What follows belongs to an exercise in optimizing a design on an open flow for small area; a production flow would make more cautious choices. Where RTL was checked, it was by simulation tests only, not by an equivalence proof against the original. Not every run is shown, and edits may drop behaviour that the tests do not exercise. No functional check of the RTL was part of runs 2 and 3. No activity file was given, so power comes from the tool's default toggle rates.

===== flow/design.v =====
`timescale 1ns / 1ps
module dbc(
input clk,
input rst,
input signal_i,
output reg signal_o
    );
    parameter clock_freq = 100000000,
              debounce_time = 1000,
              initial_value = 1'b0;
    localparam timerlim = clock_freq / debounce_time;
		localparam s_initial = 3'b000,
				   s_zero = 3'b001,
				   s_zero_to_one = 3'b010,
				   s_one = 3'b011,
				   s_one_to_zero = 3'b100;				   
		reg [2:0] state;		
    localparam timerw = $clog2(timerlim);
    reg [timerw-1:0] timer;
	reg timer_en, timer_tick;
    always@ (posedge clk or posedge rst) begin
      if (rst) begin
        state <= s_initial;
        signal_o <= 1'b0;
        timer <= 0;
        timer_en <= 1'b0;
        timer_tick <= 1'b0;
      end
      else begin
        case (state)
            s_initial: begin
                if (initial_value == 1'b0)
                    state <= s_zero;
                else
                    state <= s_one;
            end
            s_zero: begin
                signal_o <= 1'b0;
                if (signal_i == 1'b1)
                    state <= s_zero_to_one;
            end
            s_zero_to_one: begin
                signal_o <= 1'b0;
                timer_en <= 1'b1;
                if (timer_tick == 1'b1) begin
                    state <= s_one;
                    timer_en <= 1'b0;
                end
                if (signal_i == 1'b0) begin
                    state <= s_zero;
                    timer_en <= 1'b0;
                end
            end
            s_one: begin
                signal_o <= 1'b1;
                if (signal_i == 1'b0)
                    state <= s_one_to_zero;
            end
            s_one_to_zero: begin
                signal_o <= 1'b1;
                timer_en <= 1'b1;
                if (timer_tick == 1'b1) begin
                    state <= s_zero;
                    timer_en <= 1'b0;
                end
                if (signal_i == 1'b1) begin
                    state <= s_one;
                    timer_en <= 1'b0;
                end
            end
        endcase
        if (timer_en == 1'b1) begin
            if (timer == (timerlim - 1)) begin
                timer_tick <= 1'b1;
                timer <= 0;
            end    
            else begin
                timer_tick <= 1'b0;
                timer <= timer + 1'b1;
            end
        end       
        else begin
            timer <= 0;
            timer_tick <= 1'b0;
        end    
      end
    end 
endmodule
`timescale 1ns / 1ps
module edge_detector(
input clk, input rst, input in,
output reg out,
output rise
    );
	reg [1:0] state;
	assign rise = (state == 2);
	always @ (posedge clk or posedge rst) begin
	if (rst) begin
		state<=0;
		out<=0;
	end
	else
	case (state)
		0: begin
		out<=0;
		if(in) 
			state<=0;
		else 
			state<=1;
		end
		1: begin
		out<=0;
		if(in) 
			state<=2;
		else 
			state<=1;
		end
		2: begin
		out<=1;
		if(in) 
			state<=0;
		else 
			state<=1;
		end
		default: begin 
		state<=0;
		out<=0;
		end
	endcase
	end
endmodule
`timescale 1ns / 1ps
module card_generator(input hit, input clk, input rst, output reg [3:0] card, output reg [3:0] prev_card);
reg [3:0] counter;
always@(posedge clk or posedge rst) begin
if(rst)
counter<=2;
else begin
counter<=counter+1'b1;
if(counter==11)
counter<=2;
end
end
always@(posedge clk or posedge rst) begin
if(rst) begin
card<=0;
prev_card<=0;
end
else if(hit) begin
card<=counter;
prev_card<= card;
end
end
endmodule
`timescale 1ns / 1ps
module lfsr (out, clk, rst);
  output reg [3:0] out;
  reg [3:0] number;
  input clk, rst;
  wire feedback;
  assign feedback = ~(number[3] ^ number[2]);
always @(posedge clk, posedge rst)
  begin
    if (rst)
      number <= 4'b0;
    else
      number <= {number[2:0],feedback};
  end
  always @(*) begin
  case(number)
  0: out=5;
  1: out=11;
  14: out=8;
  13: out=3;
  12: out=10;
  default: out=number;
  endcase
  end
endmodule
`timescale 1ns / 1ps
module bin2bcd_5b(
   input [4:0] bin,
   output reg [15:0] bcd
   );
integer i;
always @(bin) begin
    bcd=0;		 	
    for (i=0;i<5;i=i+1) begin					 
        if (bcd[3:0] >= 5) bcd[3:0] = bcd[3:0] + 3;		 
	if (bcd[7:4] >= 5) bcd[7:4] = bcd[7:4] + 3;
	if (bcd[11:8] >= 5) bcd[11:8] = bcd[11:8] + 3;
	if (bcd[15:12] >= 5) bcd[15:12] = bcd[15:12] + 3;
	bcd = {bcd[14:0],bin[4-i]};				 
    end
end
endmodule
`timescale 1ns / 1ps
module bin2bcd_8b(
   input [7:0] bin,
   output reg [15:0] bcd
   );
integer i;
always @(bin) begin
    bcd=0;		 	
    for (i=0;i<8;i=i+1) begin					 
        if (bcd[3:0] >= 5) bcd[3:0] = bcd[3:0] + 3;		 
	if (bcd[7:4] >= 5) bcd[7:4] = bcd[7:4] + 3;
	if (bcd[11:8] >= 5) bcd[11:8] = bcd[11:8] + 3;
	if (bcd[15:12] >= 5) bcd[15:12] = bcd[15:12] + 3;
	bcd = {bcd[14:0],bin[7-i]};				 
    end
end
endmodule
`timescale 1ns / 1ps
module lcd( clk, p_score_bcd, d_score_bcd, p_fh_bcd, p_sh_bcd, d_fh_bcd, d_sh_bcd,
 bet_bcd, sf_e, e, rs, rw, d, c, b, a, trigger, rst );
	 parameter CW = 27;
	 input trigger;
	 input rst;
	 input [15:0] p_score_bcd, d_score_bcd, p_fh_bcd, p_sh_bcd, d_fh_bcd, d_sh_bcd, bet_bcd;
	 input clk;  
	 output reg sf_e;  
	 output reg e;  
	 output reg rs;  
	 output reg rw;  
	 output reg d;  
	 output reg c;  
	 output reg b;  
	 output reg a;  
	reg [ CW-1 : 0 ] count;	 
	reg [ 5 : 0 ] code;			 
	reg refresh;					 
	reg st;
	always @ (posedge clk or posedge rst) begin
	if (rst) begin
		count <= 0;
		code <= 0;
		refresh <= 0;
		st <= 0;
		{ sf_e, e, rs, rw, d, c, b, a } <= 0;
	end
	else
	case(st)
	0: begin
		count <= count +1;
		case ( count[ CW-1 : CW-7 ] )	 
			0: code <= 6'h03;			 
			1: code <= 6'h03;			 
			2: code <= 6'h03;			 
			3: code <= 6'h02;			 
			4: code <= 6'h02;			 
			5: code <= 6'h08;			 
			6: code <= 6'h00; 		 
			7: code <= 6'h06;			 
			8: code <= 6'h00;			 
			9: code <= 6'h0C;			 
			10: code <= 6'h00;		 
			11: code <= 6'h01;		 
			12: code <= 6'h25;		 
			13: code <= 6'h20;		 
			14: code <= 6'h23;		 
			15: code <= 6'h2A;
			16: code <= 6'h23;		 
			17: code <= {2'h2,p_score_bcd[7:4]};
			18: code <= 6'h23;		 
			19: code <= {2'h2,p_score_bcd[3:0]};
			20: code <= 6'h22;		 
			21: code <= 6'h20;
			22: code <= 6'h24;		 
			23: code <= 6'h24;
			24: code <= 6'h23;		 
			25: code <= 6'h2A;
			26: code <= 6'h23;		 
			27: code <= {2'h2,d_score_bcd[7:4]};
			28: code <= 6'h23;		 
			29: code <= {2'h2,d_score_bcd[3:0]};
			30: code <= 6'h22;		 
			31: code <= 6'h20;	
			32: code <= 6'h24;		 
			33: code <= 6'h22;	
			34: code <= 6'h23;		 
			35: code <= 6'h2A;	
			36: code <= 6'h23;		 
			37: code <= {2'h2,bet_bcd[11:8]};
			38: code <= 6'h23;		 
			39: code <= {2'h2,bet_bcd[7:4]};
			40: code <= 6'h23;		 
			41: code <= {2'h2,bet_bcd[3:0]};
			42: code <= 6'b001100;	 
			43: code <= 6'b000000;	 
			44: code <= 6'h25;		 
			45: code <= 6'h20;		 
			46: code <= 6'h23;		 
			47: code <= 6'h2A;
			48: code <= 6'h23;		 
			49: code <= {2'h2,p_fh_bcd[7:4]};
			50: code <= 6'h23;		 
			51: code <= {2'h2,p_fh_bcd[3:0]};
			52: code <= 6'h22;		 
			53: code <= 6'h20;
			54: code <= 6'h23;		 
			55: code <= {2'h2,p_sh_bcd[7:4]};
			56: code <= 6'h23;		 
			57: code <= {2'h2,p_sh_bcd[3:0]};
			58: code <= 6'h22;		 
			59: code <= 6'h20;
			60: code <= 6'h24;		 
			61: code <= 6'h24;
			62: code <= 6'h23;		 
			63: code <= 6'h2A;
			64: code <= 6'h23;		 
			65: code <= {2'h2,d_fh_bcd[7:4]};
			66: code <= 6'h23;		 
			67: code <= {2'h2,d_fh_bcd[3:0]};
			68: code <= 6'h22;		 
			69: code <= 6'h20;
			70: code <= 6'h23;		 
			71: code <= {2'h2,d_sh_bcd[7:4]};
			72: code <= 6'h23;		 
			73: code <= {2'h2,d_sh_bcd[3:0]};			
			default: code <= 6'h10;
		endcase
			refresh <= count[ CW-8 ];  
			sf_e <= 1;
			{ e, rs, rw, d, c, b, a } <= { refresh, code };
			if(count[CW-1:CW-7]==127)
			st<=1;
			end
			1: begin
			if(trigger)
			st<=0;
			end
		endcase
	end  
endmodule
`timescale 1ns / 1ps
module blackjack(
	input reset,
	input clk,
	input hit,
	input stay,
	input double_down,
	input split,
	output reg win,
	output reg tie,
	output reg lose,
	output sf_e, e, rs, rw, d, c, b, a
    );
wire[3:0] card;  
wire [3:0] prev_card;	
wire hit_sp, stay_sp, double_down_sp, split_sp;	
wire hit_out, stay_out, dd_out, split_out;
wire [3:0] d_card;
wire hit_rise;
localparam DBC_TIME = 6250000;    
localparam LCD_CW = 11;
dbc #(.debounce_time(DBC_TIME)) hit_debounce(.signal_i(hit),.clk(clk), .rst(reset), .signal_o(hit_out));
dbc #(.debounce_time(DBC_TIME)) stay_debounce(.signal_i(stay),.clk(clk), .rst(reset), .signal_o(stay_out));
dbc #(.debounce_time(DBC_TIME)) dd_debounce(.signal_i(double_down),.clk(clk), .rst(reset), .signal_o(dd_out));
dbc #(.debounce_time(DBC_TIME)) split_debounce(.signal_i(split),.clk(clk), .rst(reset), .signal_o(split_out));
card_generator new_card(.hit(hit_rise), .clk(clk), .rst(reset), .card(card), .prev_card(prev_card));
lfsr d_new_card(.clk(clk), .rst(reset), .out(d_card));
edge_detector hit_button(.clk(clk), .rst(reset), .in(hit_out), .out(hit_sp), .rise(hit_rise));
edge_detector stay_button(.clk(clk), .rst(reset), .in(stay_out), .out(stay_sp), .rise());
edge_detector double_down_button(.clk(clk), .rst(reset), .in(dd_out), .out(double_down_sp), .rise());
edge_detector split_button(.clk(clk), .rst(reset), .in(split_out), .out(split_sp), .rise());
reg [3:0] state;    
reg [4:0] player_score;
reg [4:0] dealer_score;
reg [4:0] number_of_cards_player;
reg [4:0] number_of_cards_dealer;
reg [4:0] split_fh_p_score;
reg [4:0] split_sh_p_score;
reg [4:0] split_fh_d_score;
reg [4:0] split_sh_d_score;
reg [7:0] bet;  
reg dd_flag;		 
reg split_flag;      
reg result_flag;
reg splitted;
reg hit_d;
localparam state_initial = 0;
localparam state_player = 1;
localparam state_dealer = 2;
localparam state_game_result = 3;
localparam state_player_dd = 4;
localparam state_player_split_fh = 5;
localparam state_player_split_sh = 6;
localparam state_dealer_split_fh = 7;
localparam state_dealer_split_sh = 8;
wire [15:0] p_score_bcd, d_score_bcd, p_fh_bcd, p_sh_bcd, d_fh_bcd, d_sh_bcd;
wire [15:0] bet_bcd;
bin2bcd_5b bcd_p_score(.bin(player_score), .bcd(p_score_bcd));
bin2bcd_5b bcd_d_score(.bin(dealer_score), .bcd(d_score_bcd));
bin2bcd_5b bcd_p_score_fh(.bin(split_fh_p_score), .bcd(p_fh_bcd));
bin2bcd_5b bcd_p_score_sh(.bin(split_sh_p_score), .bcd(p_sh_bcd));
bin2bcd_5b bcd_d_score_fh(.bin(split_fh_d_score), .bcd(d_fh_bcd));
bin2bcd_5b bcd_d_score_sh(.bin(split_sh_d_score), .bcd(d_sh_bcd));
bin2bcd_8b bcd_bet(.bin(bet), .bcd(bet_bcd));
wire trigger;
assign trigger=(hit_out || stay_out || dd_out || split_out || reset)?1:0;
lcd #(.CW(LCD_CW)) lcdTest( .clk(clk), .rst(reset), .p_score_bcd(p_score_bcd), .d_score_bcd(d_score_bcd), .p_fh_bcd(p_fh_bcd), .p_sh_bcd(p_sh_bcd), .d_fh_bcd(d_fh_bcd), .d_sh_bcd(d_sh_bcd),
 .bet_bcd(bet_bcd), .sf_e(sf_e), .e(e), .rs(rs), .rw(rw), .d(d), .c(c), .b(b), .a(a), .trigger(trigger));
always @(posedge clk or posedge reset)
begin
	if(reset) begin 
	win = 0;
	tie = 0;
	lose = 0;
	number_of_cards_player = 0;
	number_of_cards_dealer = 0;
	player_score = 0;
	dealer_score = 0;
	dd_flag = 1;
	split_flag = 1;
	result_flag = 1;
	splitted = 1;
	hit_d=1;
	split_fh_p_score = 0;
	split_sh_p_score = 0;
	split_fh_d_score = 0;
	split_sh_d_score = 0;
	bet = 100;
	state <= state_initial;
	end
	else begin
	case(state)
		state_initial:
			begin
				state <= state_player;
			end
		state_player:   
		if(bet >= 10) 
		begin
				begin
				if(hit_sp == 1) begin
					if(card == 11 && player_score > 10)  								 
						begin
						player_score = player_score + 1'b1;
						number_of_cards_player = number_of_cards_player + 1'b1;
						end
				else 
					begin                                                      			 
					player_score = player_score + card;
					number_of_cards_player = number_of_cards_player + 1'b1;
					end
				end
				if((stay_sp == 1 && number_of_cards_player >=2 ) || player_score >= 21)	 
					begin																 
						state <= state_dealer;
					end
				if(double_down_sp == 1 && number_of_cards_player==2 && (player_score==9 || player_score==10 || player_score==11 ) && bet >= 20) 
					begin
						state <= state_player_dd;										 
					end																	 
				if(split_sp == 1 && number_of_cards_player == 2 && card==prev_card)		 
					begin																 
						split_fh_p_score = card;
						split_sh_p_score = card;
						splitted = 0;
						state <= state_player_split_fh;
					end
				end
			end
		state_player_dd:    
			begin
				if(hit_sp == 1 && dd_flag == 1) begin										
					if(card == 11 && player_score > 10)  								 
						begin
						player_score = player_score + 1'b1;
						number_of_cards_player = number_of_cards_player + 1'b1;
						dd_flag = 0;													 
						end
				else 
					begin                                                      			 
					player_score = player_score + card;
					number_of_cards_player = number_of_cards_player + 1'b1;
					dd_flag = 0;														 
					end
				end
				if(stay_sp == 1 && dd_flag == 0 )											 
					begin																
						state <= state_dealer;
					end
			end
		state_player_split_fh:    
			begin
			if(hit_sp == 1) begin
					if(card == 11 && split_fh_p_score > 10)  								
						begin
						split_fh_p_score = split_fh_p_score + 1'b1;
						split_flag = 0;
						end
				else 
					begin                                                      			
					split_fh_p_score = split_fh_p_score + card;
					split_flag = 0;
					end
				end
				if((stay_sp == 1 && split_flag==0) || split_fh_p_score >= 21)										
					begin																
						state <= state_dealer_split_fh;
						split_flag=1;
					end
			end
		state_dealer_split_fh:    
		begin
				if(hit_d == 1) begin
				split_fh_d_score = split_fh_d_score + d_card;
				number_of_cards_dealer = number_of_cards_dealer + 1'b1;
					if(number_of_cards_dealer >=2 && split_fh_d_score >= 17) 												 
						hit_d=0;		
				end
				else      
					begin
						hit_d=1;
						state <= state_player_split_sh;
					end
			end
		state_player_split_sh:    
			begin
			if(hit_sp == 1) begin
					if(card == 11 && split_sh_p_score > 10)  								
						begin
						split_sh_p_score = split_sh_p_score + 1'b1;
						split_flag = 0;
						end
				else 
					begin                                                      			
					split_sh_p_score = split_sh_p_score + card;
					split_flag = 0;
					end
				end
				if((stay_sp == 1 && split_flag==0) || split_sh_p_score >= 21)										
					begin																
						state <= state_dealer_split_sh;
						split_flag = 1;
					end
			end
			state_dealer_split_sh:    
			begin
				if(hit_d == 1) begin
				split_sh_d_score = split_sh_d_score + d_card;
				number_of_cards_dealer = number_of_cards_dealer + 1'b1;
					if(number_of_cards_dealer >=2 && split_sh_d_score >= 17) 												 
						hit_d=0;		
				end
				else      
					begin
						hit_d=1;
						state <= state_game_result;
					end
			end
		state_dealer:    
			begin
				if(hit_d == 1) begin
				dealer_score = dealer_score + d_card;
				number_of_cards_dealer = number_of_cards_dealer + 1'b1;
					if(number_of_cards_dealer >=2 && dealer_score >= 17) 												 
						hit_d=0;		
				end
				else      
					begin
						hit_d=1;
						state <= state_game_result;
					end
			end
		state_game_result:     
		begin
		if(result_flag) begin
		result_flag = 0;
		if(splitted) begin
				if((player_score > 21) && (dealer_score > 21))	 						 
					tie = 1;
				else if(player_score > 21)	begin											 
					lose = 1;
					bet = bet - 10;
					end
				else if(dealer_score > 21)	begin											 
					win = 1;
						if(dd_flag == 0) begin
						bet = bet + 20;
						end
						else begin
							if(player_score==21)
							bet = bet + 15;
							else bet = bet + 10;
						end
					end
				else if (dealer_score > player_score) begin									 
					lose = 1;
						if(dd_flag == 0)
						bet = bet - 20;
						else
						bet = bet - 10;
					end
				else if (dealer_score < player_score) begin									 
					win = 1;
					if(dd_flag == 0) begin
						bet = bet + 20;
					end
					else begin
						if(player_score==21)
						bet = bet + 15;
						else bet = bet + 10;
						end
					end
				else if (dealer_score == player_score)									 
					tie = 1;
			end
			else begin
				if((split_fh_p_score > 21) && (split_fh_d_score > 21))	 						
					tie = 1;
				else if(split_fh_p_score > 21) begin													
					lose = 1;
					bet = bet - 10;
					end
				else if(split_fh_d_score > 21) begin												
					win = 1;
					bet = bet + 10;
					end
				else if (split_fh_d_score > split_fh_p_score) begin							
					lose = 1;
					bet = bet - 10;
					end
				else if (split_fh_d_score < split_fh_p_score) begin									
					win = 1;
					bet = bet + 10;
					end
				else if (split_fh_d_score == split_fh_p_score && split_fh_p_score != 0 && split_fh_d_score != 0)									
					tie = 1;
				if((split_sh_p_score > 21) && (split_sh_d_score > 21))  						
					tie = 1;
				else if(split_sh_p_score > 21)	begin													
					lose = 1;
					bet = bet - 10;
					end
				else if(split_sh_d_score > 21) begin														
					win = 1;
					bet = bet + 10;
					end
				else if (split_sh_d_score > split_sh_p_score) begin								
					lose = 1;
					bet = bet - 10;
					end
				else if (split_sh_d_score < split_sh_p_score) begin									
					win = 1;
					bet = bet + 10;
					end
				else if (split_sh_d_score == split_sh_p_score && split_sh_p_score != 0 && split_sh_d_score != 0)									
					tie = 1;
			end
			end
				if (split_sp == 1) begin
					state <= state_initial;
					win = 0;
					tie = 0;
					lose = 0;
					number_of_cards_player = 0;
					number_of_cards_dealer = 0;
					player_score = 0;
					dealer_score = 0;
					dd_flag = 1;
					split_flag = 1;
					result_flag = 1;
					splitted = 1;
					split_fh_p_score = 0;
					split_sh_p_score = 0;
					split_fh_d_score = 0;
					split_sh_d_score = 0;
					end
			end
	endcase
	end
end
endmodule					

===== flow/run.sh =====
#!/bin/bash
# synth_recipe.tcl (not shown) runs the flow's synth.tcl, then flattens the netlist and writes it again
# the make line also repeats each setting of config.mk as NAME=value (left out here)
make -C /OpenROAD-flow-scripts/flow DESIGN_CONFIG=/design/flow/config.mk WORK_HOME=/design/flow/orfs CLKGATE_MAP_FILE= SYNTH_SCRIPT=/design/flow/synth_recipe.tcl finish

===== flow/config.mk =====
export PLATFORM = sky130hd
export DESIGN_NAME = blackjack
export DESIGN_NICKNAME = blackjack
export VERILOG_FILES = /design/flow/design.v
export SDC_FILE = /design/flow/constraint.sdc
export NUM_CORES = 4
export LEC_CHECK = 0
export CAP_MARGIN = 20
export CORE_MARGIN = 2
export CORE_UTILIZATION = 40
export SLEW_MARGIN = 20

===== flow/constraint.sdc =====
create_clock -name core_clock -period 10.0 [get_ports {clk}]
set_input_delay 2.0000 -clock core_clock [delete_from_list [all_inputs] [get_ports {clk}]]
set_output_delay 2.0000 -clock core_clock [all_outputs]
set_load 0.01 [all_outputs]

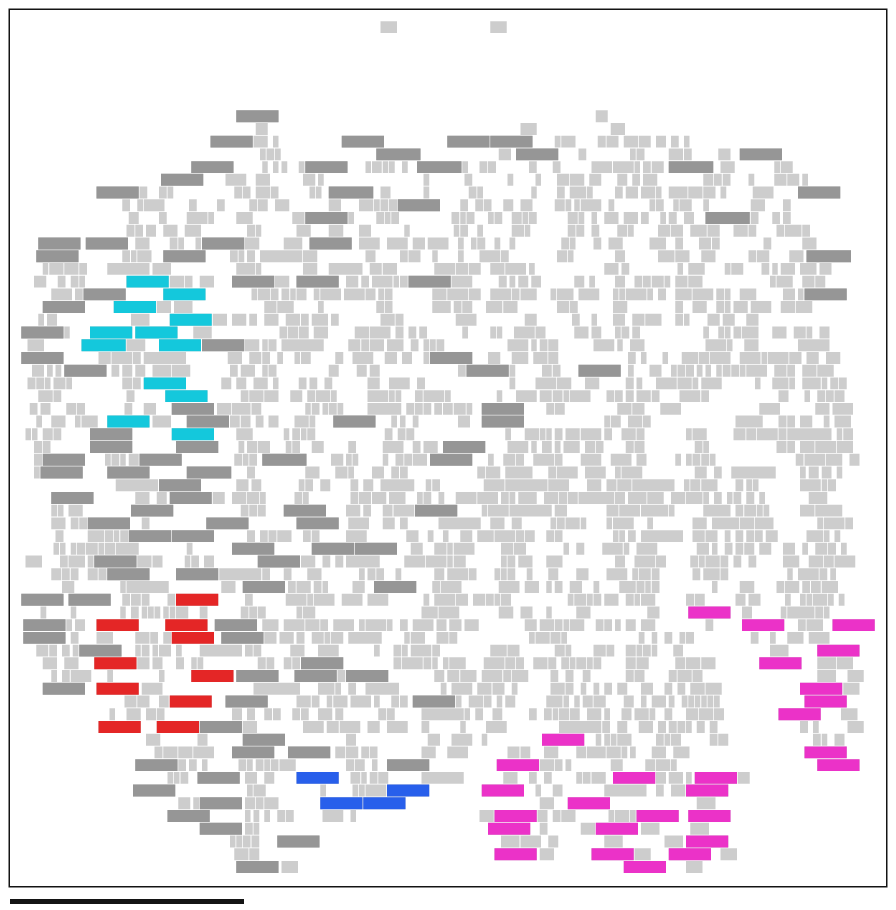
Run 1: sequential cells colored by instance or generate block
Bar = 50 microns. Other sequential cells in the stronger gray, the rest of the logic in the fainter gray.
- cyan: new_card (sequential cells 12)
- magenta: lcdTest (sequential cells 27; where lower right)
- red: stay_debounce (sequential cells 10; where lower left)
- blue: d_new_card (sequential cells 4; where bottom center)
- not colored: 102

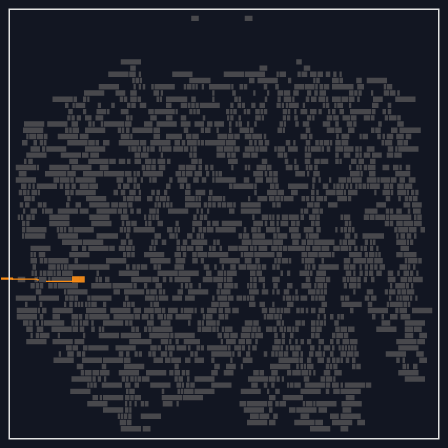
Run 1: port wiring
- orange: reset (bits 1; direction input; end cells 2; buffers 1; wire 28.4 microns)
Port Buffers: 16
I/O pin total: 17

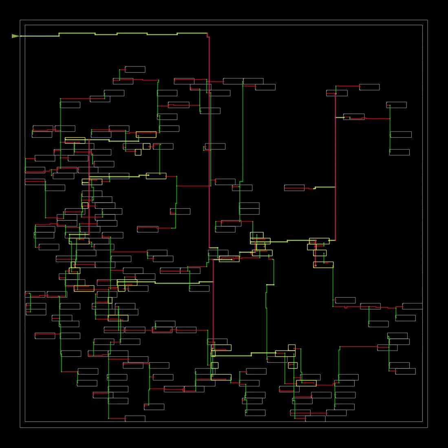
Run 1: clock nets
Final Skew: 0.0209 ns
seq_cells: 155
Clk Latency, worst-skew pair: 0.45 ns

==> metrics.csv, run 1 <==
stage;metric;value;unit
clocking;cts_sinks;155;
power_and_ir_drop;leakage;6.13;nW
min_path;whs_endpoint;d_new_card.number[3];
synthesis;synth_edf_count;0;
critical_path;critical_path_buf_inv_count;4;
drt;ant_nets;0;
synthesis;ys_seq_elements;155;
clocking;cts_root_buf;clkbuf_16;
synthesis;synth-async-reset-ratio;1.00;
floorplan;initial_core_util;0.404;
cells_and_area;nonClockBufferCount;27;
power_and_ir_drop;p_comb;485;uW
grt;grt.overflow.total;0;
grt;antenna_found_initial;0;
critical_path;critical_path.reg2reg.startpoint;bet[5];
critical_path;rr_worst_depth;24;
cells_and_area;dominant-cell-class;multi-input combinational cells;
grt;grt_use_met2;0.340;
grt;grt_busiest_layer;met2;
cells_and_area;largest_reg_flops;11;
run_status;outcome;finished clean;
cells_and_area;final_core_util;0.436;
synthesis;synth_xor_area_frac;0.0519;
placed_design;place_ws;3.92;ns
critical_path;path_depth;24;
critical_path;arrival;6.47;ns
cells_and_area;fill_cells;3378;
timing;maxSlewHeadroom;0.327;
Run 1, selected gate families:
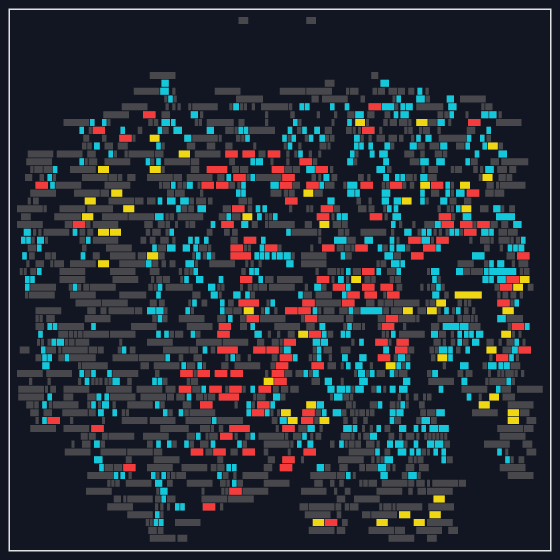

--- run 2 (changed files replaced; the others as in run 1) ---
==> flow/design.v <==
module dbc(input clk, input rst, input signal_i, output reg signal_o, output rise, output reg pulse);
  reg [4:0] cnt; reg s1, s2;
  function [4:0] L; input [4:0] x; L = {x[3:0], x[4] ^ x[2]}; endfunction
  localparam [4:0] Z = 5'b00001;
  wire [4:0] T19, RST;
  assign T19 = L(L(L(L(L(L(L(L(L(L(L(L(L(L(L(L(L(L(L(Z)))))))))))))))))));
  wire flip = (cnt == T19);
  wire s = signal_o ^ flip;
  wire diff = signal_i ^ s;
  assign rise = s2;
  always @(posedge clk or posedge rst)
    if (rst) begin signal_o <= 0; cnt <= 5'b10000; s1 <= 0; s2 <= 0; pulse <= 0; end
    else begin
      signal_o <= s;
      cnt <= (diff & ~flip) ? L(cnt) : (diff ? L(Z) : Z);
      s1 <= ~signal_o; s2 <= signal_o & s1; pulse <= s2;
    end
endmodule
module card_generator(input hit, input clk, input rst, input [3:0] lstate,
                      output reg [3:0] card, output reg same);
reg par;
reg [3:0] v;
always @(*) begin
    case ({par, lstate})
        5'd0: v = 4'd2;
        5'd1: v = 4'd8;
        5'd2: v = 4'd2;
        5'd3: v = 4'd4;
        5'd4: v = 4'd10;
        5'd5: v = 4'd8;
        5'd6: v = 4'd4;
        5'd7: v = 4'd10;
        5'd8: v = 4'd6;
        5'd9: v = 4'd6;
        5'd10: v = 4'd4;
        5'd11: v = 4'd8;
        5'd12: v = 4'd10;
        5'd13: v = 4'd2;
        5'd14: v = 4'd6;
        5'd16: v = 4'd7;
        5'd17: v = 4'd3;
        5'd18: v = 4'd7;
        5'd19: v = 4'd9;
        5'd20: v = 4'd5;
        5'd21: v = 4'd3;
        5'd22: v = 4'd9;
        5'd23: v = 4'd5;
        5'd24: v = 4'd11;
        5'd25: v = 4'd11;
        5'd26: v = 4'd9;
        5'd27: v = 4'd3;
        5'd28: v = 4'd5;
        5'd29: v = 4'd7;
        5'd30: v = 4'd11;
        default: v = {par, 3'd0};
    endcase
end
always @(posedge clk or posedge rst) begin
    if (rst) begin
        par <= 1'b0;
        card <= 4'd0;
        same <= 1'b1;
    end else begin
        par <= ~par;
        if (hit) begin
            card <= v;
            same <= (v == card);
        end
    end
end
endmodule
module lfsr (out, state, clk, rst);
  output reg [3:0] out;
  output [3:0] state;
  input clk, rst;
  reg [3:0] number;
  assign state = number;
  wire feedback = ~(number[3] ^ number[2]);
  always @(posedge clk, posedge rst)
  begin
    if (rst)
      number <= 4'b0;
    else
      number <= {number[2:0], feedback};
  end
  always @(*) begin
    case (number)
      0: out = 5;
      1: out = 11;
      14: out = 8;
      13: out = 3;
      12: out = 10;
      default: out = number;
    endcase
  end
endmodule
module bin2bcd_8b(
   input [7:0] bin,
   output reg [11:0] bcd
   );
integer i;
always @(bin) begin
    bcd = 0;
    for (i = 0; i < 8; i = i + 1) begin
        if (bcd[3:0] >= 5) bcd[3:0] = bcd[3:0] + 3;
        if (bcd[7:4] >= 5) bcd[7:4] = bcd[7:4] + 3;
        bcd = {bcd[10:0], bin[7-i]};
    end
end
endmodule
module lcd(clk, rst, trigger, ps, ds, fhp, shp, fhd, shd, bet_bcd,
           sf_e, e, rs, rw, d, c, b, a);
    parameter CW = 11;
    input clk, rst, trigger;
    input [4:0] ps, ds, fhp, shp, fhd, shd;
    input [11:0] bet_bcd;
    output reg sf_e, e, rs, rw, d, c, b, a;
    reg [CW-1:0] count;
    reg [5:0] code;
    reg refresh;
    reg st;
    wire [6:0] idx = count[CW-1:CW-7];
    reg [4:0] sc;
    always @(*) begin
        case (idx)
            7'd17, 7'd19: sc = ps;
            7'd27, 7'd29: sc = ds;
            7'd49, 7'd51: sc = fhp;
            7'd55, 7'd57: sc = shp;
            7'd65, 7'd67: sc = fhd;
            default:      sc = shd;
        endcase
    end
    wire [1:0] tens = (sc >= 5'd30) ? 2'd3 : (sc >= 5'd20) ? 2'd2 : (sc >= 5'd10) ? 2'd1 : 2'd0;
    wire [4:0] ones5 = sc - tens * 4'd10;
    reg [5:0] code_n;
    always @(*) begin
        case (idx)
            7'd0: code_n = 6'h03;
            7'd1: code_n = 6'h03;
            7'd2: code_n = 6'h03;
            7'd3: code_n = 6'h02;
            7'd4: code_n = 6'h02;
            7'd5: code_n = 6'h08;
            7'd6: code_n = 6'h00;
            7'd7: code_n = 6'h06;
            7'd8: code_n = 6'h00;
            7'd9: code_n = 6'h0C;
            7'd10: code_n = 6'h00;
            7'd11: code_n = 6'h01;
            7'd12: code_n = 6'h25;
            7'd13: code_n = 6'h20;
            7'd14: code_n = 6'h23;
            7'd15: code_n = 6'h2A;
            7'd16: code_n = 6'h23;
            7'd17: code_n = {4'h8, tens};
            7'd18: code_n = 6'h23;
            7'd19: code_n = {2'h2, ones5[3:0]};
            7'd20: code_n = 6'h22;
            7'd21: code_n = 6'h20;
            7'd22: code_n = 6'h24;
            7'd23: code_n = 6'h24;
            7'd24: code_n = 6'h23;
            7'd25: code_n = 6'h2A;
            7'd26: code_n = 6'h23;
            7'd27: code_n = {4'h8, tens};
            7'd28: code_n = 6'h23;
            7'd29: code_n = {2'h2, ones5[3:0]};
            7'd30: code_n = 6'h22;
            7'd31: code_n = 6'h20;
            7'd32: code_n = 6'h24;
            7'd33: code_n = 6'h22;
            7'd34: code_n = 6'h23;
            7'd35: code_n = 6'h2A;
            7'd36: code_n = 6'h23;
            7'd37: code_n = {2'h2, bet_bcd[11:8]};
            7'd38: code_n = 6'h23;
            7'd39: code_n = {2'h2, bet_bcd[7:4]};
            7'd40: code_n = 6'h23;
            7'd41: code_n = {2'h2, bet_bcd[3:0]};
            7'd42: code_n = 6'h0C;
            7'd43: code_n = 6'h00;
            7'd44: code_n = 6'h25;
            7'd45: code_n = 6'h20;
            7'd46: code_n = 6'h23;
            7'd47: code_n = 6'h2A;
            7'd48: code_n = 6'h23;
            7'd49: code_n = {4'h8, tens};
            7'd50: code_n = 6'h23;
            7'd51: code_n = {2'h2, ones5[3:0]};
            7'd52: code_n = 6'h22;
            7'd53: code_n = 6'h20;
            7'd54: code_n = 6'h23;
            7'd55: code_n = {4'h8, tens};
            7'd56: code_n = 6'h23;
            7'd57: code_n = {2'h2, ones5[3:0]};
            7'd58: code_n = 6'h22;
            7'd59: code_n = 6'h20;
            7'd60: code_n = 6'h24;
            7'd61: code_n = 6'h24;
            7'd62: code_n = 6'h23;
            7'd63: code_n = 6'h2A;
            7'd64: code_n = 6'h23;
            7'd65: code_n = {4'h8, tens};
            7'd66: code_n = 6'h23;
            7'd67: code_n = {2'h2, ones5[3:0]};
            7'd68: code_n = 6'h22;
            7'd69: code_n = 6'h20;
            7'd70: code_n = 6'h23;
            7'd71: code_n = {4'h8, tens};
            7'd72: code_n = 6'h23;
            7'd73: code_n = {2'h2, ones5[3:0]};
            default: code_n = 6'h10;
        endcase
    end
    always @(posedge clk or posedge rst) begin
        if (rst) begin
            count <= 0;
            code <= 0;
            refresh <= 0;
            st <= 0;
            {sf_e, e, rs, rw, d, c, b, a} <= 0;
        end else if (!st) begin
            count <= count + 1'b1;
            code <= code_n;
            refresh <= count[CW-8];
            sf_e <= 1'b1;
            {e, rs, rw, d, c, b, a} <= {refresh, code};
            if (idx == 7'd127)
                st <= 1'b1;
        end else if (trigger)
            st <= 1'b0;
    end
endmodule
`timescale 1ns / 1ps
module blackjack(
	input reset,
	input clk,
	input hit,
	input stay,
	input double_down,
	input split,
	output reg win,
	output reg tie,
	output reg lose,
	output sf_e, e, rs, rw, d, c, b, a
    );
wire hit_out, stay_out, dd_out, split_out;
wire hit_rise, hit_sp, stay_sp, double_down_sp, split_sp;
dbc hit_debounce(.clk(clk), .rst(reset), .signal_i(hit), .signal_o(hit_out), .rise(hit_rise), .pulse(hit_sp));
dbc stay_debounce(.clk(clk), .rst(reset), .signal_i(stay), .signal_o(stay_out), .rise(), .pulse(stay_sp));
dbc dd_debounce(.clk(clk), .rst(reset), .signal_i(double_down), .signal_o(dd_out), .rise(), .pulse(double_down_sp));
dbc split_debounce(.clk(clk), .rst(reset), .signal_i(split), .signal_o(split_out), .rise(), .pulse(split_sp));
wire [3:0] d_card, lstate;
lfsr d_new_card(.clk(clk), .rst(reset), .out(d_card), .state(lstate));
wire [3:0] card;
wire same;
card_generator new_card(.hit(hit_rise), .clk(clk), .rst(reset), .lstate(lstate), .card(card), .same(same));
reg [4:0] ps, X, fhp, shp, shd;
reg [7:0] bet;
reg [4:0] state;
localparam [4:0] S_INIT = 0,
                 S_P0 = 1, S_P1 = 2, S_P2 = 3, S_P3 = 4,
                 S_DDA = 5, S_DDB = 6,
                 S_DL1 = 7, S_DLN = 8, S_DLS = 9,
                 S_DL1D = 10, S_DLND = 11, S_DLSD = 12,
                 S_RES = 13, S_RESD = 14, S_DONE = 15,
                 S_SFHA = 16, S_SFHB = 17, S_DFH1 = 18, S_DFHN = 19, S_DFHS = 20,
                 S_SSHA = 21, S_SSHB = 22, S_DSH = 23, S_DSHS = 24;
wire splitted = |fhp;    
wire [15:0] bet_bcd;
bin2bcd_8b bcd_bet(.bin(bet), .bcd(bet_bcd[11:0]));
assign bet_bcd[15:12] = 4'd0;
wire trigger = hit_out | stay_out | dd_out | split_out;
lcd lcdTest(.clk(clk), .rst(reset), .trigger(trigger),
    .ps(ps), .ds(splitted ? 5'd0 : X), .fhp(fhp), .shp(shp), .fhd(splitted ? X : 5'd0), .shd(shd),
    .bet_bcd(bet_bcd[11:0]), .sf_e(sf_e), .e(e), .rs(rs), .rw(rw), .d(d), .c(c), .b(b), .a(a));
wire in_sfh = (state == S_SFHA) || (state == S_SFHB);
wire in_ssh = (state == S_SSHA) || (state == S_SSHB);
wire [4:0] P = in_sfh ? fhp : in_ssh ? shp : ps;
wire [4:0] padd = (card == 4'd11 && P > 5'd10) ? 5'd1 : {1'b0, card};
wire [4:0] psum = P + padd;
wire [4:0] np = hit_sp ? psum : P;
wire in_dsh = (state == S_DSH);
wire [4:0] D = in_dsh ? shd : X;
wire [4:0] dsum = D + {1'b0, d_card};
wire d17 = dsum >= 5'd17;
function [2:0] hand;
    input [4:0] p, dl;
    input chk0;
    begin
        if (p > 21 && dl > 21) hand = 3'b010;
        else if (p > 21) hand = 3'b001;
        else if (dl > 21) hand = 3'b100;
        else if (dl > p) hand = 3'b001;
        else if (dl < p) hand = 3'b100;
        else if (!chk0 || (p != 0 && dl != 0)) hand = 3'b010;
        else hand = 3'b000;
    end
endfunction
wire [4:0] p1 = splitted ? fhp : ps;
wire [2:0] h1 = hand(p1, X, splitted);
wire [2:0] h2 = hand(shp, shd, 1'b1);
wire ddg = (state == S_RESD);
reg [7:0] delta;
always @(*) begin
    if (splitted) begin
        delta = (h1[2] ? 8'd10 : h1[0] ? -8'd10 : 8'd0) + (h2[2] ? 8'd10 : h2[0] ? -8'd10 : 8'd0);
    end else begin
        if (h1[2]) delta = ddg ? 8'd20 : (ps == 5'd21) ? 8'd15 : 8'd10;
        else if (h1[0]) delta = (ddg && !(ps > 21)) ? -8'd20 : -8'd10;
        else delta = 8'd0;
    end
end
wire [2:0] res = splitted ? (h1 | h2) : h1;
wire [1:0] ncp = state[1:0] - 2'd1;    
wire [1:0] ncp1 = hit_sp ? ((ncp == 2'd3) ? 2'd3 : ncp + 2'd1) : ncp;
always @(posedge clk or posedge reset) begin
    if (reset) begin
        win <= 0; tie <= 0; lose <= 0;
        ps <= 0; X <= 0; fhp <= 0; shp <= 0; shd <= 0;
        bet <= 8'd100;
        state <= S_INIT;
    end else begin
        case (state)
            S_INIT: state <= S_P0;
            S_P0, S_P1, S_P2, S_P3:
                if (bet >= 10) begin
                    ps <= np;
                    state <= S_P0 + ncp1;
                    if ((stay_sp && ncp1 >= 2) || np >= 21)
                        state <= S_DL1;
                    if (double_down_sp && ncp1 == 2 && (np == 9 || np == 10 || np == 11) && bet >= 20)
                        state <= S_DDA;
                    if (split_sp && ncp1 == 2 && same) begin
                        fhp <= card;
                        shp <= card;
                        state <= S_SFHA;
                    end
                end
            S_DDA: if (hit_sp) begin
                    ps <= psum;
                    state <= stay_sp ? S_DL1D : S_DDB;
                end
            S_DDB: if (stay_sp) state <= S_DL1D;
            S_DL1, S_DL1D: begin
                    X <= dsum;
                    state <= state + 1'b1;
                end
            S_DLN, S_DLND, S_DFHN: begin
                    X <= dsum;
                    if (d17) state <= state + 1'b1;
                end
            S_DLS: state <= S_RES;
            S_DLSD: state <= S_RESD;
            S_SFHA, S_SFHB: begin
                    fhp <= np;
                    if (hit_sp) state <= S_SFHB;
                    if ((stay_sp && (hit_sp || state == S_SFHB)) || np >= 21)
                        state <= S_DFH1;
                end
            S_DFH1: begin
                    X <= dsum;
                    state <= S_DFHN;
                end
            S_DFHS: state <= S_SSHA;
            S_SSHA, S_SSHB: begin
                    shp <= np;
                    if (hit_sp) state <= S_SSHB;
                    if ((stay_sp && (hit_sp || state == S_SSHB)) || np >= 21)
                        state <= S_DSH;
                end
            S_DSH: begin
                    shd <= dsum;
                    if (d17) state <= S_DSHS;
                end
            S_DSHS: state <= S_RES;
            default: ;
        endcase
        if (state == S_RES || state == S_RESD) begin
            {win, tie, lose} <= res;
            bet <= bet + delta;
            state <= S_DONE;
        end
        if ((state == S_RES || state == S_RESD || state == S_DONE) && split_sp) begin
            win <= 0; tie <= 0; lose <= 0;
            ps <= 0; X <= 0; fhp <= 0; shp <= 0; shd <= 0;
            state <= S_INIT;
        end
    end
end
endmodule
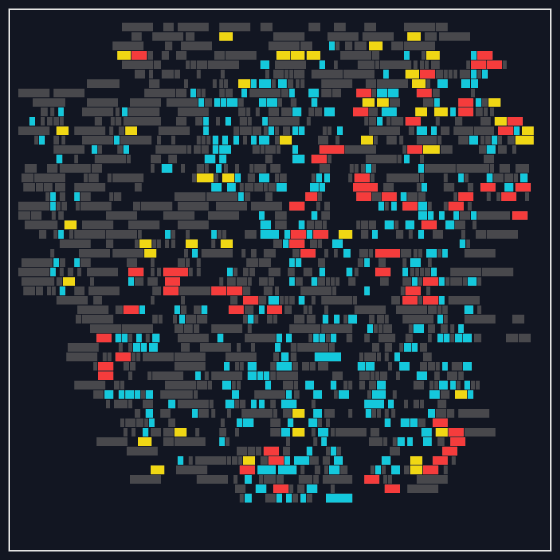
Run 2: selected gate families
- red: fa/ha/maj cells (cells 66; most used ha_1; where spread over the die)
- yellow: mux cells (cells 43; most used mux2i_1)
- cyan: aoi and oai cells (cells 263; most used a21oi_1)

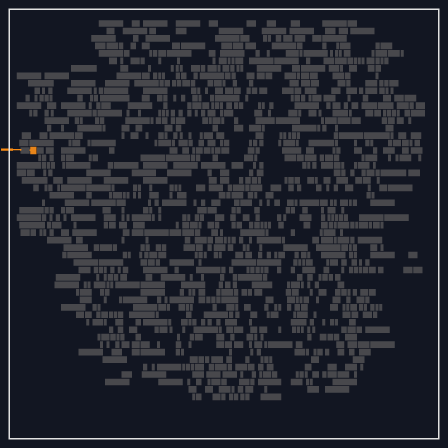
Run 2: port wiring
- orange: reset (bits 1; direction input; end cells 1; buffers 1; wire 4.10 microns)

==> metrics.csv, run 2 <==
stage;metric;value;unit;change
run_status;outcome;finished clean;;unchanged
timing;fin_crit;6.19;ns;was 6.16 ns
cells_and_area;multi_input_cells;879;;was 1311
drt;wl_met2;10400;microns;was 16500 microns
floorplan;pin_count;17;;unchanged
clocking;cts_root_buf;clkbuf_16;;unchanged
clocking;worstSkewPairLatency;0.42;ns;was 0.45 ns
floorplan;die_y;156;microns;was 187 microns
grt;grtUsageMet1;0.278;;was 0.280
clocking;cts_sinks;114;;was 155
timing;max_freq;0.162;GHz;about the same
floorplan;initial_core_util;0.408;;was 0.404
critical_path;critPathCaptureType;register;;unchanged
placed_design;place_ws;3.89;ns;was 3.92 ns
critical_path;crit_family;adder cells;;was compound AO/OA/AOI/OAI gates
timing;maxSlewHeadroom;0.194;;was 0.327
min_path;whs_endpoint;dd_debounce.pulse;;was d_new_card.number[3]
synthesis;synth_compound_area_frac;0.243;;was 0.260
critical_path;arrival;6.48;ns;was 6.47 ns
placed_design;routabilityCongestion;0.879;;was 0.890
synthesis;ys_seq_elements;114;;was 155
cells_and_area;dominant-cell-class;multi-input combinational cells;;unchanged
grt;grt.overflow.total;0;;unchanged
synthesis;synth_xor_area_frac;0.0481;;was 0.0519
critical_path;rr_worst_depth;27;;was 24
grt;antenna_found_initial;0;;unchanged
power_and_ir_drop;leakage;4.40;nW;was 6.13 nW
min_path;hold-path-cell-count;0;;unchanged
grt;grt_use_met2;0.303;;was 0.340
placed_design;io_buffers;16;;unchanged
cells_and_area;fin_area;10100;sq um;was 14500 sq um
drt;ant_nets;0;;unchanged
synthesis;synth_edf_count;0;;unchanged
synthesis;synth-async-reset-ratio;1.00;;unchanged
power_and_ir_drop;power;1.43;mW;was 2.06 mW
power_and_ir_drop;p_comb;232;uW;was 485 uW
cells_and_area;nonClockBufferCount;20;;was 27
drt;met3_length;1190;microns;was 1660 microns
cells_and_area;flops_and_latches;114;;was 155
cells_and_area;seqCellArea;2860;sq um;was 3890 sq um
critical_path;critical_path_buf_inv_count;4;;unchanged
cells_and_area;largest_reg_flops;11;;unchanged
synthesis;yosys.area_share.adder;0.0925;;was 0.111
power_and_ir_drop;cellPowerDensity;141;nW/um^2;was 142 nW/um^2
cells_and_area;fill_cells;2209;;was 3378
timing;clock_skew;0.00973;ns;was 0.0209 ns
grt;grt_busiest_layer;met2;;unchanged
critical_path;path_depth;27;;was 24
synthesis;synth_area_leaders;dfrtp_1 29%, ha_1 8.3%, nand2_1 5.6%;;was dfrtp_1 27%, ha_1 10%, o21ai_0 5.4%
critical_path;critical_path.reg2reg.startpoint;bet[5];;unchanged
timing;finalSetupViolCount;0;;unchanged
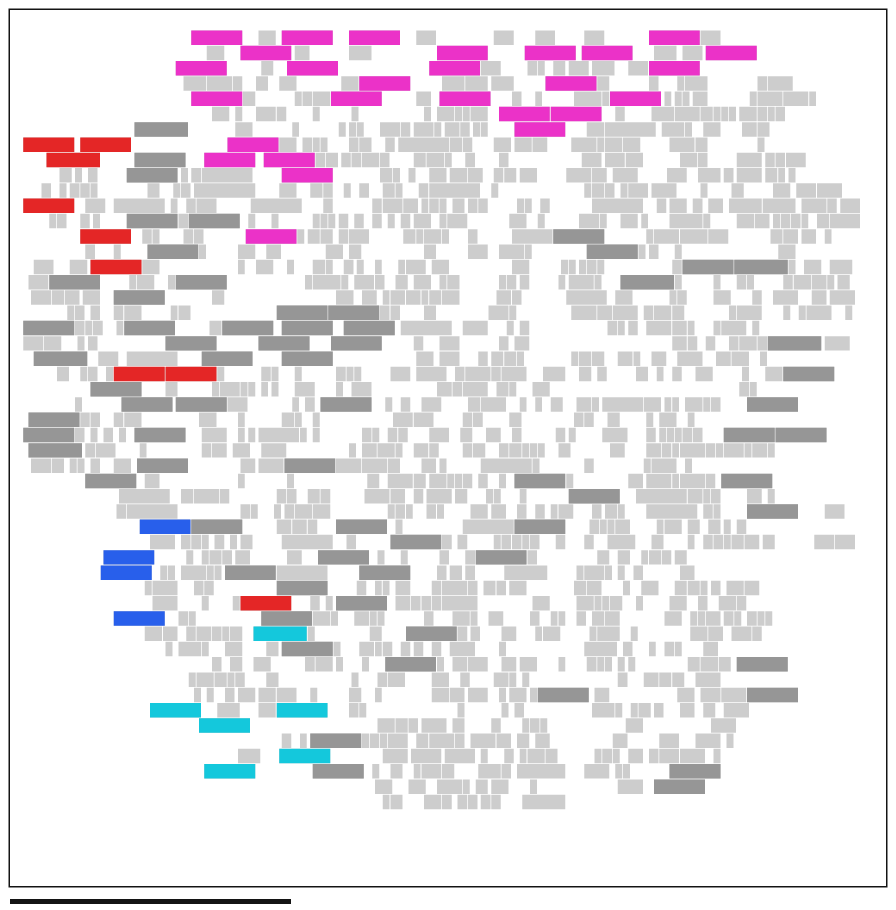
Run 2: sequential cells colored by instance or generate block
Bar = 50 microns. Other sequential cells in the stronger gray, the rest of the logic in the fainter gray.
- blue: d_new_card (sequential cells 4)
- red: stay_debounce (sequential cells 9)
- magenta: lcdTest (sequential cells 27)
- cyan: new_card (sequential cells 6; where lower left)
- not colored: 68
fin cells: 1403
final core occ: 0.447
Die ar.: 24300 sq um

Run 2, finished layout with every layer on:
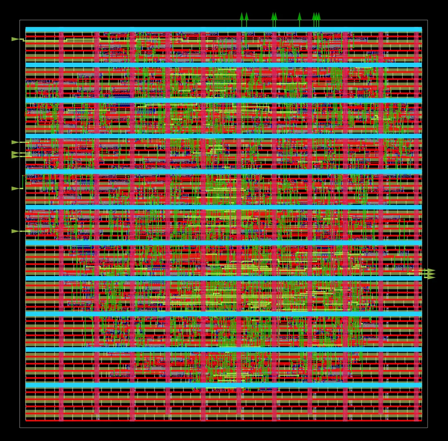

==> run 2 -> run 3 <==
--- a/flow/config.mk
+++ b/flow/config.mk
@@ -10,2 +10,4 @@
 export CORE_UTILIZATION = 40
+export CTS_BUF_LIST = sky130_fd_sc_hd__clkbuf_4
+export HOLD_SLACK_MARGIN = 0
 export SLEW_MARGIN = 20
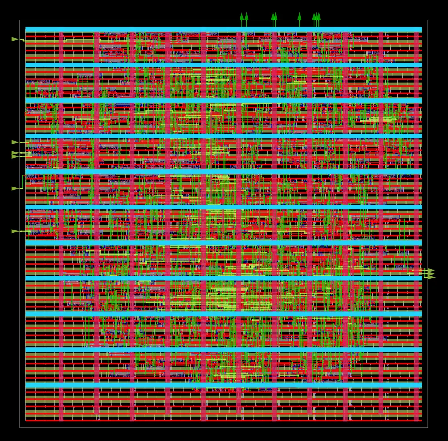
Run 3: finished layout with every layer on
Die H: 156 microns
final core occ: 0.434
fin cells: 1404
Die W: 156 microns
Routed WL: 23200 microns

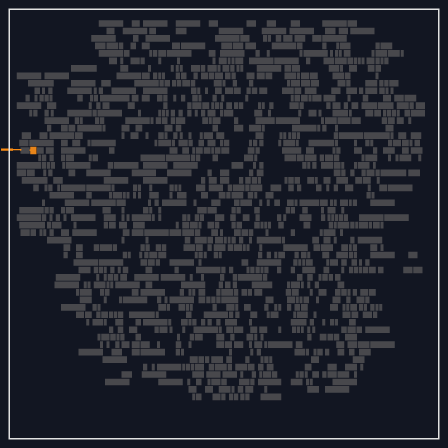
Run 3: port wiring
- orange: reset (bits 1; direction input; end cells 1; buffers 1; wire 4.10 microns)

==> metrics.csv, run 3 <==
stage;metric;value;unit;change
run_status;outcome;finished clean;;unchanged
critical_path;path_depth;27;;unchanged
timing;maxSlewHeadroom;0.174;;was 0.194
synthesis;yosys.area_share.adder;0.0925;;unchanged
critical_path;critical_path.reg2reg.startpoint;bet[5];;unchanged
min_path;whs_endpoint;dd_debounce.pulse;;unchanged
critical_path;rr_worst_depth;27;;unchanged
power_and_ir_drop;p_comb;233;uW;was 232 uW
drt;met3_length;1380;microns;was 1190 microns
cells_and_area;seqCellArea;2860;sq um;unchanged
synthesis;synth_area_leaders;dfrtp_1 29%, ha_1 8.3%, nand2_1 5.6%;;unchanged
synthesis;synth_compound_area_frac;0.243;;unchanged
min_path;hold-path-cell-count;0;;unchanged
cells_and_area;dominant-cell-class;multi-input combinational cells;;unchanged
synthesis;synth-async-reset-ratio;1.00;;unchanged
clocking;cts_sinks;114;;unchanged
timing;max_freq;0.161;GHz;was 0.162 GHz
grt;grtUsageMet1;0.278;;unchanged
drt;ant_nets;0;;unchanged
synthesis;synth_edf_count;0;;unchanged
cells_and_area;largest_reg_flops;11;;unchanged
cells_and_area;nonClockBufferCount;20;;unchanged
grt;grt.overflow.total;0;;unchanged
drt;wl_met2;10200;microns;was 10400 microns
grt;grt_use_met2;0.300;;was 0.303
power_and_ir_drop;power;1.18;mW;was 1.43 mW
timing;fin_crit;6.20;ns;was 6.19 ns
floorplan;die_area;24300;sq um;unchanged
floorplan;pin_count;17;;unchanged
critical_path;cp_data_required_time;10.43;ns;was 10.29 ns
clocking;worstSkewPairLatency;0.54;ns;was 0.42 ns
cells_and_area;fin_area;9820;sq um;was 10100 sq um
cells_and_area;multi_input_cells;879;;unchanged
grt;antenna_found_initial;1;;was 0
critical_path;arrival;6.63;ns;was 6.48 ns
placed_design;place_ws;3.89;ns;unchanged
floorplan;initial_core_util;0.408;;unchanged
clocking;cts_root_buf;clkbuf_4;;was clkbuf_16
cells_and_area;flops_and_latches;114;;unchanged
critical_path;critPathCaptureType;register;;unchanged
timing;finalSetupViolCount;0;;unchanged
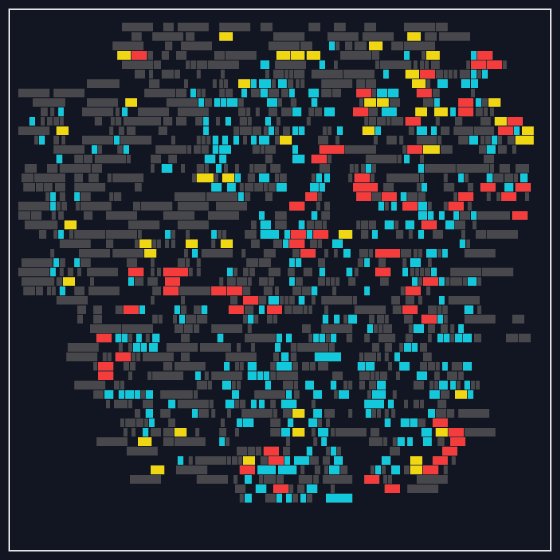
Run 3: selected gate families
- yellow: mux cells (cells 43; most used mux2i_1)
- cyan: aoi and oai cells (cells 263; most used a21oi_1)
- red: fa/ha/maj cells (cells 66; most used ha_1; where spread over the die)
multi-input combinational area share: 0.598
commonest non-fill, non-tap cell in the layout: nand2_1

Run 3, register map, names as in the netlist:
Other sequential cells in the stronger gray, the rest of the logic in the fainter gray.
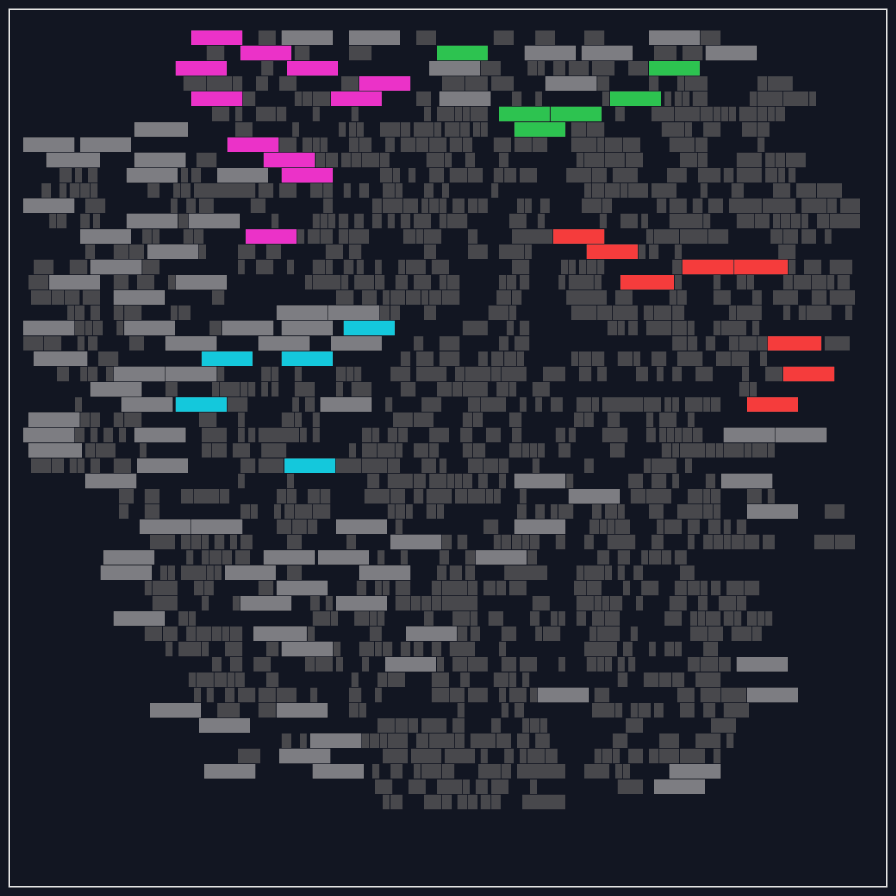

==> run 3 -> run 4 <==
--- a/flow/design.v
+++ b/flow/design.v
@@ -277,12 +277,29 @@
     .bet_bcd(bet_bcd[11:0]), .sf_e(sf_e), .e(e), .rs(rs), .rw(rw), .d(d), .c(c), .b(b), .a(a));
+wire isP   = (state == S_P0) || (state == S_P1) || (state == S_P2) || (state == S_P3);
+wire isDDA = (state == S_DDA);
 wire in_sfh = (state == S_SFHA) || (state == S_SFHB);
 wire in_ssh = (state == S_SSHA) || (state == S_SSHB);
-wire [4:0] P = in_sfh ? fhp : in_ssh ? shp : ps;
-wire [4:0] padd = (card == 4'd11 && P > 5'd10) ? 5'd1 : {1'b0, card};
+wire in_dsh = (state == S_DSH);
+wire dl_add = (state == S_DL1) || (state == S_DLN) || (state == S_DL1D) || (state == S_DLND)
+           || (state == S_DFH1) || (state == S_DFHN);
+wire resf = (state == S_RES) || (state == S_RESD);
+wire clr = (resf || state == S_DONE) && split_sp;    
+wire betok = bet >= 8'd10;
+wire pl = isP && betok;
+wire [1:0] ncp = state[1:0] - 2'd1;    
+wire [1:0] ncp1 = hit_sp ? ((ncp == 2'd3) ? 2'd3 : ncp + 2'd1) : ncp;
+wire split_ev = pl && split_sp && ncp1 == 2'd2 && same;
+wire [4:0] P = clr ? 5'd0 : in_sfh ? fhp : in_ssh ? shp : ps;
+wire [4:0] padd = clr ? 5'd0 : (card == 4'd11 && P > 5'd10) ? 5'd1 : {1'b0, card};
 wire [4:0] psum = P + padd;
 wire [4:0] np = hit_sp ? psum : P;
-wire in_dsh = (state == S_DSH);
-wire [4:0] D = in_dsh ? shd : X;
-wire [4:0] dsum = D + {1'b0, d_card};
+wire ge21 = np >= 5'd21;
+wire [4:0] D = clr ? 5'd0 : in_dsh ? shd : X;
+wire [4:0] dsum = D + (clr ? 5'd0 : {1'b0, d_card});
 wire d17 = dsum >= 5'd17;
+wire we_ps = clr || (hit_sp && (pl || isDDA));
+wire we_fh = clr || (hit_sp && in_sfh);
+wire we_sh = clr || (hit_sp && in_ssh);
+wire we_x  = clr || dl_add;
+wire we_sd = clr || in_dsh;
 function [2:0] hand;
@@ -314,5 +331,42 @@
 end
-wire [2:0] res = splitted ? (h1 | h2) : h1;
-wire [1:0] ncp = state[1:0] - 2'd1;    
-wire [1:0] ncp1 = hit_sp ? ((ncp == 2'd3) ? 2'd3 : ncp + 2'd1) : ncp;
+wire [2:0] res = h1 | h2;
+reg [4:0] nstate;
+always @(*) begin
+    nstate = state;
+    case (state)
+        S_INIT: nstate = S_P0;
+        S_P0, S_P1, S_P2, S_P3:
+            if (betok) begin
+                nstate = S_P0 + ncp1;
+                if ((stay_sp && ncp1 >= 2) || ge21)
+                    nstate = S_DL1;
+                if (double_down_sp && ncp1 == 2 && (np == 9 || np == 10 || np == 11) && bet >= 20)
+                    nstate = S_DDA;
+                if (split_ev)
+                    nstate = S_SFHA;
+            end
+        S_DDA: if (hit_sp) nstate = stay_sp ? S_DL1D : S_DDB;
+        S_DDB: if (stay_sp) nstate = S_DL1D;
+        S_DL1, S_DL1D, S_DFH1: nstate = state + 1'b1;
+        S_DLN, S_DLND, S_DFHN: if (d17) nstate = state + 1'b1;
+        S_DLS: nstate = S_RES;
+        S_DLSD: nstate = S_RESD;
+        S_SFHA, S_SFHB: begin
+                if (hit_sp) nstate = S_SFHB;
+                if ((stay_sp && (hit_sp || state == S_SFHB)) || ge21)
+                    nstate = S_DFH1;
+            end
+        S_DFHS: nstate = S_SSHA;
+        S_SSHA, S_SSHB: begin
+                if (hit_sp) nstate = S_SSHB;
+                if ((stay_sp && (hit_sp || state == S_SSHB)) || ge21)
+                    nstate = S_DSH;
+            end
+        S_DSH: if (d17) nstate = S_DSHS;
+        S_DSHS: nstate = S_RES;
+        S_RES, S_RESD: nstate = S_DONE;
+        default: ;
+    endcase
+    if (clr) nstate = S_INIT;
+end
 always @(posedge clk or posedge reset) begin
@@ -324,67 +378,16 @@
     end else begin
-        case (state)
-            S_INIT: state <= S_P0;
-            S_P0, S_P1, S_P2, S_P3:
-                if (bet >= 10) begin
-                    ps <= np;
-                    state <= S_P0 + ncp1;
-                    if ((stay_sp && ncp1 >= 2) || np >= 21)
-                        state <= S_DL1;
-                    if (double_down_sp && ncp1 == 2 && (np == 9 || np == 10 || np == 11) && bet >= 20)
-                        state <= S_DDA;
-                    if (split_sp && ncp1 == 2 && same) begin
-                        fhp <= card;
-                        shp <= card;
-                        state <= S_SFHA;
-                    end
-                end
-            S_DDA: if (hit_sp) begin
-                    ps <= psum;
-                    state <= stay_sp ? S_DL1D : S_DDB;
-                end
-            S_DDB: if (stay_sp) state <= S_DL1D;
-            S_DL1, S_DL1D: begin
-                    X <= dsum;
-                    state <= state + 1'b1;
-                end
-            S_DLN, S_DLND, S_DFHN: begin
-                    X <= dsum;
-                    if (d17) state <= state + 1'b1;
-                end
-            S_DLS: state <= S_RES;
-            S_DLSD: state <= S_RESD;
-            S_SFHA, S_SFHB: begin
-                    fhp <= np;
-                    if (hit_sp) state <= S_SFHB;
-                    if ((stay_sp && (hit_sp || state == S_SFHB)) || np >= 21)
-                        state <= S_DFH1;
-                end
-            S_DFH1: begin
-                    X <= dsum;
-                    state <= S_DFHN;
-                end
-            S_DFHS: state <= S_SSHA;
-            S_SSHA, S_SSHB: begin
-                    shp <= np;
-                    if (hit_sp) state <= S_SSHB;
-                    if ((stay_sp && (hit_sp || state == S_SSHB)) || np >= 21)
-                        state <= S_DSH;
-                end
-            S_DSH: begin
-                    shd <= dsum;
-                    if (d17) state <= S_DSHS;
-                end
-            S_DSHS: state <= S_RES;
-            default: ;
-        endcase
-        if (state == S_RES || state == S_RESD) begin
-            {win, tie, lose} <= res;
-            bet <= bet + delta;
-            state <= S_DONE;
-        end
-        if ((state == S_RES || state == S_RESD || state == S_DONE) && split_sp) begin
-            win <= 0; tie <= 0; lose <= 0;
-            ps <= 0; X <= 0; fhp <= 0; shp <= 0; shd <= 0;
-            state <= S_INIT;
+        state <= nstate;
+        if (we_ps) ps <= psum;
+        if (split_ev) begin
+            fhp <= {1'b0, card};
+            shp <= {1'b0, card};
+        end else begin
+            if (we_fh) fhp <= psum;
+            if (we_sh) shp <= psum;
         end
+        if (we_x) X <= dsum;
+        if (we_sd) shd <= dsum;
+        if (resf) bet <= bet + delta;
+        if (clr) {win, tie, lose} <= 3'b000;
+        else if (resf) {win, tie, lose} <= res;
     end
==> flow/flow/run.sh (new file) <==
#!/bin/bash
# Layout flow: the standard synthesis, then the combinational logic between
# the (unchanged) registers is re-optimised for area with ABC, then the standard flow's
# standard layout from floorplan to finish. Each tool writes its own log here.
set -uo pipefail
W=$(pwd)
R=$W/orfs/results/${FLOW_PLATFORM}/blackjack/base
LIB=$FLOW_HOME/platforms/${FLOW_PLATFORM}/lib/sky130_fd_sc_hd__tt_025C_1v80.lib

bash standard.sh synth > $W/log_1_std_synth.txt 2>&1 || exit 1
cp $R/1_2_yosys.v $W/std_netlist.v

# don't-use cells of the platform
python3 - "$FLOW_HOME/platforms/${FLOW_PLATFORM}/config.mk" > $W/dont_use.txt <<'PY'
import re, sys
txt = open(sys.argv[1]).read().replace("\\\n", " ")
cells = set()
for m in re.finditer(r"DONT_USE_CELLS\s*\+?=([^\n]*)", txt):
    cells.update(re.findall(r"sky130_fd_sc_hd__\w+", m.group(1)))
print(" ".join(f"-dont_use {c}" for c in sorted(cells)))
PY
DU=$(cat $W/dont_use.txt)

best=""
bestarea=""
for s in $W/flow/abc_*.script; do
  n=$(basename $s .script)
  cat > $W/resynth_$n.ys <<EOS
read_liberty -ignore_miss_func $LIB
blackbox sky130_fd_sc_hd__df*
read_verilog $W/std_netlist.v
hierarchy -top $FLOW_TOP
flatten
opt_clean -purge
abc -script $s -liberty $LIB $DU
opt_clean -purge
hilomap -singleton -hicell sky130_fd_sc_hd__conb_1 HI -locell sky130_fd_sc_hd__conb_1 LO
opt_clean -purge
tee -o $W/stat_$n.txt stat -liberty $LIB
write_verilog -noattr -nohex -nodec $W/netlist_$n.v
EOS
  ( timeout 1200 yosys -s $W/resynth_$n.ys > $W/log_2_resynth_$n.txt 2>&1 ) &
done
wait
for s in $W/flow/abc_*.script; do
  n=$(basename $s .script)
  a=$(grep -o "Chip area for module.*: [0-9.]*" $W/stat_$n.txt 2>/dev/null | awk '{print $NF}')
  [[ -z "$a" || ! -s $W/netlist_$n.v ]] && continue
  grep -o "sky130_fd_sc_hd__df[a-z0-9_]* [^ ]*" $W/std_netlist.v | sort > $W/regs_std.txt
  grep -o "sky130_fd_sc_hd__df[a-z0-9_]* [^ ]*" $W/netlist_$n.v | sort > $W/regs_$n.txt
  cmp -s $W/regs_std.txt $W/regs_$n.txt || continue
  if [[ -z "$best" ]] || python3 -c "import sys; sys.exit(0 if $a < $bestarea else 1)"; then
    best=$n; bestarea=$a
  fi
done
echo "chosen: ${best:-standard} ${bestarea}" > $W/log_2_resynth_choice.txt
if [[ -n "$best" ]]; then
  cp $W/netlist_$best.v $R/1_2_yosys.v
  touch $R/1_2_yosys.v
fi

bash standard.sh "BUFFER_PORTS_ARGS=-buffer_cell sky130_fd_sc_hd__buf_1" finish > $W/log_3_std_layout.txt 2>&1 || exit 1
==> flow/flow/abc_a.script (new file) <==
strash
&get -n
&deepsyn -T 30
&put
dch -f
amap
topo
==> flow/flow/abc_b.script (new file) <==
strash
&get -n
&deepsyn -T 30
&put
&get -n
&dch -f
&nf -R 1000
&put
topo
==> flow/flow/abc_c.script (new file) <==
strash
dch -f
map -a
topo
==> flow/standard.sh (new file) <==
#!/bin/bash
# synth_recipe.tcl (not shown) runs the flow's synth.tcl, then flattens the netlist and writes it again
# the make line also repeats each setting of config.mk as NAME=value (left out here)
make -C /OpenROAD-flow-scripts/flow DESIGN_CONFIG=/design/flow/config.mk WORK_HOME=/design/flow/orfs CLKGATE_MAP_FILE= SYNTH_SCRIPT=/design/flow/synth_recipe.tcl "${@:-finish}"
removed: flow/run.sh
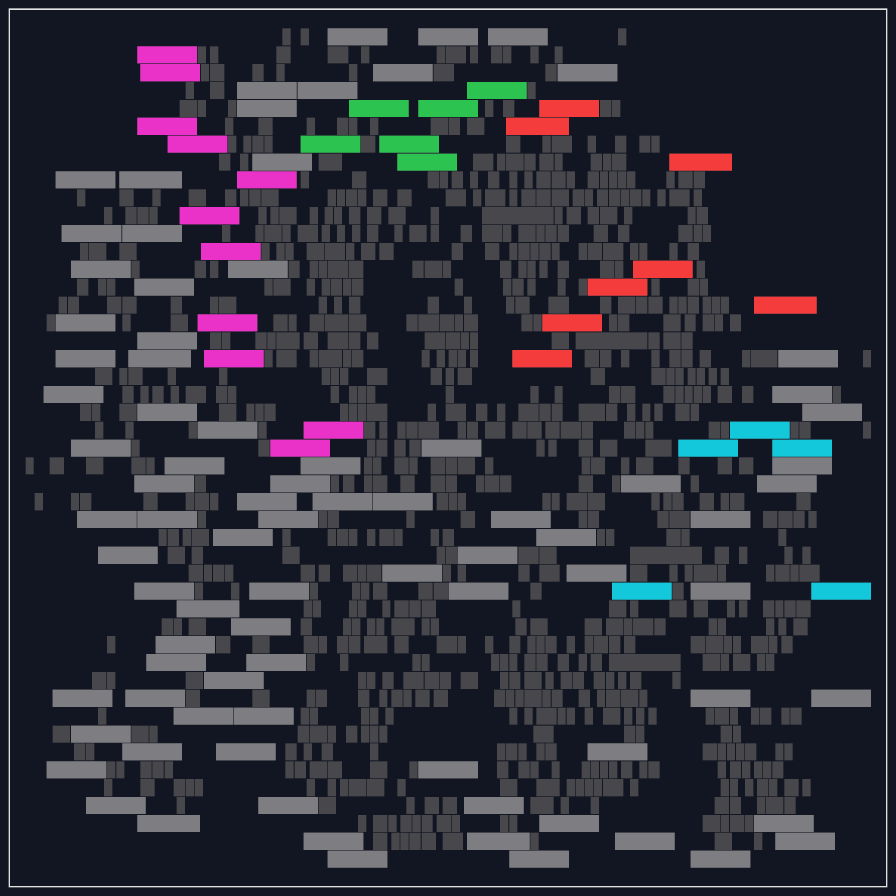
Run 4: register map, names as in the netlist
Other sequential cells in the stronger gray, the rest of the logic in the fainter gray.
- green: lcdTest.code (sequential cells 6; where top center)
- red: bet (sequential cells 8)
- cyan: X (sequential cells 5; where middle right)
- magenta: lcdTest.count (sequential cells 11)
- not colored: 84
sequential cell area share: 0.389
sequential power: 573 uW
Reg area: 2860 sq um
final core occ: 0.447

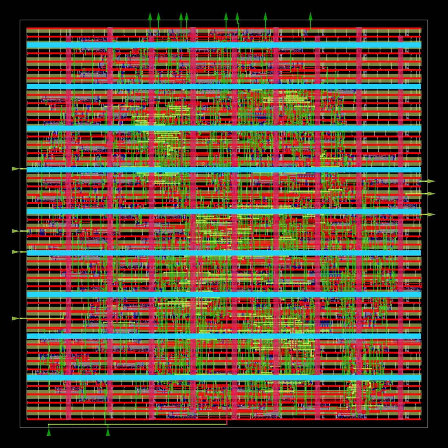
Run 4: finished layout with every layer on
Die ar.: 17800 sq um
Die H: 133 microns

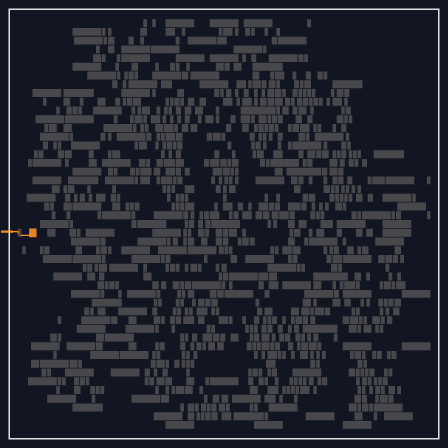
Run 4: port wiring
- orange: reset (bits 1; direction input; end cells 1; buffers 1; wire 6.00 microns)

==> metrics.csv, run 4 <==
stage;metric;value;unit;change
run_status;outcome;finished clean;;unchanged
timing;finalSetupViolCount;0;;unchanged
placed_design;io_buffers;16;;unchanged
critical_path;critical_path_buf_inv_count;4;;unchanged
cells_and_area;final_cells;1157;;was 1404
clocking;postCtsHoldBufs;0;;unchanged
cells_and_area;max_flop_register;lcdTest.count;;unchanged
placed_design;place_ws;4.31;ns;was 3.89 ns
floorplan;die_w;133;microns;was 156 microns
power_and_ir_drop;intPower;785;uW;was 759 uW
cells_and_area;nonClockBufferCount;17;;was 20
cells_and_area;multi_input_area_share;0.450;;was 0.598
drt;avgViaCountPerCell;5.64;;was 5.79
cells_and_area;dominant-cell-class;multi-input combinational cells;;unchanged
power_and_ir_drop;power;1.13;mW;was 1.18 mW
clocking;cts_sinks;114;;unchanged
clocking;htree_num_levels;4;;unchanged
critical_path;cp_data_required_time;10.41;ns;was 10.43 ns
grt;antenna_found_initial;1;;unchanged
critical_path;critPathCaptureType;register;;unchanged
power_and_ir_drop;leakage;2.89;nW;was 4.28 nW
grt;grt_busiest_layer;met2;;unchanged
synthesis;avgSynthCellArea;7.53;sq um;was 8.28 sq um
critical_path;crit_family;compound AO/OA/AOI/OAI gates;;was adder cells
critical_path;critical_path.reg2reg.startpoint;state[4];;was bet[5]
timing;fin_tns_setup;0;ns;unchanged
drt;met3_length;1130;microns;was 1380 microns
drt;routed_wl;17600;microns;was 23200 microns
grt;grt.overflow.total;0;;unchanged
timing;max_freq;0.169;GHz;was 0.161 GHz
min_path;whs_endpoint;split_debounce.pulse;;was dd_debounce.pulse
critical_path;path_depth;25;;was 27
min_path;hold-path-cell-count;0;;unchanged
critical_path;arrival;6.34;ns;was 6.63 ns
cells_and_area;largest_reg_flops;11;;unchanged
cells_and_area;flops_and_latches;114;;unchanged
floorplan;initial_core_util;0.406;;was 0.408
cells_and_area;multi_input_cells;636;;was 879
cells_and_area;fill_cells;1709;;was 2249
clocking;cts_root_buf;clkbuf_4;;unchanged
floorplan;pin_count;17;;unchanged
timing;maxSlewHeadroom;0.407;;was 0.174
power_and_ir_drop;p_comb;170;uW;was 233 uW
cells_and_area;n_clock_buffer;17;;was 20
placed_design;routabilityCongestion;0.923;;was 0.879
critical_path;rr_worst_depth;25;;was 27
power_and_ir_drop;cellPowerDensity;153;nW/um^2;was 120 nW/um^2
timing;clock_skew;0.0230;ns;was 0.0181 ns
drt;ant_nets;0;;unchanged
Run 4, selected gate families:
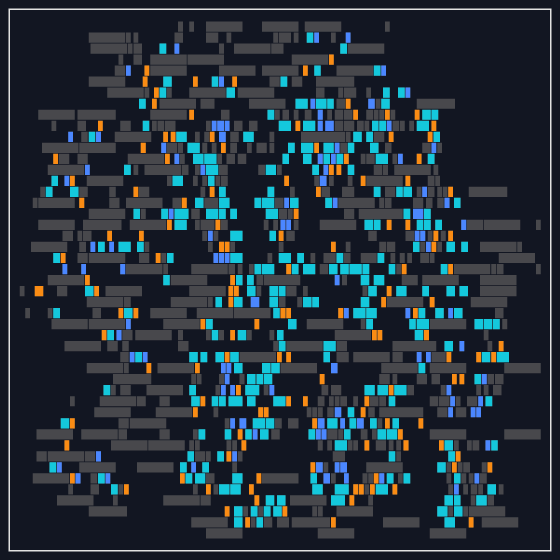

==> run 4 -> run 5 <==
--- a/flow/flow/run.sh
+++ b/flow/flow/run.sh
@@ -61,2 +61,7 @@
 
-bash standard.sh "BUFFER_PORTS_ARGS=-buffer_cell sky130_fd_sc_hd__buf_1" finish > $W/log_3_std_layout.txt 2>&1 || exit 1
+# extra make settings for the layout, one per line
+ARGS=()
+if [[ -f $W/flow/layout_args.txt ]]; then
+  while IFS= read -r line; do [[ -n "$line" ]] && ARGS+=("$line"); done < $W/flow/layout_args.txt
+fi
+bash standard.sh "${ARGS[@]}" finish > $W/log_3_std_layout.txt 2>&1 || exit 1
==> flow/flow/layout_args.txt (new file) <==
BUFFER_PORTS_ARGS=-buffer_cell sky130_fd_sc_hd__buf_1
CTS_ARGS=-sink_clustering_enable -repair_clock_nets -buf_list sky130_fd_sc_hd__clkbuf_8 -dont_use_dummy_load -sink_clustering_size 30 -sink_clustering_max_diameter 100
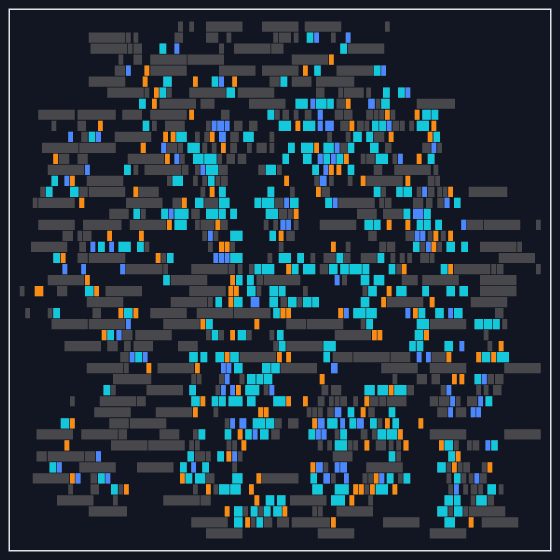
Run 5: selected gate families
- blue: nand cells (cells 102; most used nand2_1; where spread over the die)
- cyan: aoi and oai cells (cells 239)
- orange: inv cells (cells 138; most used clkinv_1)

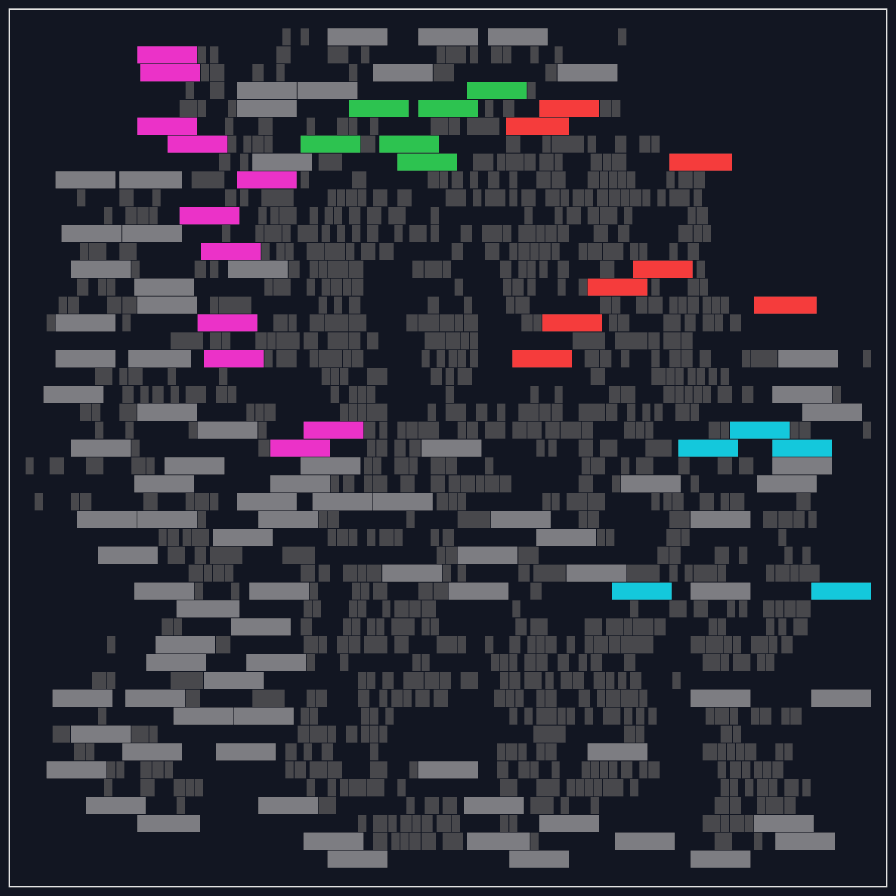
Run 5: register map, names as in the netlist
Other sequential cells in the stronger gray, the rest of the logic in the fainter gray.
- green: lcdTest.code (sequential cells 6; where top center)
- red: bet (sequential cells 8)
- cyan: X (sequential cells 5; where middle right)
- magenta: lcdTest.count (sequential cells 11)
- not colored: 84

==> metrics.csv, run 5 <==
stage;metric;value;unit;change
run_status;outcome;finished clean;;unchanged
cells_and_area;largest_reg_flops;11;;unchanged
synthesis;avgSynthCellArea;7.53;sq um;unchanged
drt;ant_nets;0;;unchanged
timing;max_freq;0.169;GHz;about the same
critical_path;crit_family;compound AO/OA/AOI/OAI gates;;unchanged
power_and_ir_drop;powerSeq;574;uW;was 573 uW
grt;grt_busiest_layer;met2;;unchanged
timing;finalSetupViolCount;0;;unchanged
grt;grt_use_met2;0.314;;was 0.320
clocking;cts_root_buf;clkbuf_8;;was clkbuf_4
drt;avgViaCountPerCell;5.61;;was 5.64
power_and_ir_drop;intPower;739;uW;was 785 uW
cells_and_area;seq-cell-share;0.394;;was 0.389
cells_and_area;multi_input_cells;636;;unchanged
timing;fin_tns_setup;0;ns;unchanged
cells_and_area;dominant-cell-class;multi-input combinational cells;;unchanged
placed_design;place_ws;4.31;ns;unchanged
clocking;cts_sinks;114;;unchanged
critical_path;critPathCaptureType;register;;unchanged
critical_path;cp_data_required_time;10.29;ns;was 10.41 ns
cells_and_area;n_clock_buffer;17;;unchanged
floorplan;die_w;133;microns;unchanged
power_and_ir_drop;power;1.05;mW;was 1.13 mW
grt;grtUsageMet1;0.288;;was 0.287
cells_and_area;nonClockBufferCount;17;;unchanged
placed_design;routabilityCongestion;0.923;;unchanged
floorplan;die_y;133;microns;unchanged
critical_path;critical_path.reg2reg.startpoint;state[4];;unchanged
cells_and_area;flops_and_latches;114;;unchanged
cells_and_area;fill_cells;1715;;was 1709
floorplan;initial_core_util;0.406;;unchanged
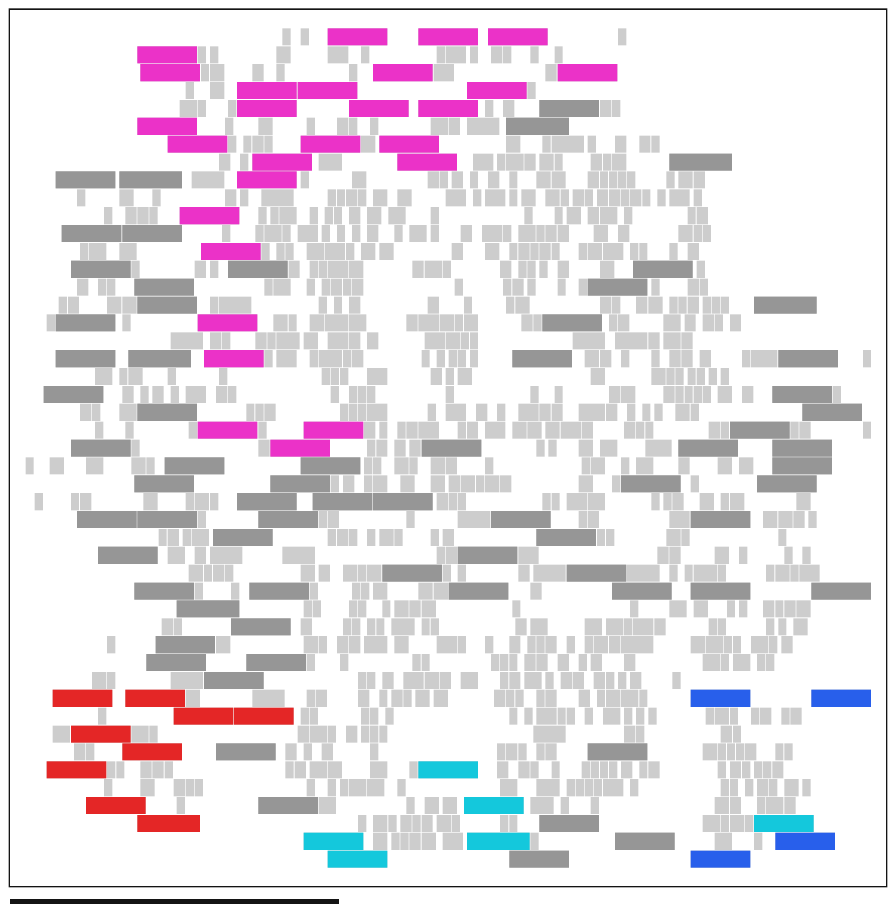
Run 5: sequential cells colored by instance or generate block
Bar = 50 microns. Other sequential cells in the stronger gray, the rest of the logic in the fainter gray.
- cyan: new_card (sequential cells 6; where bottom center)
- red: stay_debounce (sequential cells 9; where lower left)
- magenta: lcdTest (sequential cells 27)
- blue: d_new_card (sequential cells 4; where lower right)
- not colored: 68
final core occ: 0.441
fin cells: 1142

Run 5, port wiring:
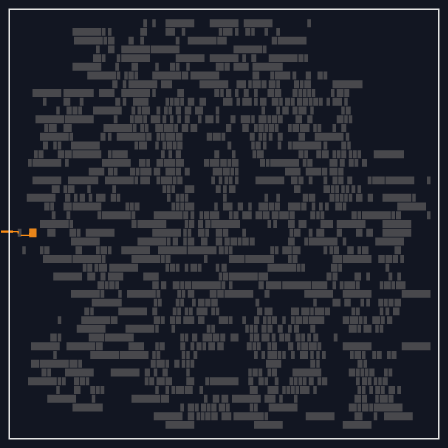

==> run 5 -> run 6 <==
==> flow/flow/layout_args.txt (replaced) <==
BUFFER_PORTS_ARGS=-buffer_cell sky130_fd_sc_hd__buf_1
CTS_ARGS=-repair_clock_nets -buf_list sky130_fd_sc_hd__clkbuf_16 -dont_use_dummy_load
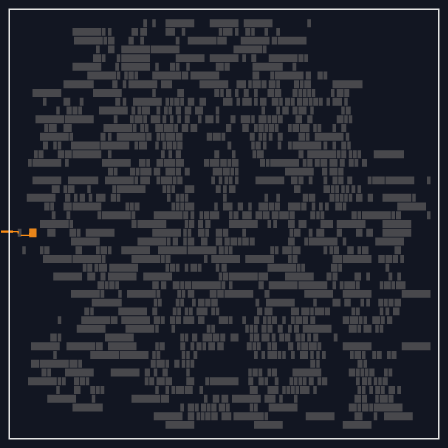
Run 6: port wiring
- orange: reset (bits 1; direction input; end cells 1; buffers 1; wire 6.00 microns)

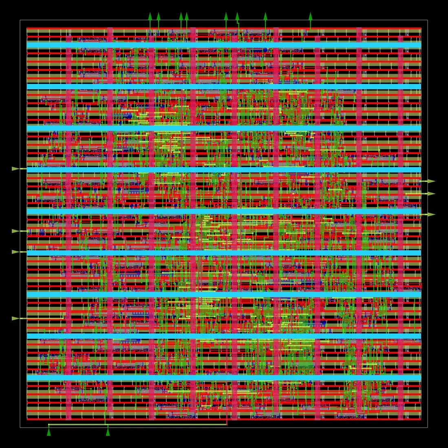
Run 6: finished layout with every layer on
Routed WL: 17600 microns
Die W: 133 microns
final core occ: 0.453
Final Instance Area: 7460 sq um
Rows: 47

==> metrics.csv, run 6 <==
stage;metric;value;unit;change
run_status;outcome;finished clean;;unchanged
timing;max_freq;0.170;GHz;was 0.169 GHz
critical_path;path_depth;25;;unchanged
clocking;htree_num_levels;4;;unchanged
grt;grt.overflow.total;0;;unchanged
timing;clock_skew;0.0201;ns;was 0.0255 ns
power_and_ir_drop;p_comb;169;uW;was 170 uW
critical_path;critical_path.reg2reg.startpoint;state[4];;unchanged
cells_and_area;fill_cells;1695;;was 1715
cells_and_area;multi_input_cells;636;;unchanged
floorplan;die_area;17800;sq um;unchanged
clocking;postCtsHoldBufs;0;;unchanged
synthesis;avgSynthCellArea;7.53;sq um;unchanged
min_path;whs_endpoint;split_debounce.pulse;;was dd_debounce.pulse
cells_and_area;dominant-cell-class;multi-input combinational cells;;unchanged
cells_and_area;flops_and_latches;114;;unchanged
drt;wl_met2;7710;microns;was 7660 microns
grt;grt_busiest_layer;met2;;unchanged
critical_path;cp_data_required_time;10.27;ns;was 10.29 ns
power_and_ir_drop;leakage;2.94;nW;was 2.85 nW
timing;maxSlewHeadroom;0.399;;was 0.398
cells_and_area;max_flop_register;lcdTest.count;;unchanged
placed_design;place_ws;4.31;ns;unchanged
power_and_ir_drop;powerSeq;575;uW;was 574 uW
placed_design;routabilityCongestion;0.923;;unchanged
placed_design;io_buffers;16;;unchanged
floorplan;initial_core_util;0.406;;unchanged
power_and_ir_drop;intPower;883;uW;was 739 uW
floorplan;pin_count;17;;unchanged
cells_and_area;nonClockBufferCount;17;;unchanged
cells_and_area;largest_reg_flops;11;;unchanged
drt;met3_length;1090;microns;was 1040 microns
cells_and_area;seq-cell-share;0.384;;was 0.394
timing;fin_crit;5.89;ns;was 5.92 ns
power_and_ir_drop;power;1.22;mW;was 1.05 mW
clocking;cts_root_buf;clkbuf_16;;was clkbuf_8
drt;avgViaCountPerCell;5.67;;was 5.61
clocking;worstSkewPairLatency;0.41;ns;was 0.44 ns
grt;antenna_found_initial;0;;unchanged
power_and_ir_drop;cellPowerDensity;163;nW/um^2;was 145 nW/um^2
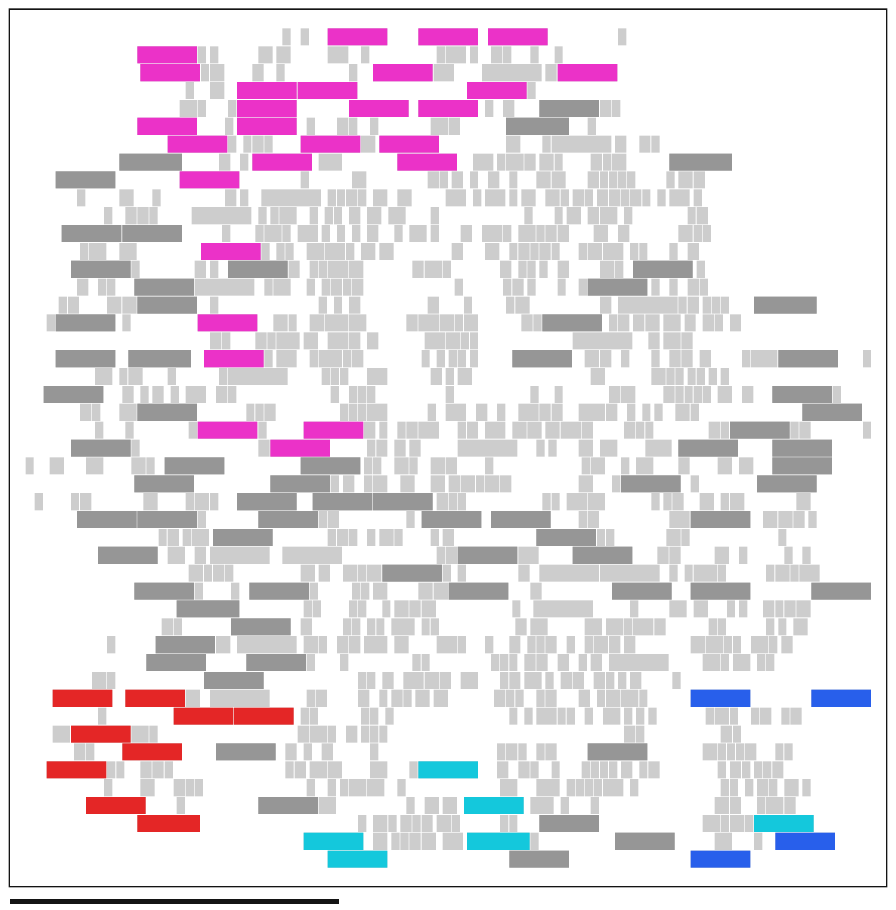
Run 6: sequential cells colored by instance or generate block
Bar = 50 microns. Other sequential cells in the stronger gray, the rest of the logic in the fainter gray.
- blue: d_new_card (sequential cells 4; where lower right)
- magenta: lcdTest (sequential cells 27)
- red: stay_debounce (sequential cells 9; where lower left)
- cyan: new_card (sequential cells 6; where bottom center)
- not colored: 68

Run 6, register map, names as in the netlist:
Other sequential cells in the stronger gray, the rest of the logic in the fainter gray.
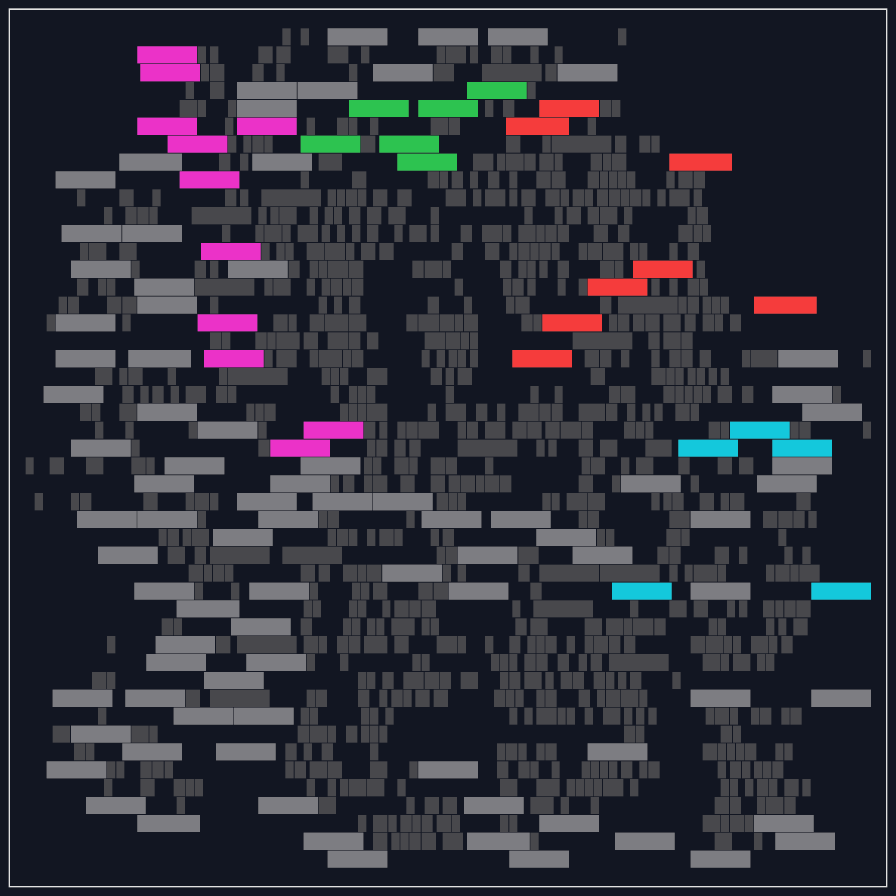

==> run 6 -> run 7 <==
==> flow/flow/layout_args.txt (replaced) <==
BUFFER_PORTS_ARGS=-buffer_cell sky130_fd_sc_hd__buf_1
CTS_ARGS=-sink_clustering_enable -repair_clock_nets -buf_list sky130_fd_sc_hd__clkbuf_4 -dont_use_dummy_load
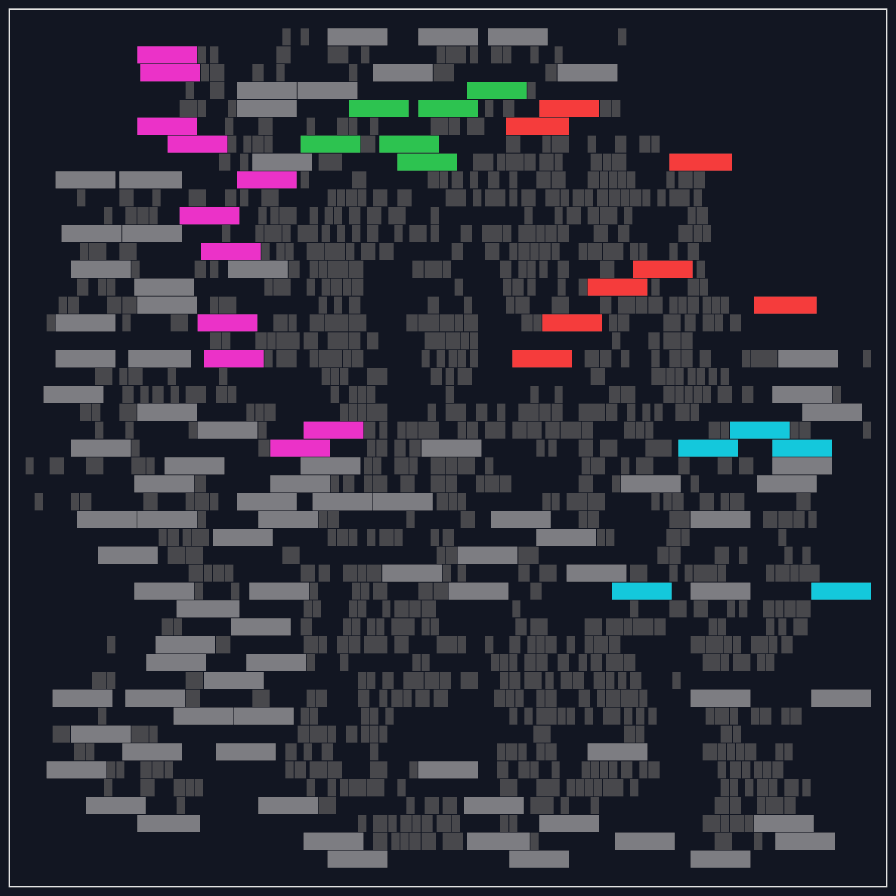
Run 7: register map, names as in the netlist
Other sequential cells in the stronger gray, the rest of the logic in the fainter gray.
- magenta: lcdTest.count (sequential cells 11)
- cyan: X (sequential cells 5; where middle right)
- red: bet (sequential cells 8)
- green: lcdTest.code (sequential cells 6; where top center)

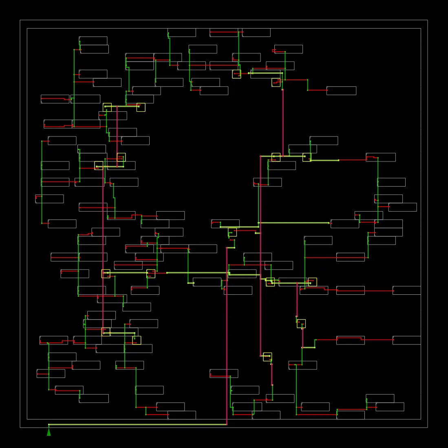
Run 7: clock nets
seq_cells: 114
clock-net power: 226 uW
Sink Count: 114
clock buffer count from CTS: 17

==> metrics.csv, run 7 <==
stage;metric;value;unit;change
run_status;outcome;finished clean;;unchanged
synthesis;avgSynthCellArea;7.53;sq um;unchanged
cells_and_area;final_common_cell;nor2_1;;unchanged
floorplan;die_area;17800;sq um;unchanged
clocking;worstSkewPairLatency;0.54;ns;was 0.41 ns
critical_path;path_depth;25;;unchanged
grt;grtUsageMet1;0.287;;was 0.293
floorplan;die_w;133;microns;unchanged
drt;met3_length;1010;microns;was 1090 microns
timing;clock_skew;0.0390;ns;was 0.0201 ns
floorplan;fp-row-count;47;;unchanged
cells_and_area;seq-cell-share;0.400;;was 0.384
grt;grt_use_met2;0.313;;was 0.315
critical_path;critical_path.reg2reg.startpoint;state[4];;unchanged
placed_design;place_ws;4.31;ns;unchanged
critical_path;rr_worst_depth;25;;unchanged
timing;maxSlewHeadroom;0.396;;was 0.399
floorplan;die_y;133;microns;unchanged
grt;grt_busiest_layer;met2;;unchanged
cells_and_area;multi_input_cells;636;;unchanged
cells_and_area;fill_cells;1727;;was 1695
timing;finalSetupViolCount;0;;unchanged
cells_and_area;largest_reg_flops;11;;unchanged
power_and_ir_drop;p_comb;170;uW;was 169 uW
drt;ant_nets;0;;unchanged
grt;grt.overflow.total;0;;unchanged
cells_and_area;multi_input_area_share;0.462;;was 0.443
power_and_ir_drop;leakage;2.81;nW;was 2.94 nW
critical_path;critPathCaptureType;register;;unchanged
clocking;cts_root_buf;clkbuf_4;;was clkbuf_16
grt;antenna_found_initial;1;;was 0
min_path;worst_hold_path_type;register to register;;unchanged
drt;wl_met2;7630;microns;was 7710 microns
cells_and_area;dominant-cell-class;multi-input combinational cells;;unchanged
min_path;hold-path-cell-count;0;;unchanged
power_and_ir_drop;powerSeq;573;uW;was 575 uW
placed_design;routabilityCongestion;0.923;;unchanged
drt;avgViaCountPerCell;5.64;;was 5.67
clocking;htree_num_levels;4;;unchanged
floorplan;initial_core_util;0.406;;unchanged
power_and_ir_drop;intPower;666;uW;was 883 uW
timing;fin_crit;5.96;ns;was 5.89 ns
min_path;whs_endpoint;dd_debounce.pulse;;was split_debounce.pulse
critical_path;critical_path_buf_inv_count;4;;unchanged
power_and_ir_drop;power;970;uW;was 1.22 mW
cells_and_area;fin_area;7160;sq um;was 7460 sq um
cells_and_area;n_clock_buffer;17;;unchanged
critical_path;arrival;6.34;ns;was 6.17 ns
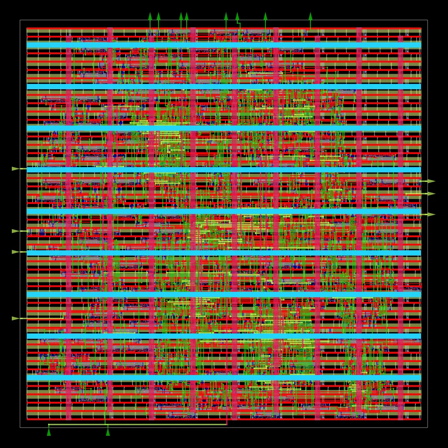
Run 7: finished layout with every layer on
fin cells: 1143
Routed WL: 17500 microns
final core occ: 0.435

==> run 7 -> run 8 <==
==> flow/flow/layout_args.txt (replaced) <==
BUFFER_PORTS_ARGS=-buffer_cell sky130_fd_sc_hd__buf_1
CTS_ARGS=-sink_clustering_enable -repair_clock_nets -buf_list sky130_fd_sc_hd__clkbuf_8 -dont_use_dummy_load -sink_clustering_size 60 -sink_clustering_max_diameter 400 -sink_clustering_levels 1
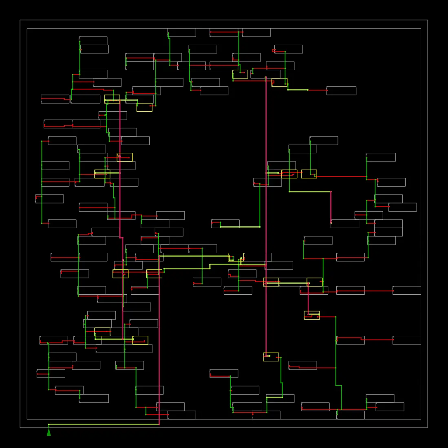
Run 8: clock nets
Clk Latency, worst-skew pair: 0.44 ns
Final Skew: 0.0255 ns
clock buf count: 17
clock-net power: 308 uW

==> metrics.csv, run 8 <==
stage;metric;value;unit;change
clocking;cts_buffers;17;;unchanged
grt;grt_busiest_layer;met2;;unchanged
timing;maxSlewHeadroom;0.398;;was 0.396
run_status;outcome;finished clean;;unchanged
floorplan;die_area;17800;sq um;unchanged
min_path;whs_endpoint;dd_debounce.pulse;;unchanged
clocking;postCtsHoldBufs;0;;unchanged
cells_and_area;dominant-cell-class;multi-input combinational cells;;unchanged
critical_path;arrival;6.21;ns;was 6.34 ns
power_and_ir_drop;power;1.05;mW;was 970 uW
critical_path;critPathCaptureType;register;;unchanged
critical_path;crit_family;compound AO/OA/AOI/OAI gates;;unchanged
placed_design;io_buffers;16;;unchanged
grt;grtUsageMet1;0.288;;was 0.287
cells_and_area;nonClockBufferCount;17;;unchanged
grt;antenna_found_initial;0;;was 1
power_and_ir_drop;powerSeq;574;uW;was 573 uW
critical_path;cp_data_required_time;10.29;ns;was 10.38 ns
drt;ant_nets;0;;unchanged
placed_design;place_ws;4.31;ns;unchanged
floorplan;die_w;133;microns;unchanged
cells_and_area;seqCellArea;2860;sq um;unchanged
synthesis;avgSynthCellArea;7.53;sq um;unchanged
drt;wl_met2;7660;microns;was 7630 microns
grt;grt_use_met2;0.314;;was 0.313
grt;grt.overflow.total;0;;unchanged
clocking;cts_root_buf;clkbuf_8;;was clkbuf_4
power_and_ir_drop;leakage;2.85;nW;was 2.81 nW
cells_and_area;multi_input_area_share;0.455;;was 0.462
cells_and_area;max_flop_register;lcdTest.count;;unchanged
critical_path;critical_path.reg2reg.startpoint;state[4];;unchanged
min_path;worst_hold_path_type;register to register;;unchanged
power_and_ir_drop;cellPowerDensity;145;nW/um^2;was 135 nW/um^2
timing;fin_tns_setup;0;ns;unchanged
drt;met3_length;1040;microns;was 1010 microns
cells_and_area;largest_reg_flops;11;;unchanged
floorplan;initial_core_util;0.406;;unchanged
clocking;cts_sinks;114;;unchanged
min_path;hold-path-cell-count;0;;unchanged
timing;fin_crit;5.92;ns;was 5.96 ns
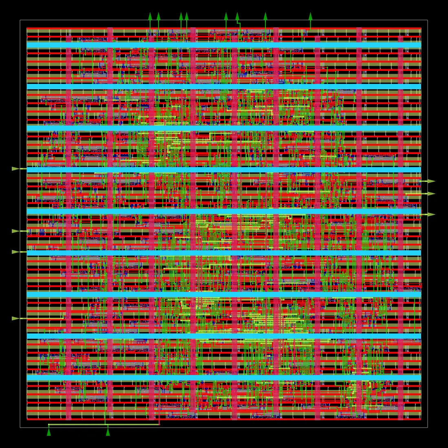
Run 8: finished layout with every layer on
Routed WL: 17500 microns
final core occ: 0.441
Final Instance Area: 7270 sq um
fin cells: 1142

==> run 8 -> run 9 <==
--- a/flow/design.v
+++ b/flow/design.v
@@ -1,17 +1,35 @@
-module dbc(input clk, input rst, input signal_i, output reg signal_o, output rise, output reg pulse);
-  reg [4:0] cnt; reg s1, s2;
-  function [4:0] L; input [4:0] x; L = {x[3:0], x[4] ^ x[2]}; endfunction
-  localparam [4:0] Z = 5'b00001;
-  wire [4:0] T19, RST;
-  assign T19 = L(L(L(L(L(L(L(L(L(L(L(L(L(L(L(L(L(L(L(Z)))))))))))))))))));
-  wire flip = (cnt == T19);
-  wire s = signal_o ^ flip;
-  wire diff = signal_i ^ s;
-  assign rise = s2;
-  always @(posedge clk or posedge rst)
-    if (rst) begin signal_o <= 0; cnt <= 5'b10000; s1 <= 0; s2 <= 0; pulse <= 0; end
-    else begin
-      signal_o <= s;
-      cnt <= (diff & ~flip) ? L(cnt) : (diff ? L(Z) : Z);
-      s1 <= ~signal_o; s2 <= signal_o & s1; pulse <= s2;
+module dbc(
+input clk,
+input rst,
+input signal_i,
+output reg signal_o,
+output rise,       
+output pulse,      
+output started     
+    );
+    function [4:0] L;
+        input [4:0] x;
+        L = {x[3:0], x[4] ^ x[2]};
+    endfunction
+    localparam [4:0] Z   = 5'b00001;   
+    localparam [4:0] T19 = 5'b00110;   
+    localparam [4:0] R   = 5'b10000;   
+    reg [4:0] cnt;
+    reg [1:0] ph;
+    wire flip = (cnt == T19);
+    wire s = signal_o ^ flip;
+    wire diff = signal_i ^ s;
+    assign rise = signal_o & (ph == 2'd2);
+    assign pulse = signal_o & (ph == 2'd3);
+    assign started = (cnt != R);
+    always @(posedge clk or posedge rst) begin
+        if (rst) begin
+            signal_o <= 1'b0;
+            cnt <= R;
+            ph <= 2'd0;
+        end else begin
+            signal_o <= s;
+            cnt <= (diff & ~flip) ? L(cnt) : (diff ? L(Z) : Z);
+            ph <= flip ? 2'd1 : ph + {1'b0, ph != 2'd0};
+        end
     end
@@ -110,14 +128,16 @@
 endmodule
-module lcd(clk, rst, trigger, ps, ds, fhp, shp, fhd, shd, bet_bcd,
+module lcd(clk, rst, trigger, started, ps, ds, fhp, shp, fhd, shd, bet_bcd,
            sf_e, e, rs, rw, d, c, b, a);
     parameter CW = 11;
-    input clk, rst, trigger;
+    input clk, rst, trigger, started;
     input [4:0] ps, ds, fhp, shp, fhd, shd;
     input [11:0] bet_bcd;
-    output reg sf_e, e, rs, rw, d, c, b, a;
+    output sf_e;
+    output reg e, rs, rw, d, c, b, a;
     reg [CW-1:0] count;
     reg [5:0] code;
-    reg refresh;
     reg st;
     wire [6:0] idx = count[CW-1:CW-7];
+    assign sf_e = started;
+    wire refresh = started & (count[CW-8] ^ (count[CW-9:CW-11] == 3'd0));
     reg [4:0] sc;
@@ -219,5 +239,4 @@
             code <= 0;
-            refresh <= 0;
             st <= 0;
-            {sf_e, e, rs, rw, d, c, b, a} <= 0;
+            {e, rs, rw, d, c, b, a} <= 0;
         end else if (!st) begin
@@ -225,4 +244,2 @@
             code <= code_n;
-            refresh <= count[CW-8];
-            sf_e <= 1'b1;
             {e, rs, rw, d, c, b, a} <= {refresh, code};
@@ -242,5 +259,5 @@
 	input split,
-	output reg win,
-	output reg tie,
-	output reg lose,
+	output win,
+	output tie,
+	output lose,
 	output sf_e, e, rs, rw, d, c, b, a
@@ -249,6 +266,7 @@
 wire hit_rise, hit_sp, stay_sp, double_down_sp, split_sp;
-dbc hit_debounce(.clk(clk), .rst(reset), .signal_i(hit), .signal_o(hit_out), .rise(hit_rise), .pulse(hit_sp));
-dbc stay_debounce(.clk(clk), .rst(reset), .signal_i(stay), .signal_o(stay_out), .rise(), .pulse(stay_sp));
-dbc dd_debounce(.clk(clk), .rst(reset), .signal_i(double_down), .signal_o(dd_out), .rise(), .pulse(double_down_sp));
-dbc split_debounce(.clk(clk), .rst(reset), .signal_i(split), .signal_o(split_out), .rise(), .pulse(split_sp));
+wire started;
+dbc hit_debounce(.clk(clk), .rst(reset), .signal_i(hit), .signal_o(hit_out), .rise(hit_rise), .pulse(hit_sp), .started(started));
+dbc stay_debounce(.clk(clk), .rst(reset), .signal_i(stay), .signal_o(stay_out), .rise(), .pulse(stay_sp), .started());
+dbc dd_debounce(.clk(clk), .rst(reset), .signal_i(double_down), .signal_o(dd_out), .rise(), .pulse(double_down_sp), .started());
+dbc split_debounce(.clk(clk), .rst(reset), .signal_i(split), .signal_o(split_out), .rise(), .pulse(split_sp), .started());
 wire [3:0] d_card, lstate;
@@ -274,3 +292,3 @@
 wire trigger = hit_out | stay_out | dd_out | split_out;
-lcd lcdTest(.clk(clk), .rst(reset), .trigger(trigger),
+lcd lcdTest(.clk(clk), .rst(reset), .trigger(trigger), .started(started),
     .ps(ps), .ds(splitted ? 5'd0 : X), .fhp(fhp), .shp(shp), .fhd(splitted ? X : 5'd0), .shd(shd),
@@ -332,2 +350,3 @@
 wire [2:0] res = h1 | h2;
+assign {win, tie, lose} = (state == S_DONE) ? res : 3'b000;
 reg [4:0] nstate;
@@ -373,3 +392,2 @@
     if (reset) begin
-        win <= 0; tie <= 0; lose <= 0;
         ps <= 0; X <= 0; fhp <= 0; shp <= 0; shd <= 0;
@@ -390,4 +408,2 @@
         if (resf) bet <= bet + delta;
-        if (clr) {win, tie, lose} <= 3'b000;
-        else if (resf) {win, tie, lose} <= res;
     end
==> flow/flow/layout_args.txt (replaced) <==
BUFFER_PORTS_ARGS=-buffer_cell sky130_fd_sc_hd__buf_1
CTS_ARGS=-sink_clustering_enable -repair_clock_nets -buf_list sky130_fd_sc_hd__clkbuf_8 -dont_use_dummy_load
--- a/flow/config.mk
+++ b/flow/config.mk
@@ -10,3 +10,3 @@
 export CORE_UTILIZATION = 40
-export CTS_BUF_LIST = sky130_fd_sc_hd__clkbuf_4
+export CTS_BUF_LIST = sky130_fd_sc_hd__clkbuf_8
 export HOLD_SLACK_MARGIN = 0
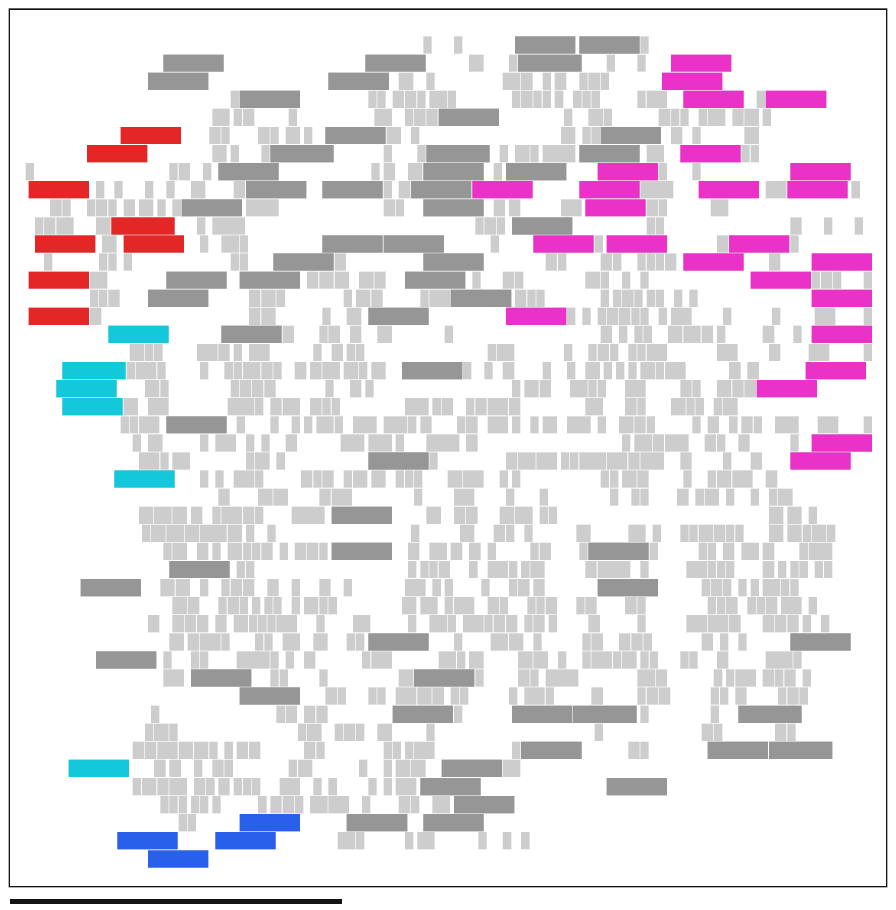
Run 9: sequential cells colored by instance or generate block
Bar = 50 microns. Other sequential cells in the stronger gray, the rest of the logic in the fainter gray.
- red: stay_debounce (sequential cells 8; where upper left)
- blue: d_new_card (sequential cells 4; where lower left)
- cyan: new_card (sequential cells 6; where middle left)
- magenta: lcdTest (sequential cells 25)
- not colored: 62
fin cells: 1135
Die ar.: 17400 sq um
final core occ: 0.440

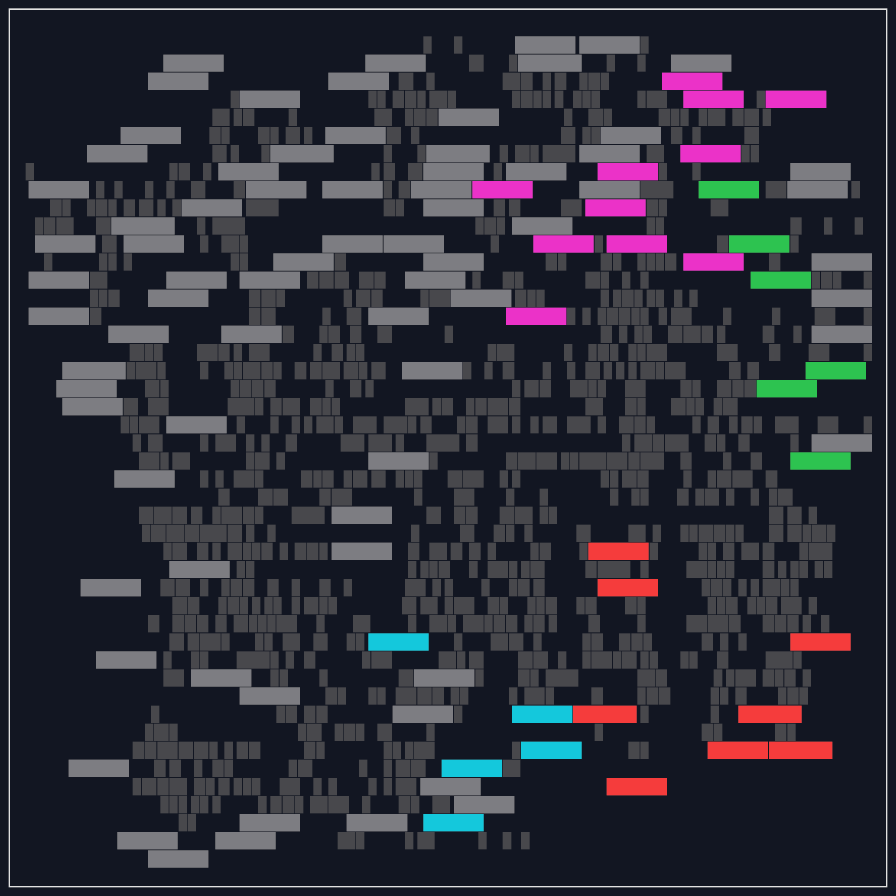
Run 9: register map, names as in the netlist
Other sequential cells in the stronger gray, the rest of the logic in the fainter gray.
- red: bet (sequential cells 8; where lower right)
- green: lcdTest.code (sequential cells 6)
- cyan: X (sequential cells 5; where bottom center)
- magenta: lcdTest.count (sequential cells 11)
sequential cell area share: 0.376
Reg area: 2640 sq um

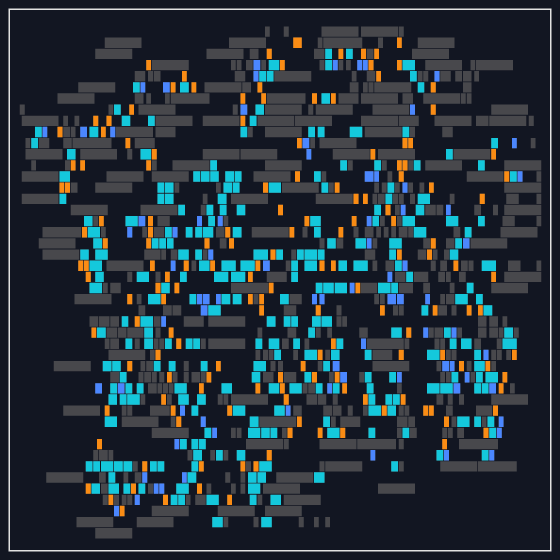
Run 9: selected gate families
- orange: inv cells (cells 156; most used clkinv_1; where spread over the die)
- blue: nand cells (cells 77; most used nand2_1; where spread over the die)
- cyan: aoi and oai cells (cells 256; most used o21ai_0)
multi-input combinational area share: 0.472
commonest non-fill, non-tap cell in the layout: nor2_1

==> metrics.csv, run 9 <==
stage;metric;value;unit;change
floorplan;die_w;132;microns;was 133 microns
cells_and_area;fill_cells;1673;;was 1715
clocking;postCtsHoldBufs;0;;unchanged
power_and_ir_drop;power;929;uW;was 1.05 mW
run_status;outcome;finished clean;;unchanged
synthesis;avgSynthCellArea;7.33;sq um;was 7.53 sq um
timing;maxSlewHeadroom;0.444;;was 0.398
critical_path;cp_data_required_time;10.28;ns;was 10.29 ns
clocking;worstSkewPairLatency;0.39;ns;was 0.44 ns
cells_and_area;largest_reg_flops;11;;unchanged
grt;grt.overflow.total;0;;unchanged
power_and_ir_drop;p_comb;182;uW;was 170 uW
timing;max_freq;0.167;GHz;was 0.169 GHz
drt;avgViaCountPerCell;5.69;;was 5.61
cells_and_area;nonClockBufferCount;19;;was 17
cells_and_area;dominant-cell-class;multi-input combinational cells;;unchanged
critical_path;crit_family;compound AO/OA/AOI/OAI gates;;unchanged
clocking;htree_num_levels;3;;was 4
timing;finalSetupViolCount;0;;unchanged
placed_design;routabilityCongestion;0.962;;was 0.923
floorplan;initial_core_util;0.410;;was 0.406
power_and_ir_drop;clock_power;219;uW;was 308 uW
power_and_ir_drop;cellPowerDensity;133;nW/um^2;was 145 nW/um^2
grt;grtUsageMet1;0.283;;was 0.288
power_and_ir_drop;leakage;2.62;nW;was 2.85 nW
floorplan;fp-row-count;46;;was 47
cells_and_area;max_flop_register;lcdTest.count;;unchanged
clocking;cts_buffers;9;;was 17
placed_design;place_ws;4.20;ns;was 4.31 ns
min_path;hold-path-cell-count;0;;unchanged
floorplan;die_y;132;microns;was 133 microns
cells_and_area;fin_area;7010;sq um;was 7270 sq um
timing;fin_crit;5.99;ns;was 5.92 ns
critical_path;critPathCaptureType;register;;unchanged
timing;fin_tns_setup;0;ns;unchanged
critical_path;critical_path.reg2reg.startpoint;state[1];;was state[4]
grt;grt_use_met2;0.320;;was 0.314
cells_and_area;n_clock_buffer;9;;was 17
placed_design;io_buffers;16;;unchanged
power_and_ir_drop;intPower;630;uW;was 739 uW
drt;met3_length;1040;microns;about the same
cells_and_area;flops_and_latches;105;;was 114
timing;clock_skew;0.0187;ns;was 0.0255 ns
drt;routed_wl;17500;microns;about the same
min_path;whs_endpoint;d_new_card.number[3];;was dd_debounce.pulse
floorplan;pin_count;17;;unchanged
clocking;cts_root_buf;clkbuf_8;;unchanged
min_path;worst_hold_path_type;register to register;;unchanged
Run 9, finished layout with every layer on:
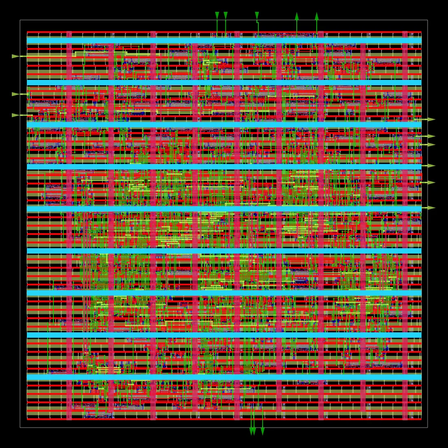

==> run 9 -> run 10 <==
--- a/flow/design.v
+++ b/flow/design.v
@@ -128,3 +128,3 @@
 endmodule
-module lcd(clk, rst, trigger, started, ps, ds, fhp, shp, fhd, shd, bet_bcd,
+module lcd(clk, rst, trigger, started, ps, ds, fhp, shp, fhd, shd, bet,
            sf_e, e, rs, rw, d, c, b, a);
@@ -133,3 +133,3 @@
     input [4:0] ps, ds, fhp, shp, fhd, shd;
-    input [11:0] bet_bcd;
+    input [7:0] bet;
     output sf_e;
@@ -142,15 +142,18 @@
     wire refresh = started & (count[CW-8] ^ (count[CW-9:CW-11] == 3'd0));
-    reg [4:0] sc;
+    reg [7:0] sc;
     always @(*) begin
         case (idx)
-            7'd17, 7'd19: sc = ps;
-            7'd27, 7'd29: sc = ds;
-            7'd49, 7'd51: sc = fhp;
-            7'd55, 7'd57: sc = shp;
-            7'd65, 7'd67: sc = fhd;
-            default:      sc = shd;
+            7'd17, 7'd19: sc = {3'b000, ps};
+            7'd27, 7'd29: sc = {3'b000, ds};
+            7'd37, 7'd39, 7'd41: sc = bet;
+            7'd49, 7'd51: sc = {3'b000, fhp};
+            7'd55, 7'd57: sc = {3'b000, shp};
+            7'd65, 7'd67: sc = {3'b000, fhd};
+            default:      sc = {3'b000, shd};
         endcase
     end
-    wire [1:0] tens = (sc >= 5'd30) ? 2'd3 : (sc >= 5'd20) ? 2'd2 : (sc >= 5'd10) ? 2'd1 : 2'd0;
-    wire [4:0] ones5 = sc - tens * 4'd10;
+    wire [11:0] dg;
+    bin2bcd_8b conv(.bin(sc), .bcd(dg));
+    wire [1:0] tens = dg[5:4];
+    wire [4:0] ones5 = {1'b0, dg[3:0]};
     reg [5:0] code_n;
@@ -195,7 +198,7 @@
             7'd36: code_n = 6'h23;
-            7'd37: code_n = {2'h2, bet_bcd[11:8]};
+            7'd37: code_n = {2'h2, dg[11:8]};
             7'd38: code_n = 6'h23;
-            7'd39: code_n = {2'h2, bet_bcd[7:4]};
+            7'd39: code_n = {2'h2, dg[7:4]};
             7'd40: code_n = 6'h23;
-            7'd41: code_n = {2'h2, bet_bcd[3:0]};
+            7'd41: code_n = {2'h2, dg[3:0]};
             7'd42: code_n = 6'h0C;
@@ -288,5 +291,2 @@
 wire splitted = |fhp;    
-wire [15:0] bet_bcd;
-bin2bcd_8b bcd_bet(.bin(bet), .bcd(bet_bcd[11:0]));
-assign bet_bcd[15:12] = 4'd0;
 wire trigger = hit_out | stay_out | dd_out | split_out;
@@ -294,3 +294,3 @@
     .ps(ps), .ds(splitted ? 5'd0 : X), .fhp(fhp), .shp(shp), .fhd(splitted ? X : 5'd0), .shd(shd),
-    .bet_bcd(bet_bcd[11:0]), .sf_e(sf_e), .e(e), .rs(rs), .rw(rw), .d(d), .c(c), .b(b), .a(a));
+    .bet(bet), .sf_e(sf_e), .e(e), .rs(rs), .rw(rw), .d(d), .c(c), .b(b), .a(a));
 wire isP   = (state == S_P0) || (state == S_P1) || (state == S_P2) || (state == S_P3);
@@ -309,10 +309,12 @@
 wire split_ev = pl && split_sp && ncp1 == 2'd2 && same;
-wire [4:0] P = clr ? 5'd0 : in_sfh ? fhp : in_ssh ? shp : ps;
-wire [4:0] padd = clr ? 5'd0 : (card == 4'd11 && P > 5'd10) ? 5'd1 : {1'b0, card};
-wire [4:0] psum = P + padd;
-wire [4:0] np = hit_sp ? psum : P;
+wire dealer_turn = dl_add || in_dsh;
+wire [4:0] A = clr ? 5'd0 : in_sfh ? fhp : in_ssh ? shp : dl_add ? X : in_dsh ? shd : ps;
+wire [4:0] padd = (card == 4'd11 && A > 5'd10) ? 5'd1 : {1'b0, card};
+wire [4:0] B = clr ? 5'd0 : dealer_turn ? {1'b0, d_card} : padd;
+wire [4:0] sum = A + B;
+wire [4:0] psum = sum;
+wire [4:0] dsum = sum;
+wire [4:0] np = hit_sp ? sum : A;
 wire ge21 = np >= 5'd21;
-wire [4:0] D = clr ? 5'd0 : in_dsh ? shd : X;
-wire [4:0] dsum = D + (clr ? 5'd0 : {1'b0, d_card});
-wire d17 = dsum >= 5'd17;
+wire d17 = sum >= 5'd17;
 wire we_ps = clr || (hit_sp && (pl || isDDA));
--- a/flow/flow/run.sh
+++ b/flow/flow/run.sh
@@ -42,2 +42,4 @@
   ( timeout 1200 yosys -s $W/resynth_$n.ys > $W/log_2_resynth_$n.txt 2>&1 ) &
+  # at most NUM_CORES at once
+  while (( $(jobs -rp | wc -l) >= ${NUM_CORES:-4} )); do sleep 1; done
 done
==> flow/flow/abc_s1.script (new file) <==
strash
&get -n
&deepsyn -T 60 -S 1
&put
dch -f
amap
topo
==> flow/flow/abc_s2.script (new file) <==
strash
&get -n
&deepsyn -T 60 -S 2
&put
dch -f
amap
topo
==> flow/flow/abc_s3.script (new file) <==
strash
&get -n
&deepsyn -T 60 -S 3
&put
dch -f
amap
topo
==> flow/flow/abc_s4.script (new file) <==
strash
&get -n
&deepsyn -T 60 -S 4
&put
dch -f
amap
topo
==> flow/flow/abc_s5.script (new file) <==
strash
&get -n
&deepsyn -T 60 -S 5
&put
dch -f
amap
topo
==> flow/flow/abc_s6.script (new file) <==
strash
&get -n
&deepsyn -T 60 -S 6
&put
dch -f
amap
topo
==> flow/flow/abc_s7.script (new file) <==
strash
&get -n
&deepsyn -T 60 -S 7
&put
dch -f
amap
topo
==> flow/flow/abc_s8.script (new file) <==
strash
&get -n
&deepsyn -T 60 -S 8
&put
dch -f
amap
topo
--- a/flow/config.mk
+++ b/flow/config.mk
@@ -7,2 +7,3 @@
 export LEC_CHECK = 0
+export ABC_AREA = 1
 export CAP_MARGIN = 20
removed: flow/flow/abc_a.script
removed: flow/flow/abc_b.script
removed: flow/flow/abc_c.script
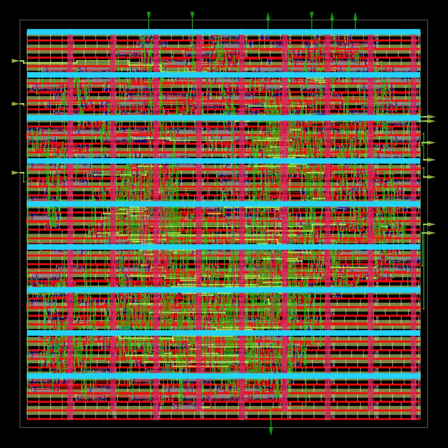
Run 10: finished layout with every layer on
final core occ: 0.439
fin cells: 1039

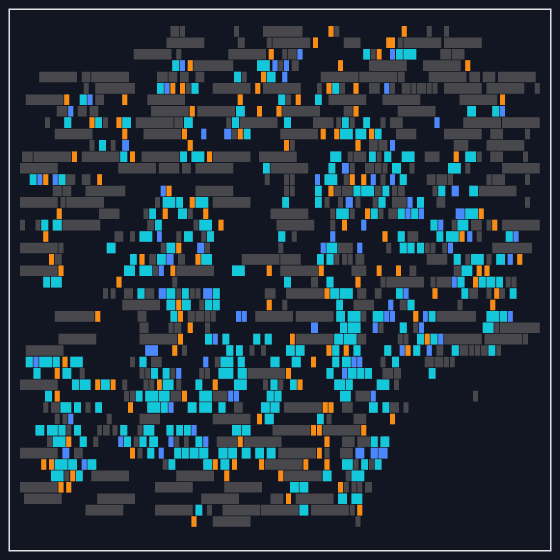
Run 10: selected gate families
- cyan: aoi and oai cells (cells 253; most used o21ai_0)
- orange: inv cells (cells 130; most used clkinv_1; where spread over the die)
- blue: nand cells (cells 82; most used nand2_1; where spread over the die)
multi-input combinational area share: 0.466

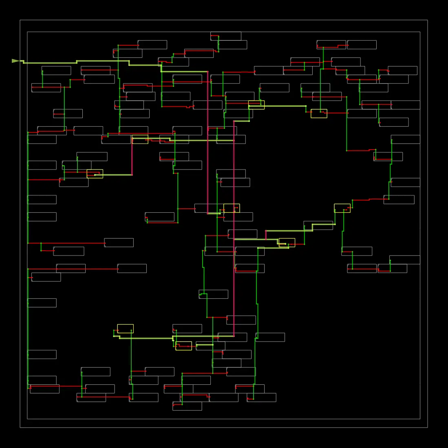
Run 10: clock nets
clock buffer count from CTS: 9
clock-net power: 220 uW
Final Skew: 0.0226 ns
seq_cells: 105

==> metrics.csv, run 10 <==
stage;metric;value;unit;change
run_status;outcome;finished clean;;unchanged
grt;grt_use_met2;0.337;;was 0.320
critical_path;cp_data_required_time;10.27;ns;was 10.28 ns
power_and_ir_drop;powerSeq;525;uW;was 528 uW
critical_path;critical_path_buf_inv_count;3;;unchanged
placed_design;routabilityCongestion;0.933;;was 0.962
cells_and_area;dominant-cell-class;multi-input combinational cells;;unchanged
critical_path;path_depth;24;;was 26
floorplan;die_w;129;microns;was 132 microns
cells_and_area;largest_reg_flops;11;;unchanged
grt;grt.overflow.total;0;;unchanged
grt;grtUsageMet1;0.299;;was 0.283
clocking;htree_num_levels;3;;unchanged
critical_path;critical_path.reg2reg.startpoint;state[0];;was state[1]
clocking;cts_root_buf;clkbuf_8;;unchanged
timing;maxSlewHeadroom;0.344;;was 0.444
floorplan;pin_count;17;;unchanged
power_and_ir_drop;p_comb;215;uW;was 182 uW
timing;fin_crit;6.49;ns;was 5.99 ns
drt;wl_met2;7700;microns;was 7850 microns
critical_path;crit_family;compound AO/OA/AOI/OAI gates;;unchanged
grt;grt_busiest_layer;met2;;unchanged
power_and_ir_drop;power;960;uW;was 929 uW
min_path;hold-path-cell-count;2;;was 0
grt;antenna_found_initial;0;;unchanged
cells_and_area;n_clock_buffer;9;;unchanged
floorplan;initial_core_util;0.410;;about the same
min_path;worst_hold_path_type;register to register;;unchanged
placed_design;io_buffers;16;;unchanged
critical_path;arrival;6.76;ns;was 6.27 ns
clocking;cts_sinks;105;;unchanged
clocking;postCtsHoldBufs;0;;unchanged
cells_and_area;seqCellArea;2640;sq um;unchanged
drt;met3_length;981;microns;was 1040 microns
critical_path;critPathCaptureType;register;;unchanged
power_and_ir_drop;cellPowerDensity;144;nW/um^2;was 133 nW/um^2

==> gallery <==
Clock nets.
image #1
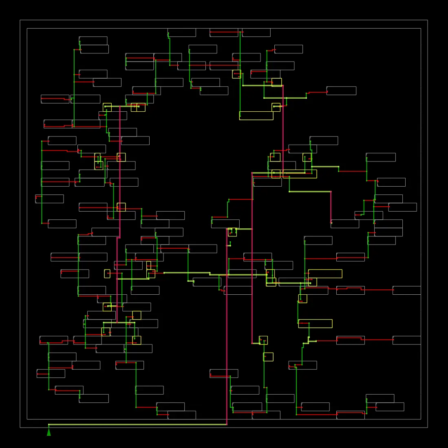
image #2
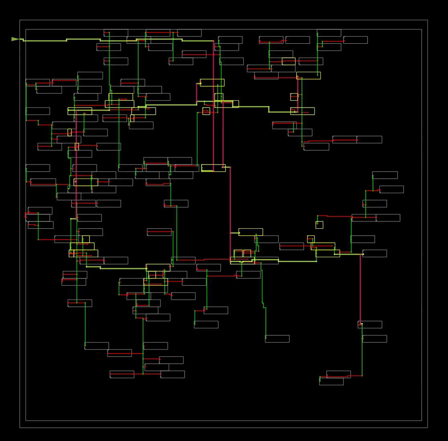
image #3
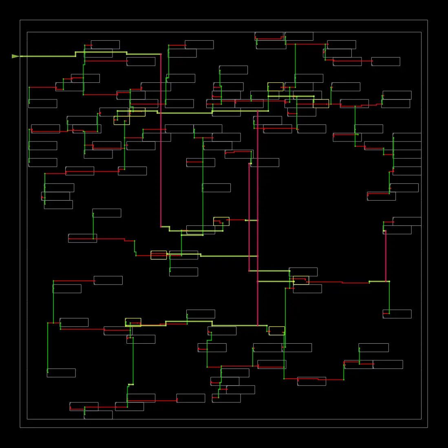
| picture | from |
|---|---|
| image #3 | run 9 |
| image #2 | run 2 |
| image #1 | run 4 |
Of these, fewest clock buffers: image #3


==> notes/layouts.md <==
Pictures saved along the way, in no particular order.

Sequential cells colored by instance or generate block.
Bar = 50 microns. Other sequential cells in the stronger gray, the rest of the logic in the fainter gray.
panel A
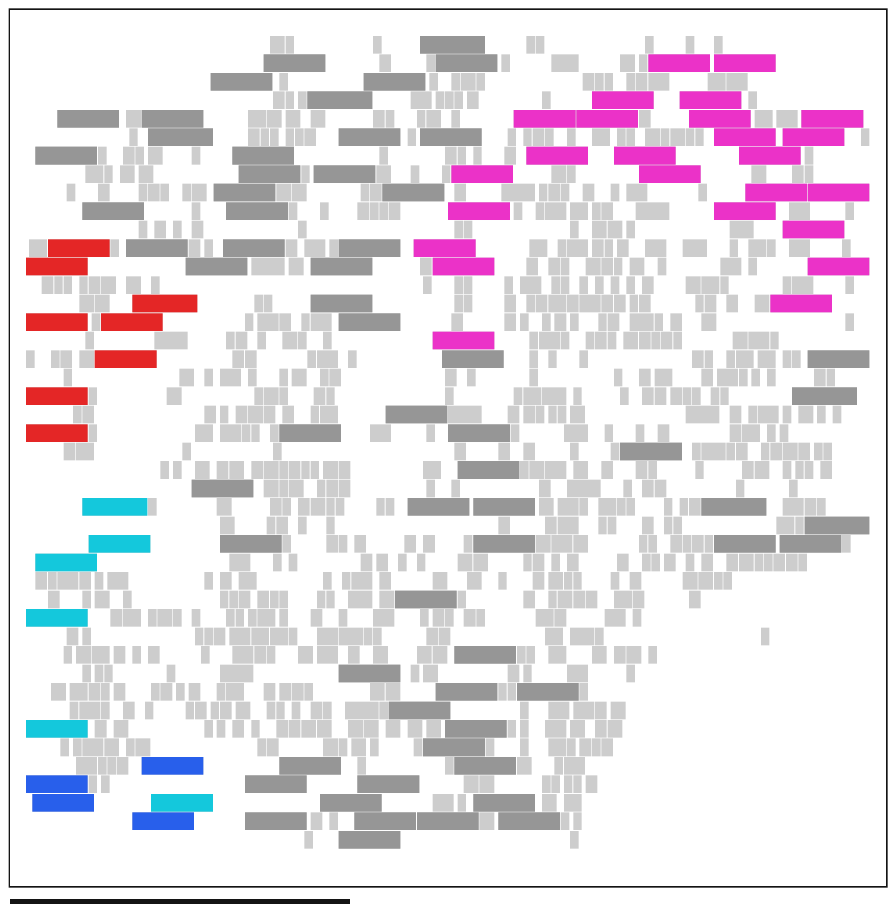
panel B
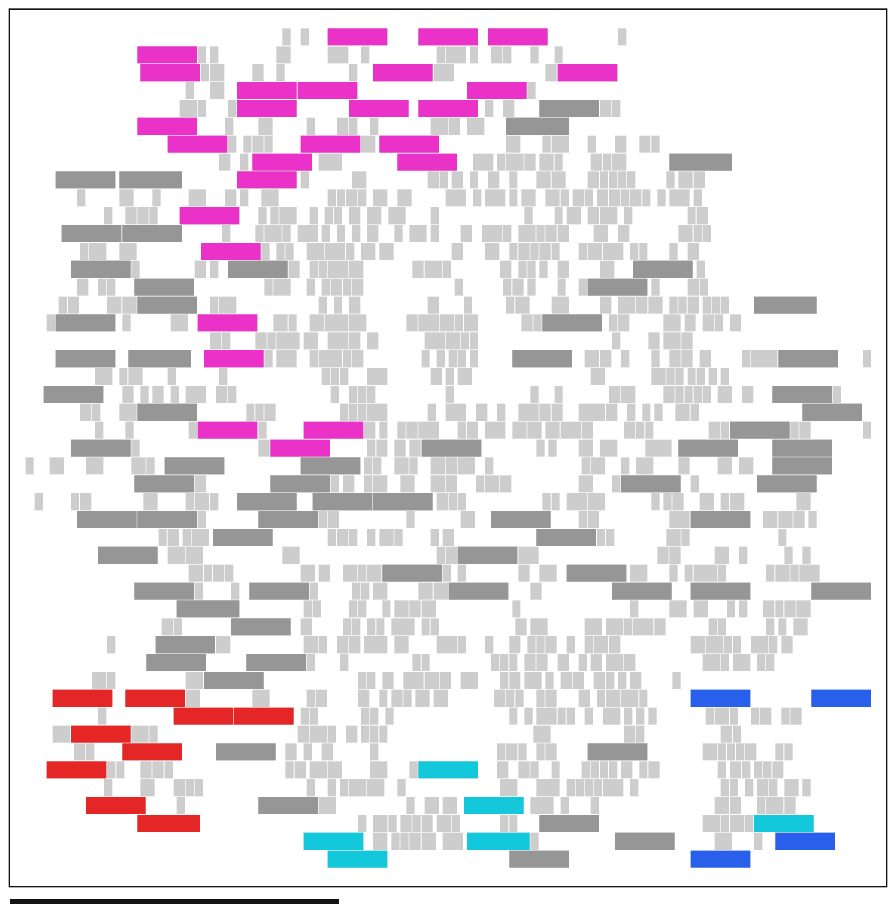
panel C
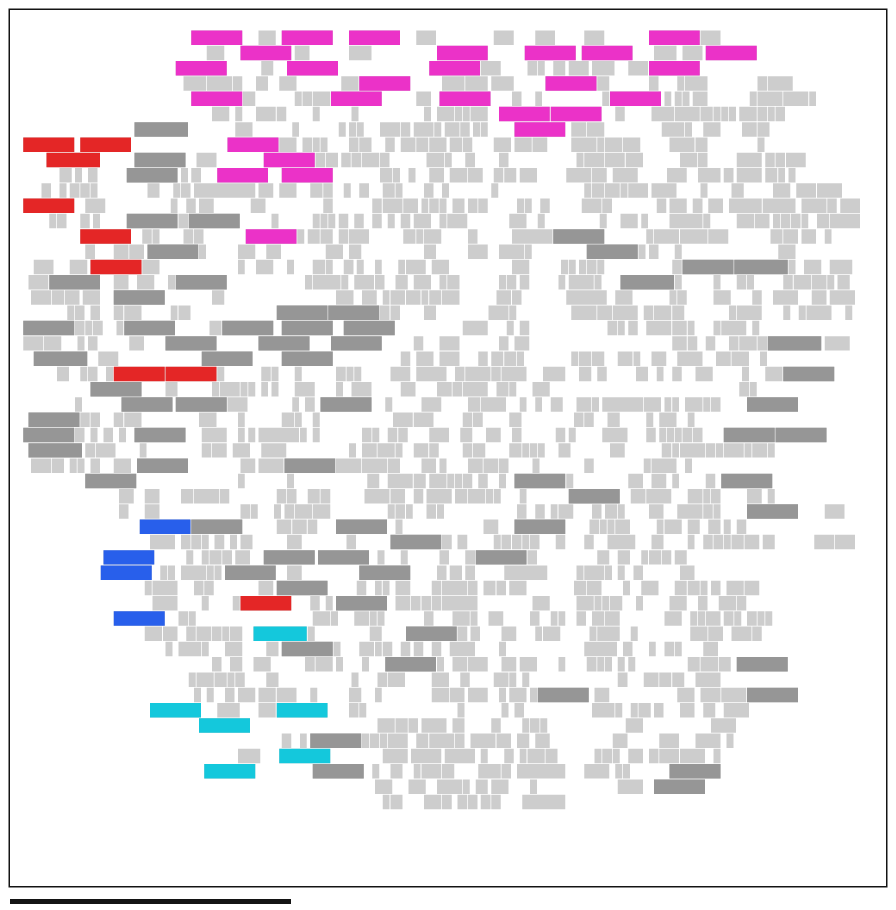
Panel A is run 10.
Panel B is run 7.
Panel C is run 3.

Key to panel B:
- magenta: lcdTest (sequential cells 27)
- blue: d_new_card (sequential cells 4; where lower right)
- cyan: new_card (sequential cells 6; where bottom center)
- red: stay_debounce (sequential cells 9; where lower left)
- not colored: 68

Check on run 10: ideal ports give 3.506 ns setup slack; a clkbuf_16 on the clock port and buf_2 on the inputs give 3.506 ns; moving port delays by the midpoint clock arrival (0.416 ns) as well gives 3.506 ns.
